What follows belongs to an exercise in optimizing a design on an open flow for small area; a production flow would make more cautious choices. Where RTL was checked, it was by simulation tests only, not by an equivalence proof against the original. Not every run is shown, and edits may drop behaviour that the tests do not exercise. For runs 2 and 8, only the layout was checked, not whether the RTL still works. No driver is modelled on the clock port, so clocking that relies on it looks cheaper here than on a real chip. No activity file was given, so power comes from the tool's default toggle rates.

File: design/flow/config.mk
export PLATFORM = sky130hd
export DESIGN_NAME = hart
export DESIGN_NICKNAME = hart
export VERILOG_FILES = /design/flow/design.v
export SDC_FILE = /design/flow/constraint.sdc
export NUM_CORES = 4
export LEC_CHECK = 0
export CAP_MARGIN = 20
export CORE_MARGIN = 2
export CORE_UTILIZATION = 40
export SLEW_MARGIN = 20
File: design/flow/constraint.sdc
create_clock -name core_clock -period 11.0 [get_ports {i_clk}]
set_input_delay 2.2000 -clock core_clock [delete_from_list [all_inputs] [get_ports {i_clk}]]
set_output_delay 2.2000 -clock core_clock [all_outputs]
set_load 0.01 [all_outputs]
File: design/flow/design.v
`default_nettype none
module hart #(
    parameter RESET_ADDR = 32'h00000000
) (
    input  wire        i_clk,
    input  wire        i_rst,
    output wire [31:0] o_imem_raddr,
    input  wire [31:0] i_imem_rdata,
    output wire [31:0] o_dmem_addr,
    output wire        o_dmem_ren,
    output wire        o_dmem_wen,
    output wire [31:0] o_dmem_wdata,
    output wire [ 3:0] o_dmem_mask,
    input  wire [31:0] i_dmem_rdata,
    output wire        o_retire_valid,
    output wire [31:0] o_retire_inst,
    output wire        o_retire_trap,
    output wire        o_retire_halt,
    output wire [ 4:0] o_retire_rs1_raddr,
    output wire [ 4:0] o_retire_rs2_raddr,
    output wire [31:0] o_retire_rs1_rdata,
    output wire [31:0] o_retire_rs2_rdata,
    output wire [ 4:0] o_retire_rd_waddr,
    output wire [31:0] o_retire_rd_wdata,
    output wire [31:0] o_retire_dmem_addr,
    output wire [ 3:0] o_retire_dmem_mask,
    output wire        o_retire_dmem_ren,
    output wire        o_retire_dmem_wen,
    output wire [31:0] o_retire_dmem_rdata,
    output wire [31:0] o_retire_dmem_wdata,
    output wire [31:0] o_retire_pc,
    output wire [31:0] o_retire_next_pc
);
  reg [31:0] pc;           
  reg        rst_reg;      
  reg [31:0] f_pc;         
  reg [31:0] d_pc, d_ir;   
  reg        d_v, d_z;     
  reg [31:0] e_pc, e_ir, e_rs1, e_rs2;   
  reg        e_v, e_z;
  reg [31:0] m_pc, m_ir, m_rs1, m_rs2, m_res;   
  reg        m_v, m_rw;
  reg [31:0] w_pc, w_ir, w_rs1, w_rs2, w_res;   
  reg        w_v, w_rw;
  wire [6:0] w_op = w_ir[6:0];
  wire       w_ld = w_v & (w_op == 7'b0000011);
  wire       w_st = w_v & (w_op == 7'b0100011);
  wire [1:0] w_sz = w_ir[13:12];
  wire       w_byte = (w_sz == 2'b00);
  wire       w_half = (w_sz == 2'b01);
  wire       w_uns = w_ir[14];
  wire [1:0] w_a = w_res[1:0];
  wire [31:0] ld = i_dmem_rdata;
  wire       sgn = ~w_uns & (w_byte ? ld[7] : ld[15]);
  reg  [31:0] ld_ext;
  always @(*) begin
    if (w_byte) begin
      case (w_a)
        2'b00: ld_ext = {{24{sgn}}, ld[7:0]};
        2'b01: ld_ext = {{16{sgn}}, ld[7:0], 8'h00};
        2'b10: ld_ext = {{8{sgn}}, ld[7:0], 16'h0000};
        default: ld_ext = {ld[7:0], 24'h000000};
      endcase
    end else if (w_half) begin
      ld_ext = w_a[1] ? {{16{sgn}}, ld[31:16]} : {{16{sgn}}, ld[15:0]};
    end else begin
      ld_ext = ld;
    end
  end
  wire [31:0] wb_data = w_ld ? ld_ext : w_res;
  wire [4:0]  w_rd = w_ir[11:7];
  reg [31:0] rf[1:31];
  wire [31:0] rf_wd = i_rst ? 32'd0 : wb_data;
  integer k;
  always @(posedge i_clk) begin
    for (k = 1; k < 32; k = k + 1)
      if (i_rst | (w_rw & (w_rd == k))) rf[k] <= rf_wd;
  end
  wire [4:0] d_rs1 = d_ir[19:15];
  wire [4:0] d_rs2 = d_ir[24:20];
  wire [31:0] rf1 = (d_rs1 == 5'd0) ? 32'd0 : rf[d_rs1];
  wire [31:0] rf2 = (d_rs2 == 5'd0) ? 32'd0 : rf[d_rs2];
  wire [31:0] rd1 = (w_rw & (w_rd == d_rs1)) ? wb_data : rf1;
  wire [31:0] rd2 = (w_rw & (w_rd == d_rs2)) ? wb_data : rf2;
  wire [6:0] op = e_ir[6:0];
  wire [2:0] f3 = e_ir[14:12];
  wire is_jal  = (op == 7'b1101111);
  wire is_jalr = (op == 7'b1100111);
  wire is_br   = (op == 7'b1100011);
  wire is_ld   = (op == 7'b0000011);
  wire is_st   = (op == 7'b0100011);
  wire writer  = (op == 7'b0110011) | (op == 7'b0010011) | is_ld | is_jal | is_jalr |
                 (op == 7'b0110111) | (op == 7'b0010111);
  wire e_rw = e_v & writer & (e_ir[11:7] != 5'd0);
  wire [31:0] imm_i = {{20{e_ir[31]}}, e_ir[31:20]};
  wire [31:0] imm_s = {{20{e_ir[31]}}, e_ir[31:25], e_ir[11:7]};
  wire [31:0] imm_u = {e_ir[31:12], 12'b0};
  wire [31:0] imm_j = {{12{e_ir[31]}}, e_ir[19:12], e_ir[20], e_ir[30:21], 1'b0};
  wire [31:0] imm_b = {{20{e_ir[31]}}, e_ir[7], e_ir[30:25], e_ir[11:8], 1'b0};
  wire [31:0] imm = op[2] ? (op[3] ? imm_j : imm_u) : (op[5] ? imm_s : imm_i);
  wire a_pc   = op[2] & (op[3] | ~op[5]);
  wire a_zero = op[2] & ~op[3] & op[5] & ~op[6];
  wire b_imm  = op[6] ? op[3] : ~(op[5] & op[4] & ~op[2]);
  wire [31:0] a = a_pc ? e_pc : (a_zero ? 32'd0 : e_rs1);
  wire [31:0] b = b_imm ? imm : e_rs2;
  wire use_f3 = (op[4] & ~op[2]) | (op[6] & ~op[3]);
  wire [2:0] fs = use_f3 ? f3 : 3'b000;
  wire sub = use_f3 & ((op[6] & ~op[2]) | (~f3[2] & f3[1]) |
                       (f3 == 3'b000 & e_ir[30] & op[5] & ~op[6]));
  wire [31:0] bx = b ^ {32{sub}};
  wire [33:0] sum_w = {1'b0, a, 1'b1} + {1'b0, bx, sub};
  wire [31:0] sum = sum_w[32:1];
  wire        cout = sum_w[33];
  wire [31:0] x_ab = a ^ b;
  wire        eq = (x_ab == 32'd0);
  wire        ult = ~cout;
  wire        slt = (a[31] ^ b[31]) ? a[31] : sum[31];
  wire        uns = (op[6] & ~op[2]) ? f3[1] : f3[0];
  wire        lt = uns ? ult : slt;
  wire        sh_left = ~fs[2];
  reg  [31:0] a_rev;
  integer j;
  always @(*) for (j = 0; j < 32; j = j + 1) a_rev[j] = a[31-j];
  wire [31:0] sh_in = sh_left ? a_rev : a;
  wire        sh_fill = e_ir[30] & a[31] & ~sh_left;
  wire signed [32:0] sh_ext = {sh_fill, sh_in};
  wire signed [32:0] sh_out = sh_ext >>> b[4:0];
  reg  [31:0] sh_rev;
  always @(*) for (j = 0; j < 32; j = j + 1) sh_rev[j] = sh_out[31-j];
  wire [31:0] shr = sh_left ? sh_rev : sh_out[31:0];
  reg [31:0] alu;
  always @(*) begin
    case (fs)
      3'b000: alu = sum;
      3'b001: alu = shr;
      3'b010, 3'b011: alu = {31'b0, lt};
      3'b100: alu = x_ab;
      3'b101: alu = shr;
      3'b110: alu = a | b;
      default: alu = a & b;
    endcase
  end
  wire [31:0] off = e_pc + (op[2] ? 32'd4 : imm_b);
  wire [31:0] link = e_z ? 32'd0 : off;
  wire taken = e_v & is_br & ~(~f3[2] & f3[1]) & (f3[0] ^ (f3[2] ? lt : eq));
  wire jb = (e_v & (is_jal | is_jalr)) | taken;
  wire [31:0] target = op[2] ? alu : off;
  wire [31:0] e_res = op[6] ? link : alu;
  wire hazard = d_v & ((e_rw & ((e_ir[11:7] == d_rs1) | (e_ir[11:7] == d_rs2))) |
                       (m_rw & ((m_ir[11:7] == d_rs1) | (m_ir[11:7] == d_rs2))));
  wire en = ~hazard;
  wire [31:0] pc4 = pc + 32'd4;
  wire [31:0] next_pc = jb ? target : pc4;
  assign o_imem_raddr = en ? pc : pc - 32'd4;
  always @(posedge i_clk) begin
    rst_reg <= i_rst;
    if (i_rst) pc <= 32'd0;
    else if (en) pc <= next_pc;
    if (en) f_pc <= pc;
  end
  always @(posedge i_clk) begin
    if (en) begin
      d_ir <= i_imem_rdata;
      d_pc <= f_pc;
      d_z  <= ~d_v;
    end
    if (i_rst | rst_reg) d_v <= 1'b0;
    else if (en) d_v <= 1'b1;
  end
  always @(posedge i_clk) begin
    e_ir  <= d_ir;
    e_pc  <= d_pc;
    e_rs1 <= rd1;
    e_rs2 <= rd2;
    e_z   <= d_z;
    e_v   <= ~i_rst & ~hazard & d_v;
  end
  always @(posedge i_clk) begin
    m_ir  <= e_ir;
    m_pc  <= e_pc;
    m_rs1 <= e_rs1;
    m_rs2 <= e_rs2;
    m_res <= e_res;
    m_v   <= ~i_rst & e_v;
    m_rw  <= ~i_rst & e_rw;
  end
  always @(posedge i_clk) begin
    w_ir  <= m_ir;
    w_pc  <= m_pc;
    w_rs1 <= m_rs1;
    w_rs2 <= m_rs2;
    w_res <= m_res;
    w_v   <= ~i_rst & m_v;
    w_rw  <= ~i_rst & m_rw;
  end
  wire [6:0] m_op = m_ir[6:0];
  wire [1:0] m_sz = m_ir[13:12];
  function [3:0] lane_mask(input [1:0] sz, input [1:0] ad);
    lane_mask = (sz == 2'b00) ? (4'b0001 << ad) :
                (sz == 2'b01) ? (ad[1] ? 4'b1100 : 4'b0011) : 4'b1111;
  endfunction
  function [31:0] st_lanes(input [1:0] sz, input [31:0] r);
    st_lanes = {(sz == 2'b00) ? r[7:0] : (sz == 2'b01) ? r[15:8] : r[31:24],
                sz[1] ? r[23:16] : r[7:0],
                (sz == 2'b00) ? r[7:0] : r[15:8],
                r[7:0]};
  endfunction
  assign o_dmem_addr  = {m_res[31:2], 2'b00};
  assign o_dmem_ren   = m_v & (m_op == 7'b0000011);
  assign o_dmem_wen   = m_v & (m_op == 7'b0100011);
  assign o_dmem_mask  = lane_mask(m_sz, m_res[1:0]);
  assign o_dmem_wdata = st_lanes(m_sz, e_rs2);
  assign o_retire_valid      = w_v & ~i_rst;
  assign o_retire_inst       = w_ir;
  assign o_retire_trap       = 1'b0;
  assign o_retire_halt       = (w_ir == 32'h00100073);
  assign o_retire_rs1_raddr  = w_ir[19:15];
  assign o_retire_rs2_raddr  = w_ir[24:20];
  assign o_retire_rs1_rdata  = w_rs1;
  assign o_retire_rs2_rdata  = w_rs2;
  assign o_retire_rd_waddr   = w_rw ? w_rd : 5'd0;
  assign o_retire_rd_wdata   = wb_data;
  assign o_retire_dmem_addr  = {w_res[31:2], 2'b00};
  assign o_retire_dmem_mask  = lane_mask(w_sz, w_a);
  assign o_retire_dmem_ren   = w_ld;
  assign o_retire_dmem_wen   = w_st;
  assign o_retire_dmem_rdata = i_dmem_rdata;
  assign o_retire_dmem_wdata = st_lanes(w_sz, m_rs2);
  assign o_retire_pc         = w_pc;
  assign o_retire_next_pc    = next_pc;
endmodule
`default_nettype wire
File: design/flow/run.sh
#!/bin/bash
# synth_recipe.tcl (not shown) runs the flow's synth.tcl, then flattens the netlist and writes it again
# the make line also repeats each setting of config.mk as NAME=value (left out here)
make -C /OpenROAD-flow-scripts/flow DESIGN_CONFIG=/design/flow/config.mk WORK_HOME=/design/flow/orfs CLKGATE_MAP_FILE= SYNTH_SCRIPT=/design/flow/synth_recipe.tcl finish
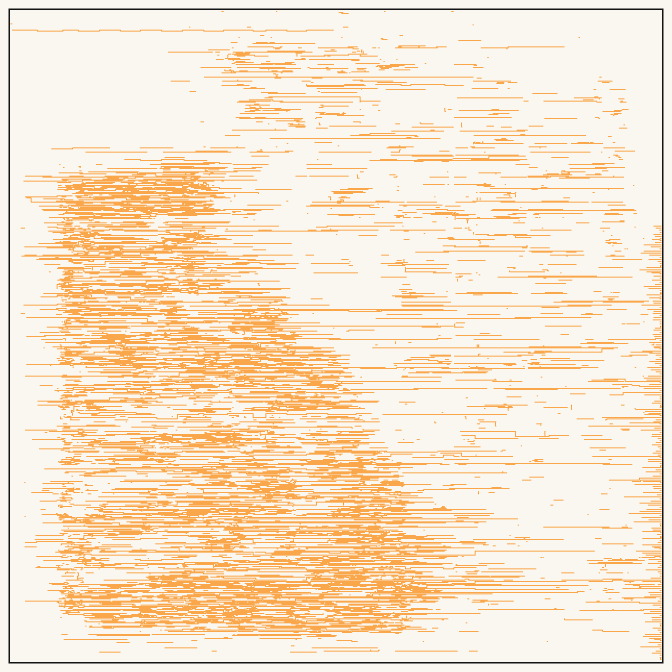
Run 1: the metal 3 layer
longest straight run = 206 um
wire length on this layer = 57.9 mm
main direction = horizontal
share of all routed wire = 14%
Vias: 64.07k
Routed Wire Length: 408.8 mm
Global Route met3 Usage: 16.22%

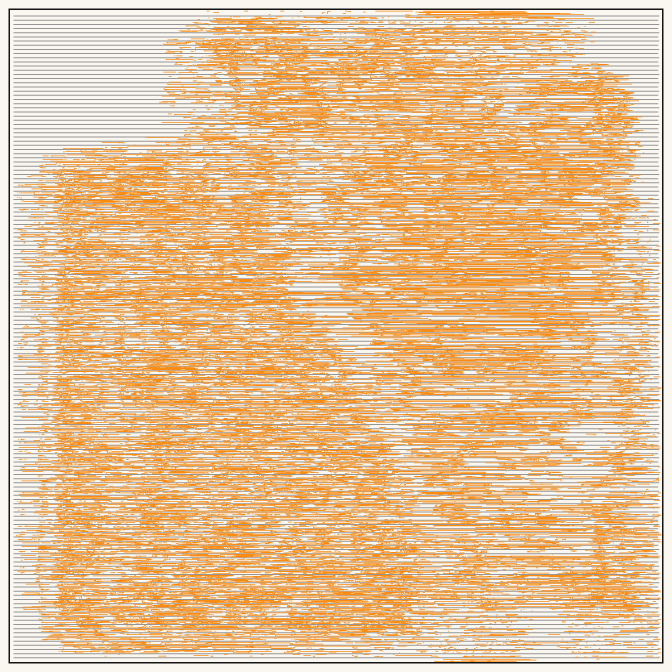
Run 1: M1 wires
Supply wires on this layer in gray.
wire length on this layer = 140 mm
longest straight run = 130 um
nets with wire on the layer = 6208
GR Layer Usage met1: 51.78%

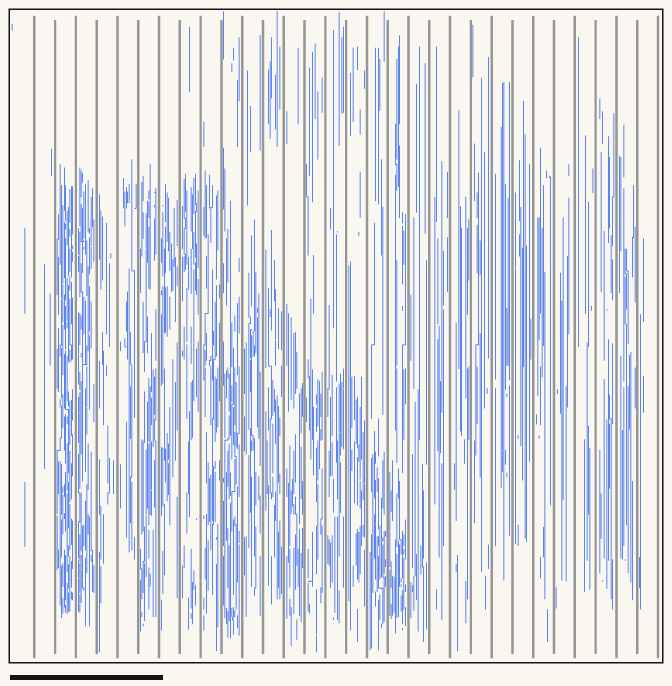
Run 1: signal wires on met4
Scale bar: 100 um. Supply wires on this layer in gray.
share of all routed wire = 9.3%
wire length on this layer = 38.1 mm
nets with wire on the layer = 359
main direction = vertical

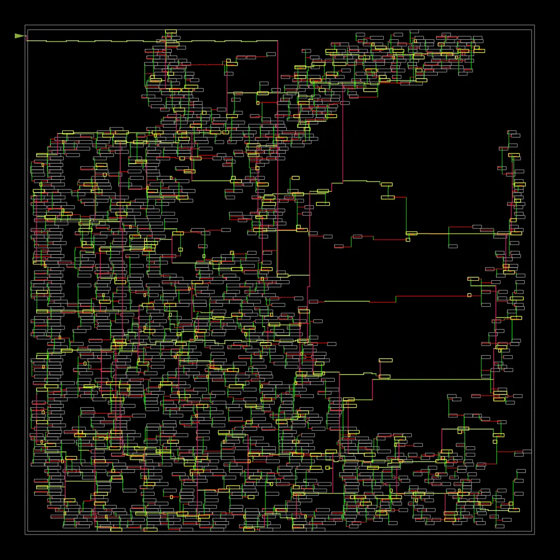
Run 1: clock routing
total CTS buffers: 165
Clk. pwr: 6.10 mW
FFs & Latches: 1577
worst skew pair latency: 0.87 ns
CTS sink cnt: 1577

==> impl_metrics.yaml, run 1 <==
timing:
  rsz0062_at_grt: "false"
  fmax_ghz: 0.09718
  drv_slew: 0
  fin_ws_ns: 0.7099
  final_hold_viol_count: 0
  slew-limit-headroom_pct: 14.19
  setup_tns_ns: 0
  finalSetupViolCount: 0
  fin_crit_ns: 10.29
  hold_ws_ns: 0.3225
  fin_crit_sh_pct: 93.55
  skew_ns: 0.05896
  worst_pin_slew_ns: 1.287
layout:
  buffers_excl_clock: 733
  drive_above_1_share_pct: 12.13
  seq-cell-share_pct: 49.79
  clkbuf_count: 207
  top_register: "rf"
  num-multi-input-gates: 3751
  stdcell_area_mm2: 0.08532
  final-clk-cell-share_pct: 6.959
  postLayoutCoreUtil_pct: 48.39
  area_delta_synth_final_pct: 20.00
  layout_common_cells: "edfxtp_1, a22oi_1, dfxtp_1"
  antenna_cells: 34
  largest_cell_class: "registers"
  buf_share_pct: 7.902
  multi_input_area_share_pct: 31.20
  fin_cells: 8885
  inv_count: 141
  seq_area_mm2: 0.04248
  mostFrequentLayoutCell: "edfxtp_1"
  fin_nets: 6564
  multi_input_area_mm2: 0.02661
  largest_reg_flops: 992
  fill_cells: 15631
drt:
  m1WireLength_mm: 139.6
  route.met2.wl_mm: 173.0
  wl_per_cell_um: 46.01
  drc: 0
  dr.max_layer_used: "met5"
  detail_route.iter0.violations: 13482
  wl_met3_mm: 57.85
  ant_nets: 0
  first_pass_iters: 10
  viasPerCell: 7.211
pwr:
  pg_comb_mw: 3.37
  p_int_mw: 11.63
  p_clk_share_pct: 35.6
  power.net_switching_mw: 5.505
  p_seq_share_pct: 44.7
  p_total_mw: 17.13
  power_frac_comb_pct: 19.7
  vdd_drop_max_mv: 0.1462
  sw_frac_of_total_pct: 32.13
  largestPowerGroup: "sequential cells"
  seq-power_mw: 7.66
  p_per_area_mw_per_mm2: 200.8
  cellLeakagePower_nw: 31.14
setup_path:
  end_kind: "output port"
  crit_path_top_delay_cell: "nor2_4"
  reg2reg_from: "e_ir[4]$_DFF_P_"
  critPathKind: "register to output port"
  rr_worst_depth: 17
  crit_required_ns: 8.80
  r2r_slack_ns: 3.82
  crit_buf_inv: 3
  cp.depth: 17
  cp.arrival_ns: 8.09
  endpoint: "o_retire_next_pc[19]"
  cp_top_family: "simple AND/OR/NAND/NOR gates"
  r2r_end: "pc[3]$_SDFFE_PP0N_"
  max_stage_delay_ns: 0.87
  startpoint_type: "register"
  crit_chain: "nor2b_1 -> a221oi_2 -> nor2_4 -> buf_4 -> xnor2_1 -> ha_1 -> nand2_1 -> nor3_1 -> a31oi_1 -> a2111oi_0 -> nor2_1 -> a211o_1 -> a31oi_4 -> buf_4 -> nor2_1 -> a21oi_1 -> clkdlybuf4s50_1"
  crit_path_start: "e_ir[4]$_DFF_P_"
  critPathMaxFanout: 38
clocking:
  clk_pin_slew_ns: 0.06
  htree_levels: 4
  ctsHoldBuffers: 0
  root_buffer: "clkbuf_16"
  clockBufferDepth: 3
  postCtsSetupBuffers: 0
  cts_tree: "done"
  cts_resized: 0
logic_synthesis:
  synth_area_mm2: 0.07110
  yosys.area.top_type: "edfxtp_1"
  synth_most_common_cell: "edfxtp_1"
  yosysSeqAreaShare_pct: 59.74
  synth_fa_ha_area_share_pct: 2.281
  synth-edff-count: 1089
  synthSimpleGateAreaFrac_pct: 9.442
  synth_compound_area_share_pct: 19.43
  synth_common_cells: "edfxtp_1, a22oi_1, dfxtp_1"
  synth-seq-cells: 1577
  synthMuxAreaShare_pct: 2.942
  syn_inst: 5977
  yosysWarnings: 34
  synth-xor-area-share_pct: 2.045
  ys_types: 102
  synth_area_leaders: "edfxtp_1, dfxtp_1, a22oi_1, a21oi_1, ha_1"
  synth_area_per_cell_um2: 11.90
  async_flop_share_pct: 0
  yosysTopAreaCellShare_pct: 46.00
  synth_top_family_by_area: "compound AO/OA/AOI/OAI gates"
  synth_top_flop_cell: "edfxtp_1"
place:
  dpl_cell_area_mm2: 0.07928
  dp_hpwl_mm: 269.0
  place_congestion: 1.030
  port_buffers: 474
  dp.cells: 8542
  dp_slack_ns: 1.682
floorplanning:
  initial_core_util_pct: 40.33
  io_pins: 480
  tap_cells: 2340
  die_w_um: 425.6
  core_area_mm2: 0.1763
  fp.dieH_um: 425.6
  row_count: 154
  die-area_mm2: 0.1811
worst_hold_path:
  hold_depth: 0
  hold_end: "w_ir[14]$_DFF_P_"
  hp-class: "register to register"
  worstHoldStart: "m_ir[14]$_DFF_P_"
grt:
  grt_pass1_wl_mm: 532.5
  met2_usage_pct: 64.56
  antenna_found_initial: 50
  grt_pass1_vias: 58664
  overflow: 0
  busiest_layer: "met2"
  grt_use_total_pct: 43.57
  grt_max_degree: 72
run:
  max_cap_viol_count: 0
run_status:
  status: "timing/DRC/antenna clean"
--- run 2 (diff from run 1) ---
--- a/design/flow/design.v
+++ b/design/flow/design.v
@@ -79,6 +79,13 @@
   wire [4:0] d_rs1 = d_ir[19:15];
   wire [4:0] d_rs2 = d_ir[24:20];
-  wire [31:0] rf1 = (d_rs1 == 5'd0) ? 32'd0 : rf[d_rs1];
-  wire [31:0] rf2 = (d_rs2 == 5'd0) ? 32'd0 : rf[d_rs2];
+  reg [31:0] rf1, rf2;
+  always @(*) begin
+    rf1 = 32'd0;
+    rf2 = 32'd0;
+    for (k = 1; k < 32; k = k + 1) begin
+      rf1 = rf1 | ({32{d_rs1 == k}} & rf[k]);
+      rf2 = rf2 | ({32{d_rs2 == k}} & rf[k]);
+    end
+  end
   wire [31:0] rd1 = (w_rw & (w_rd == d_rs1)) ? wb_data : rf1;
   wire [31:0] rd2 = (w_rw & (w_rd == d_rs2)) ? wb_data : rf2;
@@ -109,7 +116,7 @@
                        (f3 == 3'b000 & e_ir[30] & op[5] & ~op[6]));
   wire [31:0] bx = b ^ {32{sub}};
-  wire [33:0] sum_w = {1'b0, a, 1'b1} + {1'b0, bx, sub};
-  wire [31:0] sum = sum_w[32:1];
-  wire        cout = sum_w[33];
+  wire [31:0] sum;
+  wire        cout;
+  add_bk #(.W(32)) alu_add (.a(a), .b(bx), .ci(sub), .s(sum), .co(cout));
   wire [31:0] x_ab = a ^ b;
   wire        eq = (x_ab == 32'd0);
@@ -141,5 +148,7 @@
     endcase
   end
-  wire [31:0] off = e_pc + (op[2] ? 32'd4 : imm_b);
+  wire [31:0] off;
+  wire        off_co;
+  add_bk #(.W(32)) off_add (.a(e_pc), .b(op[2] ? 32'd4 : imm_b), .ci(1'b0), .s(off), .co(off_co));
   wire [31:0] link = e_z ? 32'd0 : off;
   wire taken = e_v & is_br & ~(~f3[2] & f3[1]) & (f3[0] ^ (f3[2] ? lt : eq));
@@ -150,7 +159,11 @@
                        (m_rw & ((m_ir[11:7] == d_rs1) | (m_ir[11:7] == d_rs2))));
   wire en = ~hazard;
-  wire [31:0] pc4 = pc + 32'd4;
+  wire [29:0] pc4_hi, pcm_hi;
+  wire        pc4_co, pcm_co;
+  add_bk #(.W(30)) inc_add (.a(pc[31:2]), .b(30'd0), .ci(1'b1), .s(pc4_hi), .co(pc4_co));
+  add_bk #(.W(30)) dec_add (.a(pc[31:2]), .b({30{hazard}}), .ci(1'b0), .s(pcm_hi), .co(pcm_co));
+  wire [31:0] pc4 = {pc4_hi, pc[1:0]};
   wire [31:0] next_pc = jb ? target : pc4;
-  assign o_imem_raddr = en ? pc : pc - 32'd4;
+  assign o_imem_raddr = {pcm_hi, pc[1:0]};
   always @(posedge i_clk) begin
     rst_reg <= i_rst;
@@ -230,3 +243,32 @@
   assign o_retire_next_pc    = next_pc;
 endmodule
+module add_bk #(
+    parameter W = 32
+) (
+    input  wire [W-1:0] a,
+    input  wire [W-1:0] b,
+    input  wire         ci,
+    output wire [W-1:0] s,
+    output wire         co
+);
+  reg [W-1:0] p, g;
+  integer i, j;
+  always @(*) begin
+    p = a ^ b;
+    g = a & b;
+    g[0] = g[0] | (p[0] & ci);
+    for (i = 1; (1 << i) <= W; i = i + 1)
+      for (j = (1 << i) - 1; j < W; j = j + (1 << i)) begin
+        g[j] = g[j] | (p[j] & g[j - (1 << (i-1))]);
+        p[j] = p[j] & p[j - (1 << (i-1))];
+      end
+    for (i = 5; i > 0; i = i - 1)
+      for (j = (1 << i) + (1 << (i-1)) - 1; j < W; j = j + (1 << i)) begin
+        g[j] = g[j] | (p[j] & g[j - (1 << (i-1))]);
+        p[j] = p[j] & p[j - (1 << (i-1))];
+      end
+  end
+  assign s  = (a ^ b) ^ {g[W-2:0], ci};
+  assign co = g[W-1];
+endmodule
 `default_nettype wire
--- a/design/flow/config.mk
+++ b/design/flow/config.mk
@@ -8,4 +8,6 @@
 export CAP_MARGIN = 20
 export CORE_MARGIN = 2
-export CORE_UTILIZATION = 40
+export CORE_UTILIZATION = 70
+export CTS_BUF_LIST = sky130_fd_sc_hd__clkbuf_4
+export PLACE_DENSITY = 0.8
 export SLEW_MARGIN = 20
==> impl_metrics.yaml, run 2 <==
logic_synthesis:
  synth_most_common_cell: "edfxtp_1"
  yosysWarnings: 4
  yosysSeqAreaShare_pct: 60.73
  syn_inst: 5528
  ys_types: 88
  synth_area_per_cell_um2: 12.65
  yosys.area.top_type: "edfxtp_1"
  synth_top_family_by_area: "compound AO/OA/AOI/OAI gates"
  synth-seq-cells: 1577
  synth_compound_area_share_pct: 19.21
  synth_top_flop_cell: "edfxtp_1"
  synth-xor-area-share_pct: 1.540
  async_flop_share_pct: 0
  synth_common_cells: "edfxtp_1, dfxtp_1, a221oi_1"
  synth_fa_ha_area_share_pct: 4.269
  synth_area_leaders: "edfxtp_1, dfxtp_1, a221oi_1, a22o_1, ha_1"
  synthMuxAreaShare_pct: 2.353
  synth_area_mm2: 0.06993
  synth-edff-count: 1089
  synthSimpleGateAreaFrac_pct: 7.871
  yosysTopAreaCellShare_pct: 46.76
clocking:
  cts_resized: 27
  clock-sinks: 1577
  postCtsSetupBuffers: 4
  root_buffer: "clkbuf_4"
  clockBufferDepth: 4
  htree_levels: 5
  ctsHoldBuffers: 0
  cts_made_buffers: 382
place:
  dp.cells: 7043
  dp_slack_ns: 0.7581
  dp_hpwl_mm: 219.4
  port_buffers: 474
  dpl_cell_area_mm2: 0.07662
  place_congestion: 1.153
run_status:
  flow.stopped_at: "global routing"
  status: "stopped before the end"
  first-error: "[ERROR GRT-0116] Global routing finished with congestion. Check the congestion regions in the DRC Viewer."
grt:
  use_met1_pct: 82.30
  met2_usage_pct: 94.13
  grt_use_met3_pct: 74.31
  grt_pass1_wl_mm: 592.9
  overflow: 13
  busiest_layer: "met2"
  grt_pass1_vias: 75197
  grt_use_total_pct: 83.04
  grt_max_degree: 76
floorplanning:
  initial_core_util_pct: 70.85
  die_w_um: 320.1
  row_count: 115
  io_pins: 480
  fp.dieH_um: 320.1
--- run 3 (diff from run 2) ---
--- a/design/flow/design.v
+++ b/design/flow/design.v
@@ -116,34 +116,34 @@
                        (f3 == 3'b000 & e_ir[30] & op[5] & ~op[6]));
   wire [31:0] bx = b ^ {32{sub}};
+  wire [31:0] p_ab = a ^ bx;
+  wire [31:0] g_ab = a & bx;
   wire [31:0] sum;
   wire        cout;
   add_bk #(.W(32)) alu_add (.a(a), .b(bx), .ci(sub), .s(sum), .co(cout));
-  wire [31:0] x_ab = a ^ b;
-  wire        eq = (x_ab == 32'd0);
+  wire        eq = &p_ab;
   wire        ult = ~cout;
-  wire        slt = (a[31] ^ b[31]) ? a[31] : sum[31];
+  wire        slt = p_ab[31] ? sum[31] : a[31];
   wire        uns = (op[6] & ~op[2]) ? f3[1] : f3[0];
   wire        lt = uns ? ult : slt;
-  wire        sh_left = ~fs[2];
-  reg  [31:0] a_rev;
+  wire        sh_left = ~f3[2];
+  reg  [31:0] rs1_rev;
   integer j;
-  always @(*) for (j = 0; j < 32; j = j + 1) a_rev[j] = a[31-j];
-  wire [31:0] sh_in = sh_left ? a_rev : a;
-  wire        sh_fill = e_ir[30] & a[31] & ~sh_left;
+  always @(*) for (j = 0; j < 32; j = j + 1) rs1_rev[j] = e_rs1[31-j];
+  wire [31:0] sh_in = sh_left ? rs1_rev : e_rs1;
+  wire        sh_fill = e_ir[30] & e_rs1[31] & f3[2];
   wire signed [32:0] sh_ext = {sh_fill, sh_in};
   wire signed [32:0] sh_out = sh_ext >>> b[4:0];
   reg  [31:0] sh_rev;
   always @(*) for (j = 0; j < 32; j = j + 1) sh_rev[j] = sh_out[31-j];
-  wire [31:0] shr = sh_left ? sh_rev : sh_out[31:0];
   reg [31:0] alu;
   always @(*) begin
     case (fs)
       3'b000: alu = sum;
-      3'b001: alu = shr;
+      3'b001: alu = sh_rev;
       3'b010, 3'b011: alu = {31'b0, lt};
-      3'b100: alu = x_ab;
-      3'b101: alu = shr;
-      3'b110: alu = a | b;
-      default: alu = a & b;
+      3'b100: alu = p_ab;
+      3'b101: alu = sh_out[31:0];
+      3'b110: alu = p_ab | g_ab;
+      default: alu = g_ab;
     endcase
   end
--- a/design/flow/config.mk
+++ b/design/flow/config.mk
@@ -8,6 +8,7 @@
 export CAP_MARGIN = 20
 export CORE_MARGIN = 2
-export CORE_UTILIZATION = 70
-export CTS_BUF_LIST = sky130_fd_sc_hd__clkbuf_4
-export PLACE_DENSITY = 0.8
+export CORE_UTILIZATION = 50
+export CTS_BUF_LIST = sky130_fd_sc_hd__clkbuf_16
+export CTS_CLUSTER_DIAMETER = 60
+export CTS_CLUSTER_SIZE = 25
 export SLEW_MARGIN = 20
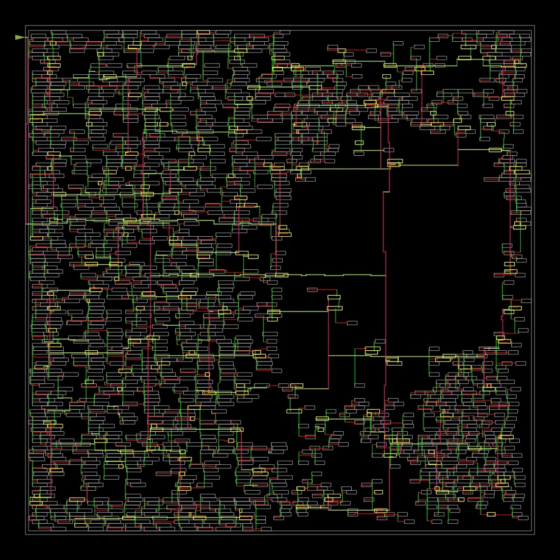
Run 3: clock routing
# clk buffers: 118
total CTS buffers: 115
worst skew pair latency: 0.79 ns
post-route clock skew: 0.05566 ns

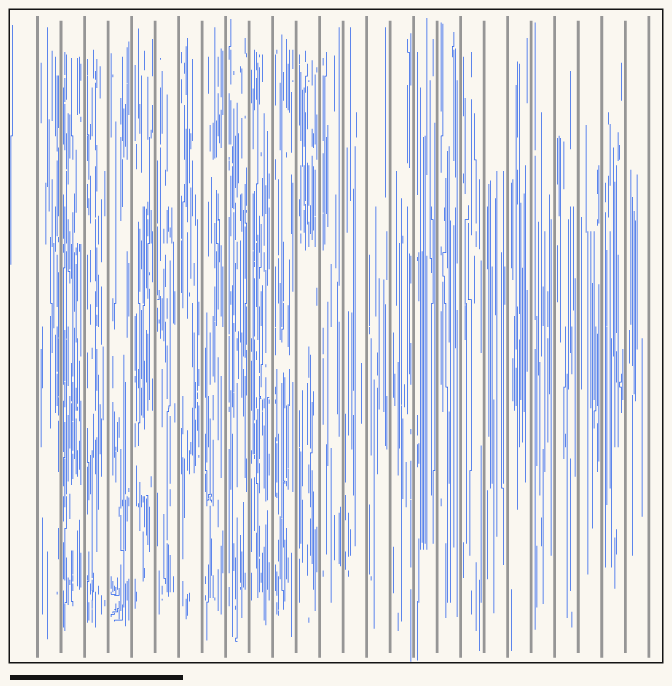
Run 3: signal wires on met4
Scale bar: 100 um. Supply wires on this layer in gray.
main direction = vertical
wire length on this layer = 34.4 mm
longest straight run = 267 um
nets with wire on the layer = 377
share of all routed wire = 9.6%
Vias: 60.04k
Routed Wire Length: 356.9 mm

==> impl_metrics.yaml, run 3 <==
layout:
  top_register: "rf"
  layout_common_cells: "edfxtp_1, dfxtp_1, clkdlybuf4s50_1"
  fin_cells: 7732
  sequential_cell_total: 1577
  postLayoutCoreUtil_pct: 58.79
  num-multi-input-gates: 3317
  buffers_excl_clock: 665
  mostFrequentLayoutCell: "edfxtp_1"
  seq-cell-share_pct: 52.55
  largest_reg_flops: 992
  buf_share_pct: 7.666
  stdcell_area_mm2: 0.08083
  area_delta_synth_final_pct: 16.61
  multi_input_area_mm2: 0.02494
  multi_input_area_share_pct: 30.86
  fin_nets: 6075
  seq_area_mm2: 0.04248
  final-clk-cell-share_pct: 5.398
  fill_cells: 11053
drt:
  route.met2.wl_mm: 147.1
  wl_per_cell_um: 46.15
  viasPerCell: 7.765
  wl_met3_mm: 56.18
  first_pass_iters: 15
  drc: 0
  m1WireLength_mm: 118.8
  ant_nets: 0
  dr.max_layer_used: "met5"
  detail_route.iter0.violations: 12933
grt:
  grt_use_met3_pct: 19.68
  grt_use_total_pct: 48.97
  overflow: 0
  busiest_layer: "met2"
  grt_pass1_vias: 54938
  grt_pass1_wl_mm: 471.7
  use_met1_pct: 59.37
  grt_max_degree: 62
  met2_usage_pct: 70.18
  antenna_found_initial: 29
timing:
  fin_ws_ns: 0.4438
  fin_crit_sh_pct: 95.97
  setup_tns_ns: 0
  drv_slew: 0
  worst_pin_slew_ns: 1.366
  slew-limit-headroom_pct: 8.257
  final_hold_viol_count: 0
logic_synthesis:
  yosysWarnings: 4
  synth_most_common_cell: "edfxtp_1"
  synth_fa_ha_area_share_pct: 3.766
  synth_top_flop_cell: "edfxtp_1"
  ys_types: 101
  synthSimpleGateAreaFrac_pct: 7.708
  synth-seq-cells: 1577
  synth-xor-area-share_pct: 1.504
  synth_common_cells: "edfxtp_1, dfxtp_1, a22o_1"
  yosys.area.top_type: "edfxtp_1"
  synth_area_mm2: 0.06931
  yosysTopAreaCellShare_pct: 47.18
  syn_inst: 5514
  synth_area_per_cell_um2: 12.57
  synth_area_leaders: "edfxtp_1, dfxtp_1, a22o_1, a221oi_1, ha_1"
  synth_compound_area_share_pct: 20.17
  yosysSeqAreaShare_pct: 61.28
  synthMuxAreaShare_pct: 1.538
  synth-edff-count: 1089
  async_flop_share_pct: 0
  synth_top_family_by_area: "compound AO/OA/AOI/OAI gates"
setup_path:
  end_kind: "output port"
  r2r_end: "pc[18]$_SDFFE_PP0N_"
  reg2reg_from: "e_ir[5]$_DFF_P_"
  max_stage_delay_ns: 0.77
  cp.depth: 24
  endpoint: "o_retire_next_pc[19]"
  critPathKind: "register to output port"
  cp.arrival_ns: 8.36
  rr_worst_depth: 25
  crit_path_top_delay_cell: "dfxtp_1"
  crit_required_ns: 8.80
  cp_top_family: "simple AND/OR/NAND/NOR gates"
  r2r_slack_ns: 3.63
  startpoint_type: "register"
  path_common_cell: "nor2_1"
  crit_buf_inv: 2
  critPathMaxFanout: 28
place:
  place_congestion: 1.045
  dpl_cell_area_mm2: 0.07640
  port_buffers: 474
  dp_slack_ns: 1.457
  dp_hpwl_mm: 222.3
  dp.cells: 7503
pwr:
  sw_frac_of_total_pct: 32.75
  p_per_area_mw_per_mm2: 187.8
  pg_comb_mw: 2.71
  power.net_switching_mw: 4.972
  p_clk_share_pct: 31.9
  p_seq_share_pct: 50.3
  power_frac_comb_pct: 17.8
  largestPowerGroup: "sequential cells"
  p_int_mw: 10.21
  seq-power_mw: 7.64
  clock_net_power_mw: 4.84
run:
  max_cap_viol_count: 0
run_status:
  status: "timing/DRC/antenna clean"
floorplanning:
  core_area_mm2: 0.1375
  die-area_mm2: 0.1416
  row_count: 136
  tap_cells: 1794
  fp.dieH_um: 376.3
  initial_core_util_pct: 50.41
  io_pins: 480
  die_w_um: 376.3
clocking:
  cts_tree: "done"
  postCtsSetupBuffers: 0
  htree_levels: 3
  root_buffer: "clkbuf_16"
  clockBufferDepth: 3
  ctsHoldBuffers: 0
  cts_resized: 0
  clock-sinks: 1577
  clk_pin_slew_ns: 0.10
worst_hold_path:
  hp-class: "register to register"
  hold_depth: 0
Run 3, the metal 3 layer:
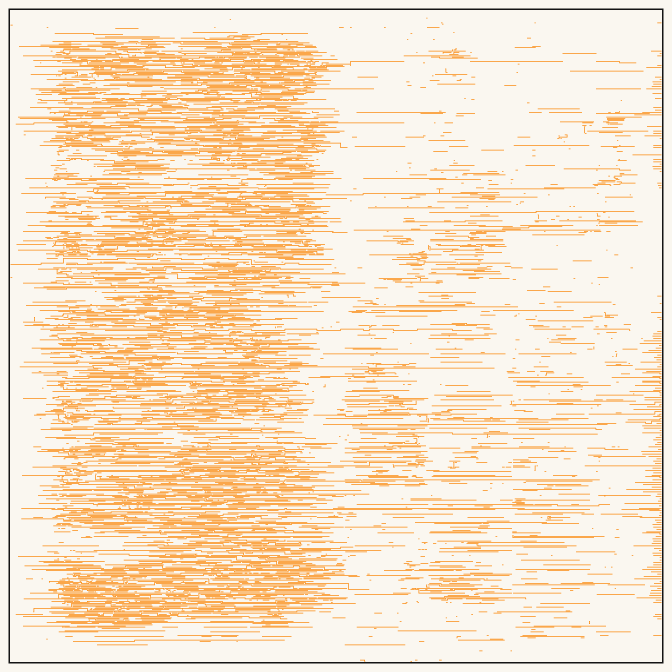

--- run 4 (diff from run 3) ---
==> design/flow/flow/run.sh (new file) <==
#!/bin/bash
# Layout flow: the standard ORFS flow (standard.sh, unchanged synthesis),
# with two knobs the ORFS scripts read from the environment:
#  - port buffers use the smallest buffer cell (every port is still buffered);
#  - clock tree synthesis uses clkbuf_16 with larger sink clusters and without
#    dummy loads.
set -euo pipefail
export BUFFER_PORTS_ARGS="-buffer_cell sky130_fd_sc_hd__buf_1"
export CTS_ARGS="-sink_clustering_enable -repair_clock_nets -dont_use_dummy_load -buf_list sky130_fd_sc_hd__clkbuf_16 -sink_clustering_size 25 -sink_clustering_max_diameter 60"
bash standard.sh > standard.log 2>&1
==> design/flow/standard.sh (new file) <==
#!/bin/bash
# synth_recipe.tcl (not shown) runs the flow's synth.tcl, then flattens the netlist and writes it again
# the make line also repeats each setting of config.mk as NAME=value (left out here)
make -C /OpenROAD-flow-scripts/flow DESIGN_CONFIG=/design/flow/config.mk WORK_HOME=/design/flow/orfs CLKGATE_MAP_FILE= SYNTH_SCRIPT=/design/flow/synth_recipe.tcl "${@:-finish}"
--- a/design/flow/config.mk
+++ b/design/flow/config.mk
@@ -9,6 +9,3 @@
 export CORE_MARGIN = 2
 export CORE_UTILIZATION = 50
-export CTS_BUF_LIST = sky130_fd_sc_hd__clkbuf_16
-export CTS_CLUSTER_DIAMETER = 60
-export CTS_CLUSTER_SIZE = 25
 export SLEW_MARGIN = 20
removed: design/flow/run.sh
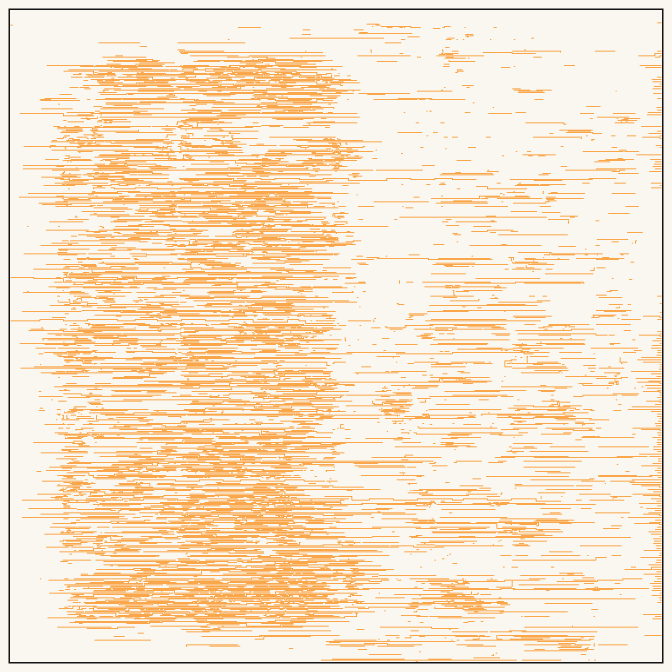
Run 4: the metal 3 layer
wire length on this layer = 55.1 mm
share of all routed wire = 16%
Global Route met3 Usage: 19.30%
Routed Wire Length: 353.3 mm
Vias: 60.00k

==> impl_metrics.yaml, run 4 <==
run_status:
  status: "timing/DRC/antenna clean"
setup_path:
  crit_path_top_delay_cell: "a2111oi_0"
  crit_path_start: "e_ir[3]$_DFF_P_"
  critPathKind: "register to output port"
  startpoint_type: "register"
  r2r_slack_ns: 3.01
  crit_buf_inv: 2
  path_common_cell: "a21oi_1"
  endpoint: "o_retire_next_pc[2]"
  cp.depth: 23
  cp_top_family: "compound AO/OA/AOI/OAI gates"
  rr_worst_depth: 24
  max_stage_delay_ns: 0.92
  critPathMaxFanout: 53
  crit_chain: "nor2b_2 -> a21oi_1 -> buf_4 -> a21oi_4 -> xnor2_1 -> ha_1 -> a21oi_1 -> nor2_1 -> a2111oi_0 -> a22oi_1 -> and2_1 -> a21o_1 -> a21oi_1 -> fa_1 -> nand2b_1 -> o311a_1 -> o21ai_1 -> a41o_1 -> and3_1 -> or3_2 -> o221a_2 -> a21oi_1 -> buf_1"
  r2r_end: "pc[20]$_SDFFE_PP0N_"
  crit_required_ns: 8.80
  cp.arrival_ns: 8.32
  reg2reg_from: "e_ir[3]$_DFF_P_"
  end_kind: "output port"
logic_synthesis:
  yosysWarnings: 4
  synth_common_cells: "edfxtp_1, dfxtp_1, a22o_1"
  synth_area_per_cell_um2: 12.57
  synth_top_flop_cell: "edfxtp_1"
  synth_most_common_cell: "edfxtp_1"
  ys_types: 101
  synth_compound_area_share_pct: 20.17
  yosysTopAreaCellShare_pct: 47.18
  synth-seq-cells: 1577
  yosys.area.top_type: "edfxtp_1"
  yosysSeqAreaShare_pct: 61.28
  synth-xor-area-share_pct: 1.504
  synth_area_leaders: "edfxtp_1, dfxtp_1, a22o_1, a221oi_1, ha_1"
  synthMuxAreaShare_pct: 1.538
  synth_area_mm2: 0.06931
  synth_top_family_by_area: "compound AO/OA/AOI/OAI gates"
  syn_inst: 5514
  synthSimpleGateAreaFrac_pct: 7.708
  async_flop_share_pct: 0
  synth-edff-count: 1089
  synth_fa_ha_area_share_pct: 3.766
floorplanning:
  tap_cells: 1794
  core_area_mm2: 0.1375
  io_pins: 480
  fp.dieH_um: 376.3
  initial_core_util_pct: 50.41
  die-area_mm2: 0.1416
  row_count: 136
  die_w_um: 376.3
timing:
  final_hold_viol_count: 0
  fin_ws_ns: 0.4794
  fin_crit_ns: 10.52
  slew-limit-headroom_pct: 7.993
  worst_pin_slew_ns: 1.367
  drv_slew: 0
  rsz0062_at_grt: "false"
  setup_tns_ns: 0
  finalSetupViolCount: 0
  fmax_ghz: 0.09505
  hold_ws_ns: 0.3025
  fin_crit_sh_pct: 95.64
grt:
  use_met1_pct: 59.04
  antenna_found_initial: 29
  grt_pass1_vias: 54492
  grt_use_total_pct: 48.40
  overflow: 0
  grt_pass1_wl_mm: 467.1
  busiest_layer: "met2"
  met2_usage_pct: 68.31
  grt_max_degree: 60
layout:
  buf_share_pct: 4.338
  drive_above_1_share_pct: 8.845
  inv_count: 152
  seq_area_mm2: 0.04248
  layout_common_cells: "edfxtp_1, dfxtp_1, buf_1"
  largest_cell_class: "registers"
  buffers_excl_clock: 677
  final-clk-cell-share_pct: 3.638
  sequential_cell_total: 1577
  antenna_cells: 21
  fin_nets: 6083
  mostFrequentLayoutCell: "edfxtp_1"
  largest_reg_flops: 992
  fin_cells: 7649
  multi_input_area_mm2: 0.02491
  postLayoutCoreUtil_pct: 55.53
  multi_input_area_share_pct: 32.63
  fill_cells: 11536
  stdcell_area_mm2: 0.07635
  top_register: "rf"
  num-multi-input-gates: 3317
  area_delta_synth_final_pct: 10.15
  seq-cell-share_pct: 55.64
drt:
  viasPerCell: 7.844
  first_pass_iters: 14
  wl_per_cell_um: 46.18
  drc: 0
  detail_route.iter0.violations: 13635
  m1WireLength_mm: 118.1
  route.met2.wl_mm: 143.4
  wl_met3_mm: 55.13
  dr.max_layer_used: "met5"
  ant_nets: 0
pwr:
  p_seq_share_pct: 55.5
  cellLeakagePower_nw: 27.70
  pg_comb_mw: 2.43
  power.net_switching_mw: 4.342
  p_clk_share_pct: 26.9
  sw_frac_of_total_pct: 31.47
  p_int_mw: 9.456
  p_total_mw: 13.80
  power_frac_comb_pct: 17.6
  vdd_drop_max_mv: 0.1633
  seq-power_mw: 7.66
  largestPowerGroup: "sequential cells"
  p_per_area_mw_per_mm2: 180.7
place:
  dp_slack_ns: 1.318
  dpl_cell_area_mm2: 0.07346
  dp_hpwl_mm: 218.6
  place_congestion: 1.111
  dp.cells: 7516
  port_buffers: 474
worst_hold_path:
  hold_end: "e_z$_DFF_P_"
  hp-class: "register to register"
  worstHoldStart: "d_z$_DFFE_PN_"
  hold_depth: 0
clocking:
  cts_resized: 0
  postCtsSetupBuffers: 0
  htree_levels: 3
  cts_tree: "done"
  clock-sinks: 1577
  clockBufferDepth: 3
  clk_pin_slew_ns: 0.09
  root_buffer: "clkbuf_16"
  ctsHoldBuffers: 0
run:
  max_cap_viol_count: 0
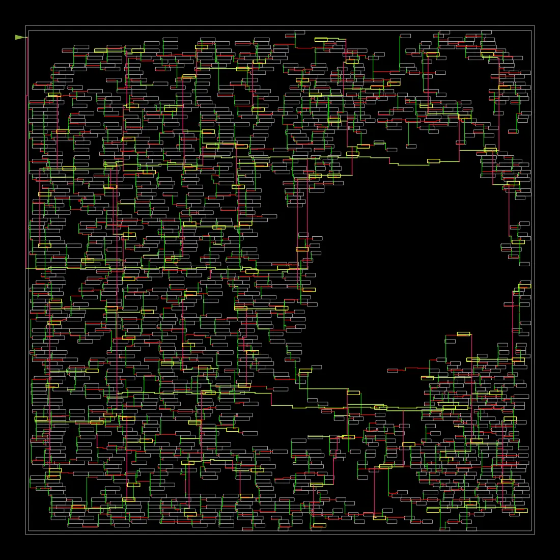
Run 4: clock routing
total CTS buffers: 111
worst skew pair latency: 0.82 ns
Clk. pwr: 3.71 mW
post-route clock skew: 0.1243 ns
# clk buffers: 111

Run 4, M1 wires:
Supply wires on this layer in gray.
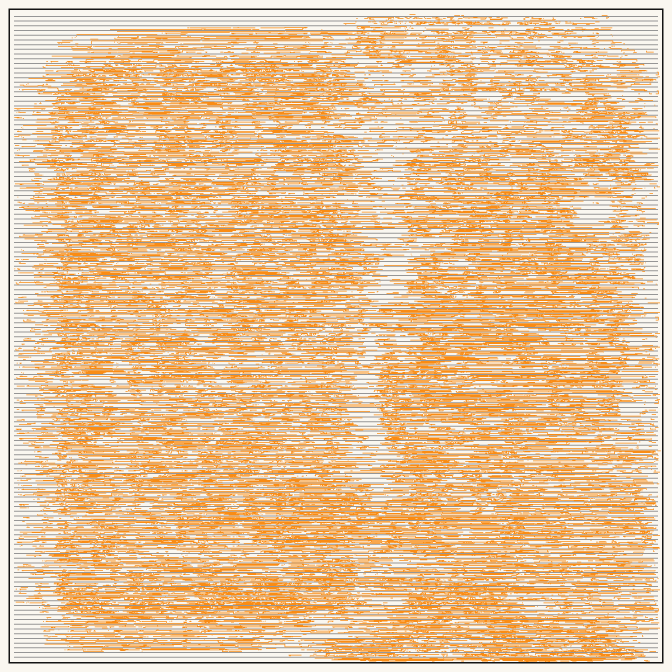

--- run 5 (diff from run 4) ---
==> design/flow/flow/run.sh (replaced) <==
#!/bin/bash
# Layout flow: the standard ORFS flow (standard.sh, unchanged synthesis),
# with two knobs the ORFS scripts read from the environment:
#  - port buffers use the smallest buffer cell (every port is still buffered);
#  - clock tree synthesis uses clkbuf_4 in small sink clusters (about 8
#    flip-flops per leaf buffer) and no dummy loads.
set -euo pipefail
export BUFFER_PORTS_ARGS="-buffer_cell sky130_fd_sc_hd__buf_1"
export CTS_ARGS="-sink_clustering_enable -repair_clock_nets -dont_use_dummy_load -buf_list sky130_fd_sc_hd__clkbuf_4 -sink_clustering_size 8 -sink_clustering_max_diameter 50"
bash standard.sh > standard.log 2>&1
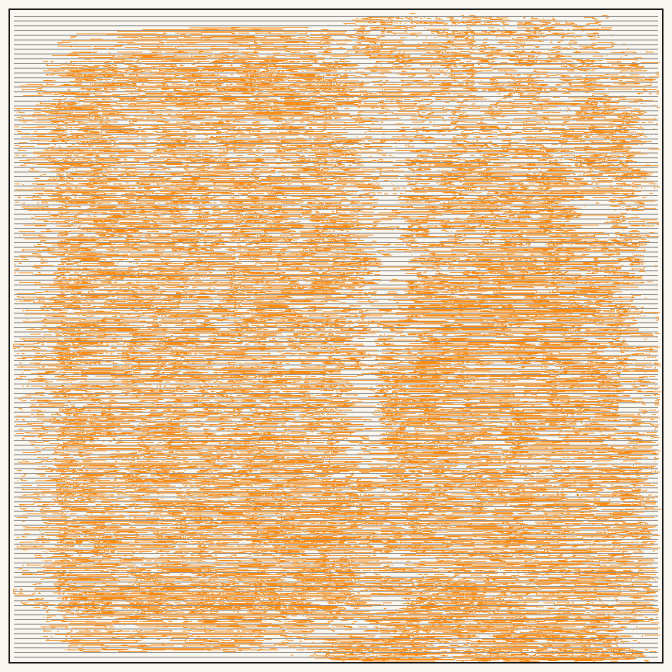
Run 5: M1 wires
Supply wires on this layer in gray.
wire length on this layer = 119 mm
main direction = horizontal
longest straight run = 133 um
share of all routed wire = 33%
nets with wire on the layer = 5828
Vias: 60.46k
GR Layer Usage met1: 58.93%
Routed Wire Length: 354.6 mm

==> impl_metrics.yaml, run 5 <==
place:
  place_congestion: 1.111
  dpl_cell_area_mm2: 0.07346
  port_buffers: 474
  dp_slack_ns: 1.318
  dp_hpwl_mm: 218.6
  dp.cells: 7516
logic_synthesis:
  yosys.area.top_type: "edfxtp_1"
  synth_compound_area_share_pct: 20.17
  synthSimpleGateAreaFrac_pct: 7.708
  synth_common_cells: "edfxtp_1, dfxtp_1, a22o_1"
  ys_types: 101
  synth_top_family_by_area: "compound AO/OA/AOI/OAI gates"
  synth-edff-count: 1089
  synth-xor-area-share_pct: 1.504
  synth_area_mm2: 0.06931
  yosysWarnings: 4
  synth_area_per_cell_um2: 12.57
  synthMuxAreaShare_pct: 1.538
  synth_most_common_cell: "edfxtp_1"
  async_flop_share_pct: 0
  synth_top_flop_cell: "edfxtp_1"
  yosysTopAreaCellShare_pct: 47.18
  syn_inst: 5514
  yosysSeqAreaShare_pct: 61.28
  synth-seq-cells: 1577
  synth_fa_ha_area_share_pct: 3.766
  synth_area_leaders: "edfxtp_1, dfxtp_1, a22o_1, a221oi_1, ha_1"
pwr:
  p_total_mw: 12.93
  p_per_area_mw_per_mm2: 171.7
  p_clk_share_pct: 22.1
  vdd_drop_max_mv: 0.09437
  power.net_switching_mw: 4.324
  clock_net_power_mw: 2.85
  power_frac_comb_pct: 18.8
  pg_comb_mw: 2.43
  cellLeakagePower_nw: 27.38
  p_seq_share_pct: 59.1
  p_int_mw: 8.609
  largestPowerGroup: "sequential cells"
  seq-power_mw: 7.65
layout:
  seq-cell-share_pct: 56.40
  mostFrequentLayoutCell: "edfxtp_1"
  fin_cells: 7772
  drive_above_1_share_pct: 10.61
  final-clk-cell-share_pct: 2.223
  multi_input_area_mm2: 0.02492
  clkbuf_count: 223
  antenna_cells: 29
  buffers_excl_clock: 680
  stdcell_area_mm2: 0.07531
  fill_cells: 11741
  area_delta_synth_final_pct: 8.650
  largest_cell_class: "registers"
  layout_common_cells: "edfxtp_1, dfxtp_1, buf_1"
  inv_count: 152
  multi_input_area_share_pct: 33.09
  buf_share_pct: 4.444
  fin_nets: 6198
  postLayoutCoreUtil_pct: 54.77
  seq_area_mm2: 0.04248
  top_register: "rf"
  largest_reg_flops: 992
worst_hold_path:
  hp-class: "register to register"
  hold_depth: 0
  hold_end: "w_pc[6]$_DFF_P_"
clocking:
  clock-sinks: 1577
  clk_latency_ns: 1.32
  ctsHoldBuffers: 0
  cts_made_buffers: 223
  postCtsSetupBuffers: 0
  cts_resized: 0
  htree_levels: 4
  cts_tree: "done"
  clk_pin_slew_ns: 0.08
  root_buffer: "clkbuf_4"
  clockBufferDepth: 3
setup_path:
  max_stage_delay_ns: 0.91
  crit_required_ns: 8.80
  startpoint_type: "register"
  r2r_slack_ns: 3.36
  crit_chain: "nand2b_1 -> nand4_2 -> nand2_4 -> o21ai_0 -> fa_1 -> nand3b_1 -> a21oi_1 -> o31ai_1 -> nand4_1 -> and2_1 -> a21o_1 -> a21oi_1 -> fa_1 -> nand2b_1 -> o311a_1 -> o21ai_1 -> a41o_1 -> a21oi_1 -> or3_2 -> o221a_2 -> a21oi_1 -> buf_1"
  end_kind: "output port"
  crit_path_top_delay_cell: "or3_2"
  cp_top_family: "simple AND/OR/NAND/NOR gates"
  endpoint: "o_retire_next_pc[2]"
  cp.arrival_ns: 8.49
  cp.depth: 22
  crit_buf_inv: 1
  rr_worst_depth: 23
  path_common_cell: "a21oi_1"
  critPathMaxFanout: 53
  reg2reg_from: "e_ir[3]$_DFF_P_"
  crit_path_start: "e_ir[3]$_DFF_P_"
  r2r_end: "pc[20]$_SDFFE_PP0N_"
  critPathKind: "register to output port"
drt:
  drc: 0
  detail_route.iter0.violations: 13280
  dr.max_layer_used: "met5"
  wl_per_cell_um: 45.63
  m1WireLength_mm: 118.5
  route.met2.wl_mm: 143.7
  ant_nets: 0
  first_pass_iters: 17
  viasPerCell: 7.779
timing:
  slew-limit-headroom_pct: 6.215
  setup_tns_ns: 0
  skew_ns: 0.2218
  fmax_ghz: 0.09350
  finalSetupViolCount: 0
  fin_crit_ns: 10.69
  drv_slew: 0
  fin_crit_sh_pct: 97.23
  hold_ws_ns: 0.3018
  fin_ws_ns: 0.3052
  worst_pin_slew_ns: 1.397
  final_hold_viol_count: 0
  rsz0062_at_grt: "false"
grt:
  grt_max_degree: 60
  met2_usage_pct: 68.48
  busiest_layer: "met2"
  grt_pass1_vias: 55303
  overflow: 0
  grt_pass1_wl_mm: 470.2
  grt_use_total_pct: 48.74
  antenna_found_initial: 36
run_status:
  status: "timing/DRC/antenna clean"
run:
  max_cap_viol_count: 0
floorplanning:
  tap_cells: 1794
  die-area_mm2: 0.1416
  die_w_um: 376.3
  io_pins: 480
  fp.dieH_um: 376.3
  core_area_mm2: 0.1375
  row_count: 136
  initial_core_util_pct: 50.41
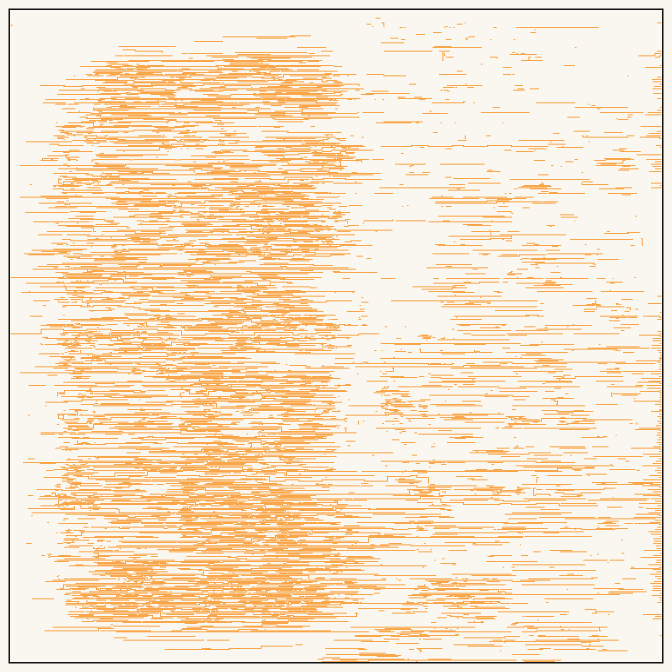
Run 5: the metal 3 layer
share of all routed wire = 16%
longest straight run = 167 um
main direction = horizontal
nets with wire on the layer = 1345
Global Route met3 Usage: 20.65%

Run 5, metal 2:
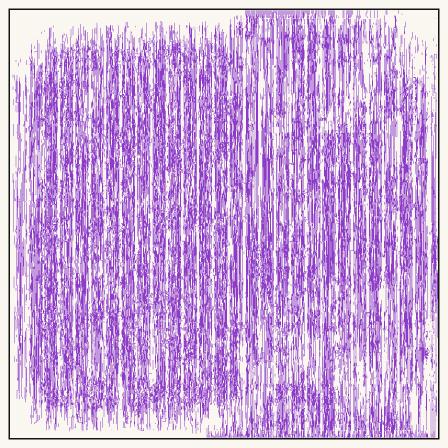

--- run 6 (diff from run 5) ---
--- a/design/flow/design.v
+++ b/design/flow/design.v
@@ -68,8 +68,8 @@
     end
   end
-  wire [31:0] wb_data = w_ld ? ld_ext : w_res;
+  wire [31:0] wb_data = ({32{w_ld & ~i_rst}} & ld_ext) | ({32{~w_ld & ~i_rst}} & w_res);
   wire [4:0]  w_rd = w_ir[11:7];
   reg [31:0] rf[1:31];
-  wire [31:0] rf_wd = i_rst ? 32'd0 : wb_data;
+  wire [31:0] rf_wd = wb_data;
   integer k;
   always @(posedge i_clk) begin
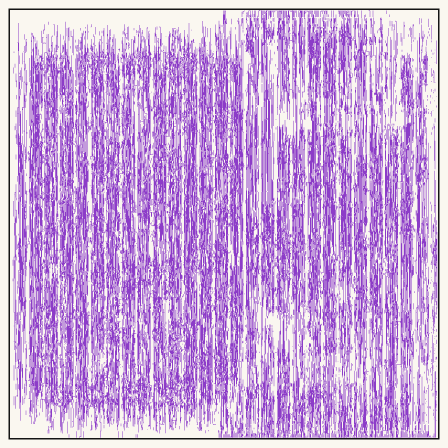
Run 6: metal 2
nets with wire on the layer = 5282
share of all routed wire = 41%
GR met2 Demand/Resource: 68.57%
Routed Wire Length: 348.3 mm
Vias: 59.76k

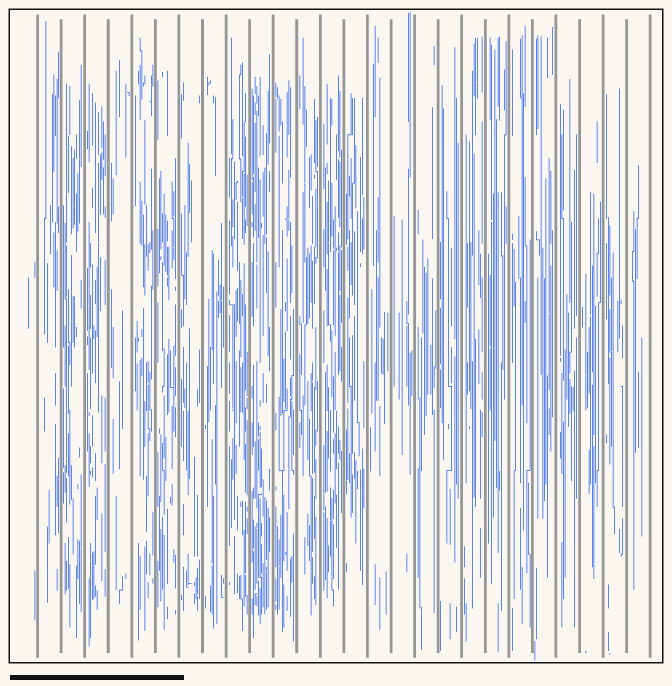
Run 6: signal wires on met4
Scale bar: 100 um. Supply wires on this layer in gray.
nets with wire on the layer = 329
longest straight run = 252 um

==> impl_metrics.yaml, run 6 <==
run_status:
  status: "timing/DRC/antenna clean"
layout:
  seq_area_mm2: 0.04248
  fill_cells: 11719
  layout_common_cells: "edfxtp_1, dfxtp_1, buf_1"
  fin_nets: 6176
  buffers_excl_clock: 647
  top_register: "rf"
  inv_count: 131
  area_delta_synth_final_pct: 8.512
  drive_above_1_share_pct: 10.41
  multi_input_area_mm2: 0.02482
  antenna_cells: 32
  largest_reg_flops: 992
  seq-cell-share_pct: 56.73
  clkbuf_count: 221
  fin_cells: 7753
  multi_input_area_share_pct: 33.16
  stdcell_area_mm2: 0.07487
  postLayoutCoreUtil_pct: 54.59
  mostFrequentLayoutCell: "edfxtp_1"
  largest_cell_class: "registers"
clocking:
  cts_resized: 2
  clockBufferDepth: 3
  root_buffer: "clkbuf_4"
  clk_pin_slew_ns: 0.08
  clock-sinks: 1577
  cts_made_buffers: 221
  postCtsSetupBuffers: 0
  htree_levels: 4
  cts_tree: "done"
  clk_latency_ns: 1.33
drt:
  wl_per_cell_um: 44.93
  detail_route.iter0.violations: 12938
  viasPerCell: 7.708
  dr.max_layer_used: "met5"
  m1WireLength_mm: 116.1
  ant_nets: 0
  drc: 0
  first_pass_iters: 13
floorplanning:
  initial_core_util_pct: 50.31
  core_area_mm2: 0.1372
  io_pins: 480
  tap_cells: 1794
  die_w_um: 375.5
logic_synthesis:
  synth_top_flop_cell: "edfxtp_1"
  synth_area_leaders: "edfxtp_1, dfxtp_1, a22oi_1, a22o_1, a221oi_1"
  synth_top_family_by_area: "compound AO/OA/AOI/OAI gates"
  synth-xor-area-share_pct: 1.536
  synth_area_per_cell_um2: 12.48
  yosys.area.top_type: "edfxtp_1"
  yosysTopAreaCellShare_pct: 47.40
  async_flop_share_pct: 0
  yosysSeqAreaShare_pct: 61.56
  synthSimpleGateAreaFrac_pct: 8.066
  synth_fa_ha_area_share_pct: 3.783
  synth_common_cells: "edfxtp_1, dfxtp_1, a22oi_1"
  synthMuxAreaShare_pct: 1.763
  synth_compound_area_share_pct: 19.40
  synth-seq-cells: 1577
  synth_most_common_cell: "edfxtp_1"
  synth-edff-count: 1089
  ys_types: 89
setup_path:
  r2r_end: "pc[27]$_SDFFE_PP0N_"
  critPathMaxFanout: 44
  critPathKind: "register to output port"
  cp.arrival_ns: 8.24
  crit_required_ns: 8.80
  end_kind: "output port"
  crit_buf_inv: 3
  reg2reg_from: "e_ir[6]$_DFF_P_"
  crit_chain: "nor2b_1 -> nor2_2 -> mux2i_2 -> buf_4 -> xnor2_1 -> ha_1 -> a21oi_1 -> nand2_1 -> inv_1 -> o21ai_1 -> a2111oi_4 -> a21oi_1 -> a21oi_1 -> nor2b_1 -> nor2_1 -> fa_1 -> mux2i_1 -> a221o_1 -> o32ai_2 -> or2_4 -> o21ai_0 -> o22a_1 -> buf_1"
  rr_worst_depth: 22
  crit_path_top_delay_cell: "dfxtp_1"
  crit_path_start: "e_ir[6]$_DFF_P_"
  max_stage_delay_ns: 0.73
  startpoint_type: "register"
  cp.depth: 23
  endpoint: "o_retire_next_pc[18]"
  cp_top_family: "compound AO/OA/AOI/OAI gates"
  r2r_slack_ns: 3.28
pwr:
  cellLeakagePower_nw: 27.14
  largestPowerGroup: "sequential cells"
  power_frac_comb_pct: 17.8
  p_clk_share_pct: 22.2
  seq-power_mw: 7.68
  vdd_drop_max_mv: 0.09779
  clock_net_power_mw: 2.85
  p_total_mw: 12.81
  power.net_switching_mw: 4.247
timing:
  final_hold_viol_count: 0
  fin_crit_ns: 10.44
  skew_ns: 0.2165
  fin_ws_ns: 0.5642
  worst_pin_slew_ns: 1.262
  fmax_ghz: 0.09582
  hold_ws_ns: 0.2949
  drv_slew: 0
  setup_tns_ns: 0
  fin_crit_sh_pct: 94.87
  slew-limit-headroom_pct: 15.59
  rsz0062_at_grt: "false"
grt:
  grt_pass1_vias: 54677
  grt_use_met3_pct: 19.20
  overflow: 0
  grt_use_total_pct: 47.93
  grt_max_degree: 138
  antenna_found_initial: 26
  grt_pass1_wl_mm: 460.4
  busiest_layer: "met2"
  use_met1_pct: 57.84
place:
  place_congestion: 1.082
  dp_slack_ns: 0.9017
  dpl_cell_area_mm2: 0.07307
  port_buffers: 474
  dp_hpwl_mm: 205.4
  dp.cells: 7498
worst_hold_path:
  hold_depth: 0
  hp-class: "register to register"
run:
  max_cap_viol_count: 0
Run 6, clock routing:
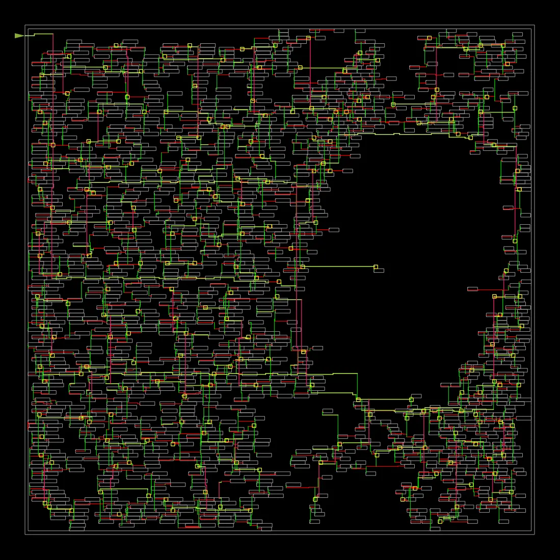

--- run 7 (diff from run 6) ---
==> design/flow/flow/run.sh (replaced) <==
#!/bin/bash
# Layout flow: the standard ORFS flow (standard.sh, unchanged synthesis),
# with knobs the ORFS scripts read from the environment:
#  - port buffers use the smallest buffer cell (every port is still buffered);
#  - clock tree synthesis uses clkbuf_4 in small sink clusters (about 8
#    flip-flops per leaf buffer) and no dummy loads;
#  - the placement and routing repair steps do not use buf_4, so they insert
#    the smaller buf_2 where it suffices.
set -euo pipefail
export BUFFER_PORTS_ARGS="-buffer_cell sky130_fd_sc_hd__buf_1"
export CTS_ARGS="-sink_clustering_enable -repair_clock_nets -dont_use_dummy_load -buf_list sky130_fd_sc_hd__clkbuf_4 -sink_clustering_size 8 -sink_clustering_max_diameter 50"
HOOK="$PWD/flow/no_buf4.tcl"
export PRE_GLOBAL_PLACE_TCL="$HOOK" PRE_RESIZE_TCL="$HOOK" PRE_CTS_TCL="$HOOK" PRE_GLOBAL_ROUTE_TCL="$HOOK" PRE_DETAIL_ROUTE_TCL="$HOOK"
bash standard.sh > standard.log 2>&1
==> design/flow/flow/no_buf4.tcl (new file) <==
set_dont_use {sky130_fd_sc_hd__buf_4}
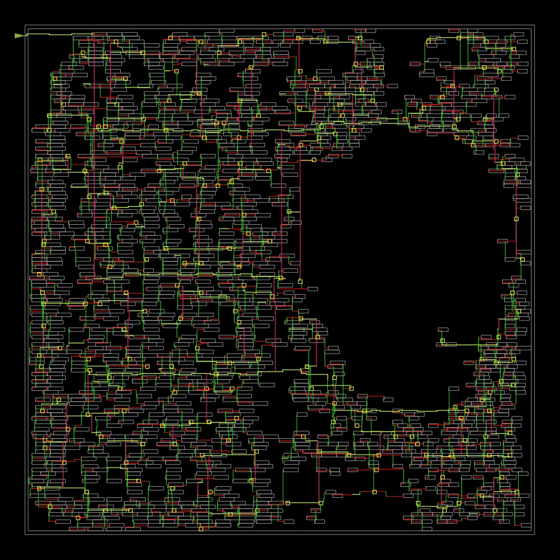
Run 7: clock routing
worst skew pair latency: 1.34 ns
total CTS buffers: 226

==> impl_metrics.yaml, run 7 <==
logic_synthesis:
  synth_area_mm2: 0.06899
  yosysTopAreaCellShare_pct: 47.40
  yosysSeqAreaShare_pct: 61.56
  synth_area_leaders: "edfxtp_1, dfxtp_1, a22oi_1, a22o_1, a221oi_1"
  synthMuxAreaShare_pct: 1.763
  synthSimpleGateAreaFrac_pct: 8.066
  yosys.area.top_type: "edfxtp_1"
  synth_compound_area_share_pct: 19.40
  synth_fa_ha_area_share_pct: 3.783
  synth_top_family_by_area: "compound AO/OA/AOI/OAI gates"
  synth_common_cells: "edfxtp_1, dfxtp_1, a22oi_1"
  synth_area_per_cell_um2: 12.48
  synth-edff-count: 1089
  synth_most_common_cell: "edfxtp_1"
  synth-seq-cells: 1577
  ys_types: 89
  async_flop_share_pct: 0
  syn_inst: 5527
  synth_top_flop_cell: "edfxtp_1"
  synth-xor-area-share_pct: 1.536
setup_path:
  reg2reg_from: "e_ir[3]$_DFF_P_"
  cp.depth: 25
  end_kind: "output port"
  path_common_cell: "buf_2"
  crit_path_start: "e_ir[3]$_DFF_P_"
  cp.arrival_ns: 8.41
  startpoint_type: "register"
  r2r_slack_ns: 3.23
  critPathMaxFanout: 29
  rr_worst_depth: 25
  r2r_end: "pc[27]$_SDFFE_PP0N_"
  crit_buf_inv: 6
  crit_required_ns: 8.80
  critPathKind: "register to output port"
  max_stage_delay_ns: 0.79
  endpoint: "o_retire_next_pc[30]"
  cp_top_family: "compound AO/OA/AOI/OAI gates"
  crit_path_top_delay_cell: "dfxtp_1"
drt:
  wl_met3_mm: 57.45
  drc: 0
  ant_nets: 0
  m1WireLength_mm: 116.5
  detail_route.iter0.violations: 12827
  first_pass_iters: 11
  viasPerCell: 7.771
  route.met2.wl_mm: 145.2
  routed_wl_mm: 355.2
  dr.max_layer_used: "met5"
  wl_per_cell_um: 45.33
layout:
  multi_input_area_share_pct: 33.12
  drive_above_1_share_pct: 11.50
  antenna_cells: 41
  inv_count: 131
  final-clk-cell-share_pct: 2.263
  fill_cells: 11710
  fin_cells: 7836
  seq_area_mm2: 0.04248
  multi_input_area_mm2: 0.02483
  buffers_excl_clock: 715
  largest_reg_flops: 992
  mostFrequentLayoutCell: "edfxtp_1"
  area_delta_synth_final_pct: 8.652
  seq-cell-share_pct: 56.66
  sequential_cell_total: 1577
  postLayoutCoreUtil_pct: 54.66
  stdcell_area_mm2: 0.07496
  fin_nets: 6250
  clkbuf_count: 226
  layout_common_cells: "edfxtp_1, dfxtp_1, buf_1"
  top_register: "rf"
  largest_cell_class: "registers"
clocking:
  clock-sinks: 1577
  postCtsSetupBuffers: 0
  cts_resized: 1
  cts_tree: "done"
  clk_pin_slew_ns: 0.10
floorplanning:
  tap_cells: 1794
  fp.dieH_um: 375.5
  io_pins: 480
  die_w_um: 375.5
  die-area_mm2: 0.1410
  core_area_mm2: 0.1372
  initial_core_util_pct: 50.31
timing:
  hold_ws_ns: 0.2854
  fin_ws_ns: 0.3876
  drv_slew: 0
  slew-limit-headroom_pct: 7.351
  rsz0062_at_grt: "false"
  skew_ns: 0.2541
  final_hold_viol_count: 0
  fmax_ghz: 0.09423
  fin_crit_sh_pct: 96.48
  fin_crit_ns: 10.61
  finalSetupViolCount: 0
  worst_pin_slew_ns: 1.379
  setup_tns_ns: 0
place:
  place_congestion: 1.054
  dp_slack_ns: 1.216
  dp_hpwl_mm: 229.6
  dp.cells: 7559
  dpl_cell_area_mm2: 0.07299
  port_buffers: 474
grt:
  antenna_found_initial: 43
  use_met1_pct: 58.27
  busiest_layer: "met2"
  grt_use_met3_pct: 21.68
  grt_pass1_wl_mm: 468.6
  grt_pass1_vias: 55668
  grt_use_total_pct: 48.96
  grt_max_degree: 113
  overflow: 0
pwr:
  clock_net_power_mw: 2.87
  cellLeakagePower_nw: 27.47
  p_seq_share_pct: 59.6
  vdd_drop_max_mv: 0.09011
  power.net_switching_mw: 4.296
  p_clk_share_pct: 22.3
  seq-power_mw: 7.67
  power_frac_comb_pct: 18.1
  p_total_mw: 12.88
  largestPowerGroup: "sequential cells"
worst_hold_path:
  hold_end: "w_ir[11]$_DFF_P_"
  worstHoldStart: "m_ir[11]$_DFF_P_"
  hp-class: "register to register"
  hold_depth: 0
run:
  max_cap_viol_count: 0
run_status:
  status: "timing/DRC/antenna clean"
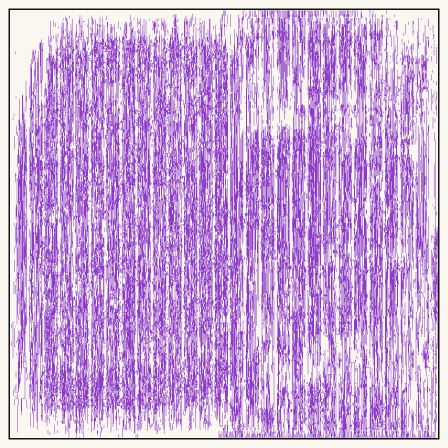
Run 7: metal 2
main direction = vertical
nets with wire on the layer = 5443
share of all routed wire = 41%
longest straight run = 128 um
wire length on this layer = 145 mm
GR met2 Demand/Resource: 69.19%
Vias: 60.90k

Run 7, the metal 3 layer:
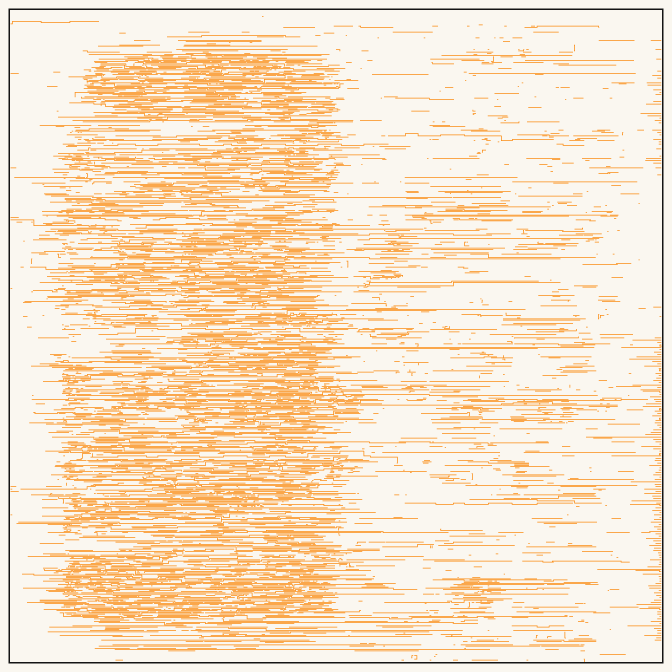

==> run 8: too many edits to list; what changed since run 7 <==
design/flow/design.v: 274 -> 879 lines; modules unchanged: 0
  Control: new, 52 lines
  imm_format: new, 21 lines
  imm: new, 11 lines
  ID: new, 53 lines
  IF: new, 19 lines
  rf: new, 27 lines
  hazard: new, 23 lines
  alu_control: new, 20 lines
  alu: new, 41 lines
  barrel_shifter: new, 30 lines
  branch: new, 20 lines
  EX: new, 51 lines
  S_extend: new, 32 lines
  mask_gen: new, 20 lines
  WB: new, 13 lines
  hart: edited, 243 -> 420 lines
  removed: add_bk
==> module alu_control as of run 8 <==
module alu_control (
    input wire [3:0] instruction_bits,
    input wire [2:0] alu_op,
    output wire o_unsigned,
    output wire o_sub,
    output wire o_arith,
    output wire [2:0] o_opsel
);
  wire [2:0] sbuj_type;   
  wire [2:0] func3;
  assign func3 = instruction_bits[2:0];   
  assign o_arith = instruction_bits[3] && (alu_op == 3'b000 || alu_op == 3'b001);
  assign o_unsigned = (alu_op == 3'b000 && func3 == 3'b011) || 
                      (alu_op == 3'b001 && func3 == 3'b011) ||
                      (alu_op == 3'b011 && func3 == 3'b110) ||
                      (alu_op == 3'b011 && func3 == 3'b111);
  assign o_sub = instruction_bits[3] && (alu_op == 3'b000);
  assign sbuj_type = 3'b000;
  assign o_opsel =(alu_op==3'b111)?3'b000:((alu_op == 3'b000 || alu_op == 3'b001) ? func3 : sbuj_type);
endmodule
==> module mask_gen as of run 8 <==
module mask_gen (
    input wire [31:0] address,
    input wire [2:0] func3,
    input wire [6:0] opcode,
    output wire [31:0] aligned_address,
    output wire o_unsigned,
    output wire [3:0] mask
);
  wire[1:0] lsb;
  assign lsb = address[1:0];
  assign aligned_address = {address[31:2], 2'b0};
  assign mask = (opcode==7'b0000011 || opcode==7'b0100011)?((func3 == 3'b000 || func3 == 3'b100) ?   
      (lsb == 2'b00 ? 4'b0001 :
         lsb == 2'b01 ? 4'b0010 :
         lsb == 2'b10 ? 4'b0100 :
                        4'b1000 ) :
    (func3 == 3'b001 || func3 == 3'b101) ?   
      (lsb[1] == 1'b1 ? 4'b1100 : 4'b0011) : 4'b1111) : 4'b1111;   
  assign o_unsigned = (func3 == 3'b100 || func3 == 3'b101);
endmodule
==> module imm as of run 8 <==
module imm (
    input  wire [31:0] i_inst,
    input  wire [ 5:0] i_format,
    output wire [31:0] o_immediate
);
    assign o_immediate = i_format[1] ? {{20{i_inst[31]}}, i_inst[31:20]} :  
                         i_format[2] ? {{20{i_inst[31]}}, i_inst[31:25], i_inst[11:7]} :  
                         i_format[3] ? {{20{i_inst[31]}}, i_inst[7], i_inst[30:25], i_inst[11:8], 1'b0} :  
                         i_format[4] ? {i_inst[31:12], 12'b0} :  
                                       {{12{i_inst[31]}}, i_inst[19:12], i_inst[20], i_inst[30:21], 1'b0};  
endmodule
==> module IF as of run 8 <==
module IF(
  input wire IF_EN,
  input wire i_clk,            
  input wire i_rst,            
  input wire [31:0] i_NextPC,       
  output reg [31:0] o_PC,           
  output wire [31:0] o_inc_pc   
);
always @(posedge i_clk) begin
    if (i_rst) begin
        o_PC <= 32'h00000000;   
    end else if (IF_EN) begin
        o_PC <= i_NextPC;       
    end else begin
        o_PC <= o_PC;            
    end
end
  assign o_inc_pc = o_PC + 32'd4;
endmodule
==> module barrel_shifter as of run 8 <==
module barrel_shifter (
    input wire [31:0] i_value,
    input wire [4:0] i_shift_amt,
    input wire i_left,
    input wire i_arith,
    output wire [31:0] o_result
);
  wire [31:0] stage[4:0];
  assign stage[0] = i_shift_amt[0] ? (i_left ? {i_value[30:0], 1'b0} :   
      (i_arith ? {i_value[31], i_value[31:1]} :   
      {1'b0, i_value[31:1]}))   
      : i_value;
  assign stage[1] = i_shift_amt[1] ? (i_left ? {stage[0][29:0], 2'b0} :   
      (i_arith) ? {{2{stage[0][31]}}, stage[0][31:2]} :   
      {2'b0, stage[0][31:2]}) :   
      stage[0];
  assign stage[2] = i_shift_amt[2] ? (i_left ? {stage[1][27:0], 4'b0} :   
      (i_arith ? {{4{stage[1][31]}}, stage[1][31:4]} :   
      {4'b0, stage[1][31:4]})) :   
      stage[1];
  assign stage[3] = i_shift_amt[3] ? (i_left ? {stage[2][23:0], 8'b0} :   
      (i_arith ? {{8{stage[2][31]}}, stage[2][31:8]} :   
      {8'b0, stage[2][31:8]})) :   
      stage[2];
  assign stage[4] = i_shift_amt[4] ? (i_left ? {stage[3][15:0], 16'b0} :   
      (i_arith ? {{16{stage[3][31]}}, stage[3][31:16]} :   
      {16'b0, stage[3][31:16]})) :   
      stage[3];
  assign o_result = stage[4];
endmodule
==> module hazard as of run 8 <==
module hazard (
    input wire [4:0] IF_ID_RS1,
    input wire [4:0] IF_ID_RS2,
    input wire valid_inst, 
    input wire [4:0] ID_EX_WriteReg,
    input wire ID_EX_RegWrite,
    input wire [4:0] EX_MEM_WriteReg,
    input wire EX_MEM_RegWrite,
    output wire PC_En,
    output wire IF_ID_En,
    output wire Mux_sel
);
 wire hazard;
assign hazard = valid_inst && (
                   (ID_EX_RegWrite && (ID_EX_WriteReg != 5'd0) &&
                        ((ID_EX_WriteReg == IF_ID_RS1) || (ID_EX_WriteReg == IF_ID_RS2))) ||
                   (EX_MEM_RegWrite && (EX_MEM_WriteReg != 5'd0) &&
                        ((EX_MEM_WriteReg == IF_ID_RS1) || (EX_MEM_WriteReg == IF_ID_RS2)))
                 );
  assign PC_En = (~hazard);
  assign IF_ID_En = (~hazard);
  assign Mux_sel = (hazard);
endmodule
==> module alu as of run 8 <==
module alu (
    input  wire [ 2:0] i_opsel,
    input  wire        i_sub,
    input  wire        i_unsigned,
    input  wire        i_arith,
    input  wire [31:0] i_op1,
    input  wire [31:0] i_op2,
    output wire [31:0] o_result,
    output wire        o_eq,
    output wire        o_slt
);
  assign o_eq = (i_op1 == i_op2);
  wire signed [31:0] signed_op1 = i_op1;
  wire signed [31:0] signed_op2 = i_op2;
  wire slt_signed = (signed_op1 < signed_op2);
  wire slt_unsigned = (i_op1 < i_op2);
  assign o_slt = i_unsigned ? slt_unsigned : slt_signed;
  wire [31:0] op2_mux = i_sub ? ~i_op2 + 1 : i_op2;
  wire [31:0] add_sub_result = i_op1 + op2_mux;
  wire [31:0] and_result = i_op1 & i_op2;
  wire [31:0] or_result = i_op1 | i_op2;
  wire [31:0] xor_result = i_op1 ^ i_op2;
  wire [31:0] shift_result;
  wire shift_left;
  assign shift_left = (i_opsel == 3'b001) ? 1'b1 : 1'b0;
  barrel_shifter shifter (
      .i_value(i_op1),
      .i_shift_amt(i_op2[4:0]),
      .i_left(shift_left),
      .i_arith(i_arith),
      .o_result(shift_result)
  );
  wire is_shift;
  assign is_shift = (i_opsel == 3'b001) | (i_opsel == 3'b101);
  assign o_result = (i_opsel == 3'b000) ? add_sub_result :   
      (i_opsel == 3'b111) ? and_result :   
      (i_opsel == 3'b110) ? or_result :   
      (i_opsel == 3'b100) ? xor_result :   
      (is_shift) ? shift_result :   
      {{31'b0}, o_slt};   
endmodule
==> module S_extend as of run 8 <==
module S_extend(
  input wire [3:0] i_mask,         
  input wire i_unsign,
  input wire [3:0] i_old_mask,
  input wire i_old_unsign,
  input wire [31:0] i_Rs2Data,    
  output wire[31:0] o_Memdata,    
  input wire [31:0] i_WB,
  output wire [31:0] o_regData
);
assign o_Memdata = (i_mask == 4'b1111)?  i_Rs2Data :
                   (i_mask == 4'b1100)? { i_Rs2Data[15:0] , 16'h0}:
                   (i_mask == 4'b0011)? { {16{i_Rs2Data[15]}} ,i_Rs2Data[15:0] }:
                   (i_mask == 4'b0001)? { {24{i_Rs2Data[7]}} ,i_Rs2Data[7:0]  }:
                   (i_mask == 4'b0010)? { {16{i_Rs2Data[7]}} ,i_Rs2Data[7:0] , 8'h0 }:
                   (i_mask == 4'b0100)? { {8{i_Rs2Data[7]}} ,i_Rs2Data[7:0] , 16'h0 }:
                   (i_mask == 4'b1000)? { i_Rs2Data[7:0], 24'h0 }:
                   i_Rs2Data; 
assign o_regData = (i_old_mask ==  4'b1111) ? i_WB : 
                   ((i_old_mask == 4'b0011)  &  i_old_unsign)  ? { 16'h0 ,i_WB[15:0] }:
                   ((i_old_mask == 4'b0011)  & ~i_old_unsign)  ? { {16{i_WB[15]}} , i_WB[15:0] } :
                   (i_old_mask  == 4'b1100   & i_old_unsign)   ? {  16'h0,i_WB[31:16] }:
                   (i_old_mask  == 4'b1100   & ~i_old_unsign)  ? {  {16{i_WB[15]}},i_WB[31:16] }:
                   ((i_old_mask == 4'b0001)  & ~i_old_unsign ) ? { {24{i_WB[7]}} ,i_WB[7:0]} : 
                   ((i_old_mask == 4'b0001)  & i_old_unsign)   ? { 24'h0, i_WB[7:0]} :
                   ((i_old_mask == 4'b0010)  & ~i_old_unsign)  ? { {16{i_WB[7]}} ,i_WB[7:0], 8'h0 }: 
                   ((i_old_mask == 4'b0010)  & i_old_unsign)   ? { 16'h0 ,i_WB[7:0], 8'h0 }:
                   ((i_old_mask == 4'b0100)  & ~i_old_unsign)  ? { {8{i_WB[7]}} ,i_WB[7:0], 16'h0 }:
                   ((i_old_mask == 4'b0100)  & i_old_unsign)   ? { 8'h0 ,i_WB[7:0], 16'h0 }:
                   (i_old_mask ==  4'b1000)                ? {i_WB[7:0], 24'h0} 
                    :i_WB; 
endmodule
==> module Control as of run 8 <==
module Control (
    input wire [6:0] i_opcode,
    output wire jal,   
    output wire jalr,   
    output wire branch,   
    output wire MemRead,
    output wire MemWrite,
    output wire ALUsrc2,
    output wire ALUsrc1,
    output wire RegWrite,
    output wire [1:0] Data_sel,
    output wire [2:0] ALUOp
);
  localparam R_type = 7'b0110011;
  localparam I_type = 7'b0010011;
  localparam Load = 7'b0000011;
  localparam S_type = 7'b0100011;
  localparam B_type = 7'b1100011;
  localparam LUI = 7'b0110111;   
  localparam auipc = 7'b0010111;   
  localparam Jump = 7'b1101111;   
  localparam JumpR = 7'b1100111;   
  assign jal = (i_opcode == Jump);   
  assign jalr = (i_opcode == JumpR);   
  assign branch = (i_opcode == B_type);   
  assign MemRead = (i_opcode == Load);   
  assign MemWrite = (i_opcode == S_type);   
  assign ALUsrc1 = (i_opcode == auipc);   
  assign ALUsrc2 = (i_opcode == I_type) || (i_opcode == Load) || (i_opcode == S_type) || (i_opcode==auipc);
  assign RegWrite = (i_opcode == R_type) ||   
      (i_opcode == I_type) ||   
      (i_opcode == Load) ||   
      (i_opcode == Jump) ||   
      (i_opcode == JumpR)  ||   
      (i_opcode == LUI) || (i_opcode == auipc);
  assign ALUOp    =    (i_opcode == R_type) ? 3'b000 : 
                     (i_opcode == I_type) ? 3'b001 : 
                     (i_opcode == Load)   ? 3'b111 :  
      (i_opcode == S_type) ? 3'b010 :
                     (i_opcode == B_type) ? 3'b011 :
                     (i_opcode == LUI)    ? 3'b100 :  
      (i_opcode == auipc) ? 3'b100 :   
      (i_opcode == Jump)   ? 3'b101 : 
                     (i_opcode == JumpR)  ? 3'b001 : 3'b000;   
  assign Data_sel    = (i_opcode == R_type) ? 2'b10 : 
                     (i_opcode == I_type) ? 2'b10 : 
                     (i_opcode == Load)   ? 2'b11 : 
                     (i_opcode == auipc)  ? 2'b10 :
                     (i_opcode == LUI)    ? 2'b01 :
                     (i_opcode == Jump)   ? 2'b00 : 
                     (i_opcode == JumpR)  ? 2'b00 : 2'b10;
endmodule
==> module imm_format as of run 8 <==
module imm_format(
    input wire [6:0] opcode,
    output wire [5:0] i_format
);
localparam R_type = 7'b0110011;
localparam I_type = 7'b0010011;
localparam Load   = 7'b0000011; 
localparam S_type = 7'b0100011; 
localparam B_type = 7'b1100011; 
localparam LUI    = 7'b0110111;  
localparam auipc  = 7'b0010111;  
localparam Jump   = 7'b1101111;  
localparam JumpR  = 7'b1100111;  
    assign i_format = (opcode == R_type) ? 6'b000001 :  
                      (opcode == Load || opcode == I_type || opcode == JumpR) ? 6'b000010 :  
                      (opcode ==  S_type) ? 6'b000100 :  
                      (opcode ==  B_type) ? 6'b001000 :  
                      (opcode == LUI || opcode == auipc) ? 6'b010000 :  
                      (opcode == Jump) ? 6'b100000 :  
                      6'b000001;  
endmodule
==> module branch as of run 8 <==
module branch (
    input wire [2:0] func3,
    input wire jal,
    input wire jalr,
    input wire branch,
    input wire eq,
    input wire slt,
    output wire [1:0] out
);
  assign out=
    (jal)?(2'b11):
    (jalr)?(2'b01):  
    (branch & func3==3'b000)? (eq?  2'b11: 2'b00):
    (branch & func3==3'b001)? (~eq ? 2'b11: 2'b00):
    (branch & func3==3'b100)? (slt ? 2'b11: 2'b00):
    (branch & func3==3'b101)? ((~slt || eq) ? 2'b11:2'b00):
    (branch & func3==3'b110)? (slt ? 2'b11 : 2'b00) :
    (branch & func3==3'b111)? ((~slt||eq) ? 2'b11:2'b00):
    2'b00;
endmodule
==> design/flow/run.sh (new file) <==
#!/bin/bash
# synth_recipe.tcl (not shown) runs the flow's synth.tcl, then flattens the netlist and writes it again
# the make line also repeats each setting of config.mk as NAME=value (left out here)
make -C /OpenROAD-flow-scripts/flow DESIGN_CONFIG=/design/flow/config.mk WORK_HOME=/design/flow/orfs CLKGATE_MAP_FILE= SYNTH_SCRIPT=/design/flow/synth_recipe.tcl finish
--- a/design/flow/config.mk
+++ b/design/flow/config.mk
@@ -8,4 +8,4 @@
 export CAP_MARGIN = 20
 export CORE_MARGIN = 2
-export CORE_UTILIZATION = 50
+export CORE_UTILIZATION = 40
 export SLEW_MARGIN = 20
removed: design/flow/flow/run.sh
removed: design/flow/flow/no_buf4.tcl
removed: design/flow/standard.sh
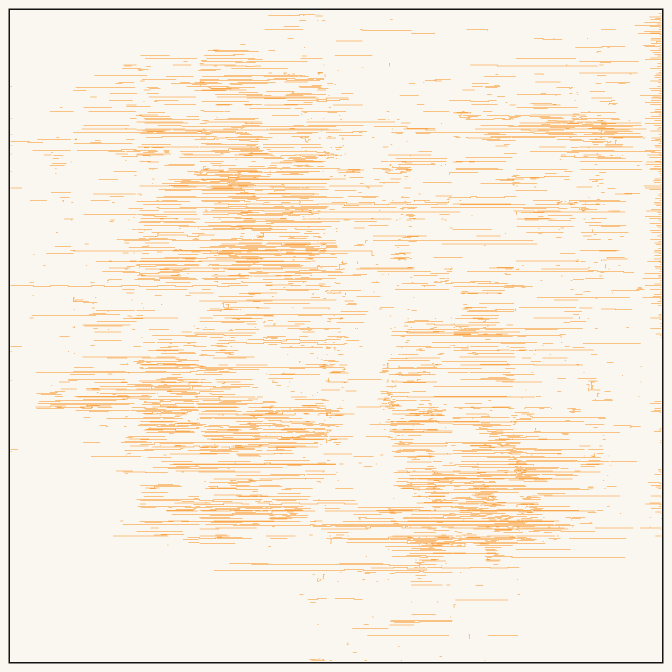
Run 8: the metal 3 layer
longest straight run = 206 um
nets with wire on the layer = 1303
share of all routed wire = 11%
Global Route met3 Usage: 8.831%
Vias: 76.17k
Routed Wire Length: 423.6 mm

==> impl_metrics.yaml, run 8 <==
place:
  place_congestion: 1.035
  port_buffers: 474
  dp.cells: 11684
  dp_slack_ns: 2.129
layout:
  area_delta_synth_final_pct: 15.44
  fin_nets: 8925
  sequential_cell_total: 2017
  largest_cell_class: "registers"
  buffers_excl_clock: 725
  drive_above_1_share_pct: 16.22
  final-clk-cell-share_pct: 6.454
  inv_count: 157
  fin_cells: 12120
  multi_input_area_mm2: 0.04334
  antenna_cells: 35
  layout_common_cells: "nor2_1, edfxtp_1, dfxtp_1"
  largest_reg_flops: 1024
  multi_input_area_share_pct: 38.46
  fill_cells: 22066
  mostFrequentLayoutCell: "nor2_1"
  top_register: "rf.mem"
  postLayoutCoreUtil_pct: 46.37
worst_hold_path:
  hp-class: "register to register"
  hold_depth: 1
  hold_end: "reg2_Data_sel_C[0]$_SDFF_PP0_"
  worstHoldStart: "reg1_Data_sel_C[0]$_SDFF_PP0_"
setup_path:
  cp_top_family: "compound AO/OA/AOI/OAI gates"
  cp.arrival_ns: 7.90
  end_kind: "output port"
  critPathMaxFanout: 12
  rr_worst_depth: 20
  crit_required_ns: 8.80
  crit_path_start: "reg0_ALU_operand2[4]$_SDFF_PP0_"
  startpoint_type: "register"
  crit_buf_inv: 2
  r2r_end: "fetch_inst.o_PC[30]$_SDFFE_PP0N_"
  max_stage_delay_ns: 0.68
  cp.depth: 20
  r2r_slack_ns: 4.73
  critPathKind: "register to output port"
logic_synthesis:
  yosysTopAreaCellShare_pct: 31.51
  synth_area_per_cell_um2: 11.39
  synth-xor-area-share_pct: 1.427
  synth-seq-cells: 2017
  synth_top_flop_cell: "edfxtp_1"
  synthMuxAreaShare_pct: 16.64
  syn_inst: 8571
  synth_fa_ha_area_share_pct: 2.092
  ys_types: 104
  synth-edff-count: 1024
  synth_common_cells: "nor2_1, edfxtp_1, dfxtp_1"
  synth_area_leaders: "edfxtp_1, dfxtp_1, mux4_2, nor2_1, nor2b_1"
  yosysSeqAreaShare_pct: 51.87
  synth_compound_area_share_pct: 8.632
  synth_top_family_by_area: "multiplexers"
timing:
  drv_slew: 0
  setup_tns_ns: 0
  fmax_ghz: 0.09905
  finalSetupViolCount: 0
  slew-limit-headroom_pct: 12.28
  worst_pin_slew_ns: 1.316
  fin_crit_ns: 10.10
  fin_ws_ns: 0.9042
  hold_ws_ns: 0.3806
  skew_ns: 0.1155
clocking:
  clock-sinks: 2017
  clk_pin_slew_ns: 0.06
  cts_made_buffers: 212
drt:
  drc: 0
  dr.max_layer_used: "met5"
  first_pass_iters: 9
  wl_met3_mm: 45.64
  route.met2.wl_mm: 190.2
  ant_nets: 0
  viasPerCell: 6.284
pwr:
  seq-power_mw: 8.38
  vdd_drop_max_mv: 0.1661
  cellLeakagePower_nw: 40.08
  largestPowerGroup: "sequential cells"
floorplanning:
  fp.dieH_um: 498.0
  core_area_mm2: 0.2430
grt:
  busiest_layer: "met2"
  grt_pass1_wl_mm: 580.8
  grt_pass1_vias: 72723
  overflow: 0
  antenna_found_initial: 42
run_status:
  status: "timing/DRC/antenna clean"
run:
  max_cap_viol_count: 0
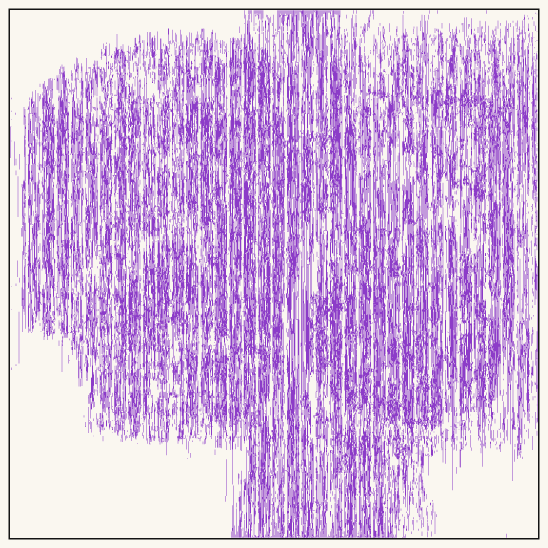
Run 8: metal 2
wire length on this layer = 190 mm
main direction = vertical
nets with wire on the layer = 7639
longest straight run = 193 um
share of all routed wire = 45%
GR met2 Demand/Resource: 51.37%


==> screenshots <==
Metal 2.
(a)
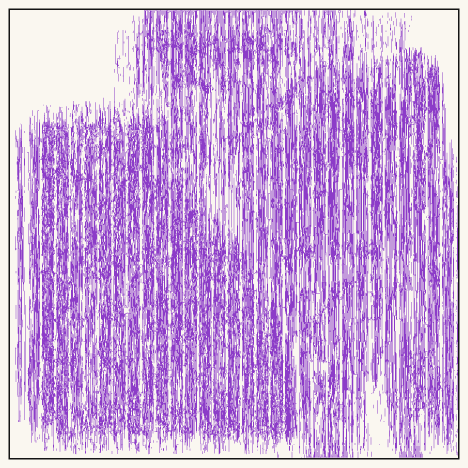
(b)
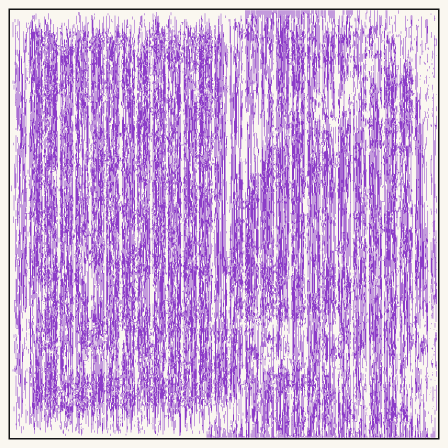
(c)
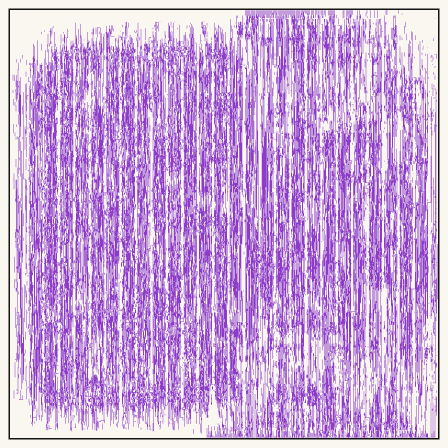
For run 1, see (a).
For run 4, see (c).
For run 3, see (b).

Key to (a):
longest straight run = 165 um
share of all routed wire = 42%
nets with wire on the layer = 5631
wire length on this layer = 173 mm
main direction = vertical


==> screenshots <==
Signal wires on met4.
Scale bar: 100 um. Supply wires on this layer in gray.
shot_01.png
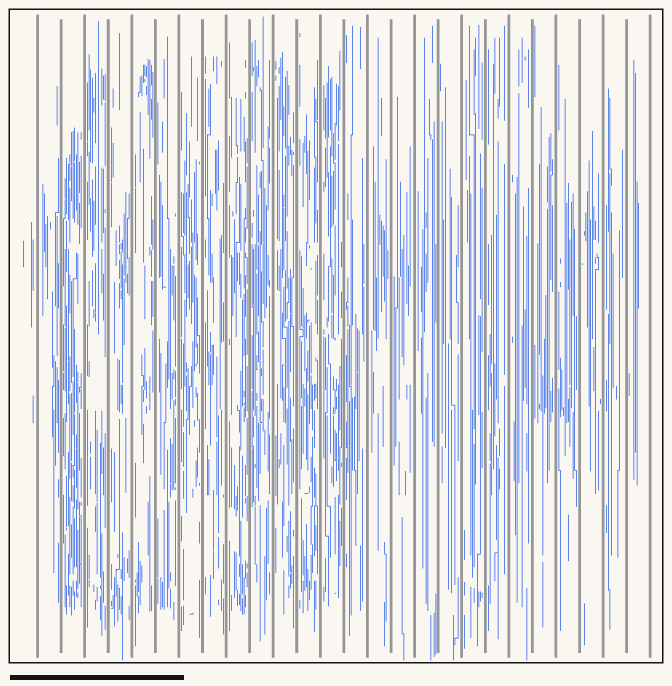
shot_02.png
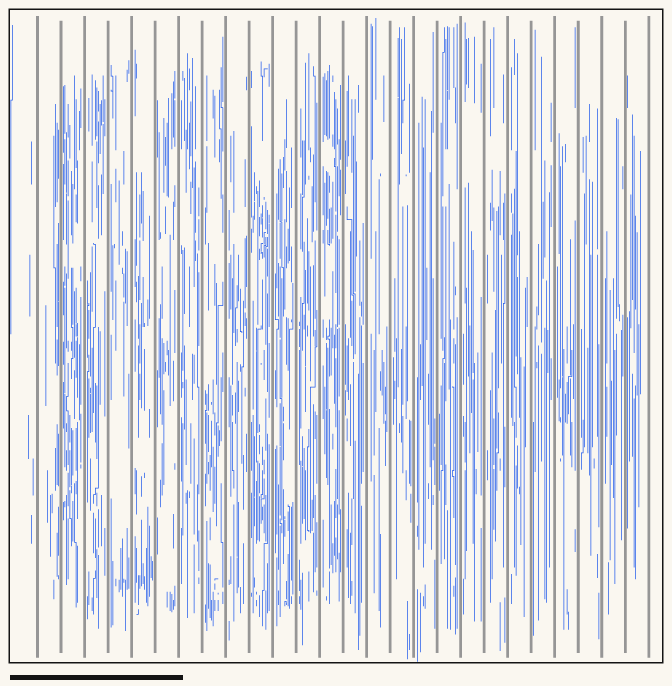
shot_03.png
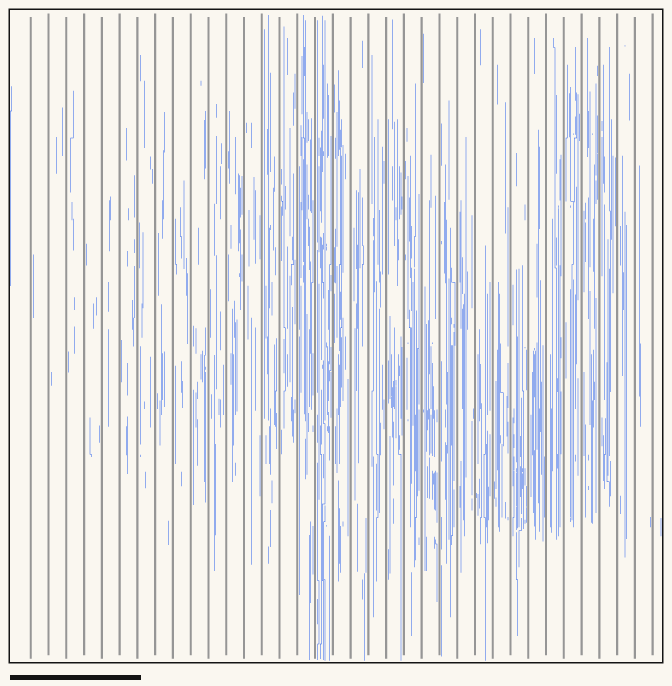
- largest die: shot_03.png
- run 7 = shot_01.png
- run 8 = shot_03.png
- run 5 = shot_02.png

Key to shot_01.png:
nets with wire on the layer = 445
share of all routed wire = 10%
main direction = vertical
longest straight run = 245 um

==> separate check: timing with driven ports <==
The flow's constraints put no driver on any port. The routed layouts listed below were extracted and timed again, unchanged, in two steps.
Step 1, drivers: a clkbuf_16 drives i_clk and a buf_2 each remaining input, both assumed.
Step 2 times the ports against the registers' clock, not the clock port: input delays grow and output delays shrink by t, the midpoint of the rising clock arrivals with the driver on.
a / b / c = ideal / step 1 / step 2; a / b = the first two.
| run | t, ns | slack for setup (ns) | worst setup path after step 2 | slew at the worst register clock pin (ns) |
|---|---|---|---|---|
| run 1 | 0.928 | 0.710 / 0.618 / 1.547 | register to output | 0.08 / 0.08 |
| run 3 | 0.849 | 0.444 / 0.361 / 1.210 | register to output | 0.10 / 0.10 |
| run 4 | 0.834 | 0.479 / 0.399 / 1.233 | register to output | 0.10 / 0.10 |
| run 5 | 1.273 | 0.305 / 0.228 / 1.501 | register to output | 0.11 / 0.11 |
| run 6 | 1.300 | 0.564 / 0.473 / 1.772 | register to output | 0.11 / 0.11 |
| run 7 | 1.294 | 0.388 / 0.300 / 1.594 | register to output | 0.11 / 0.11 |
| run 8 | 0.983 | 0.904 / 0.813 / 1.796 | register to output | 0.07 / 0.07 |
After both steps setup and hold are still met in every run listed.
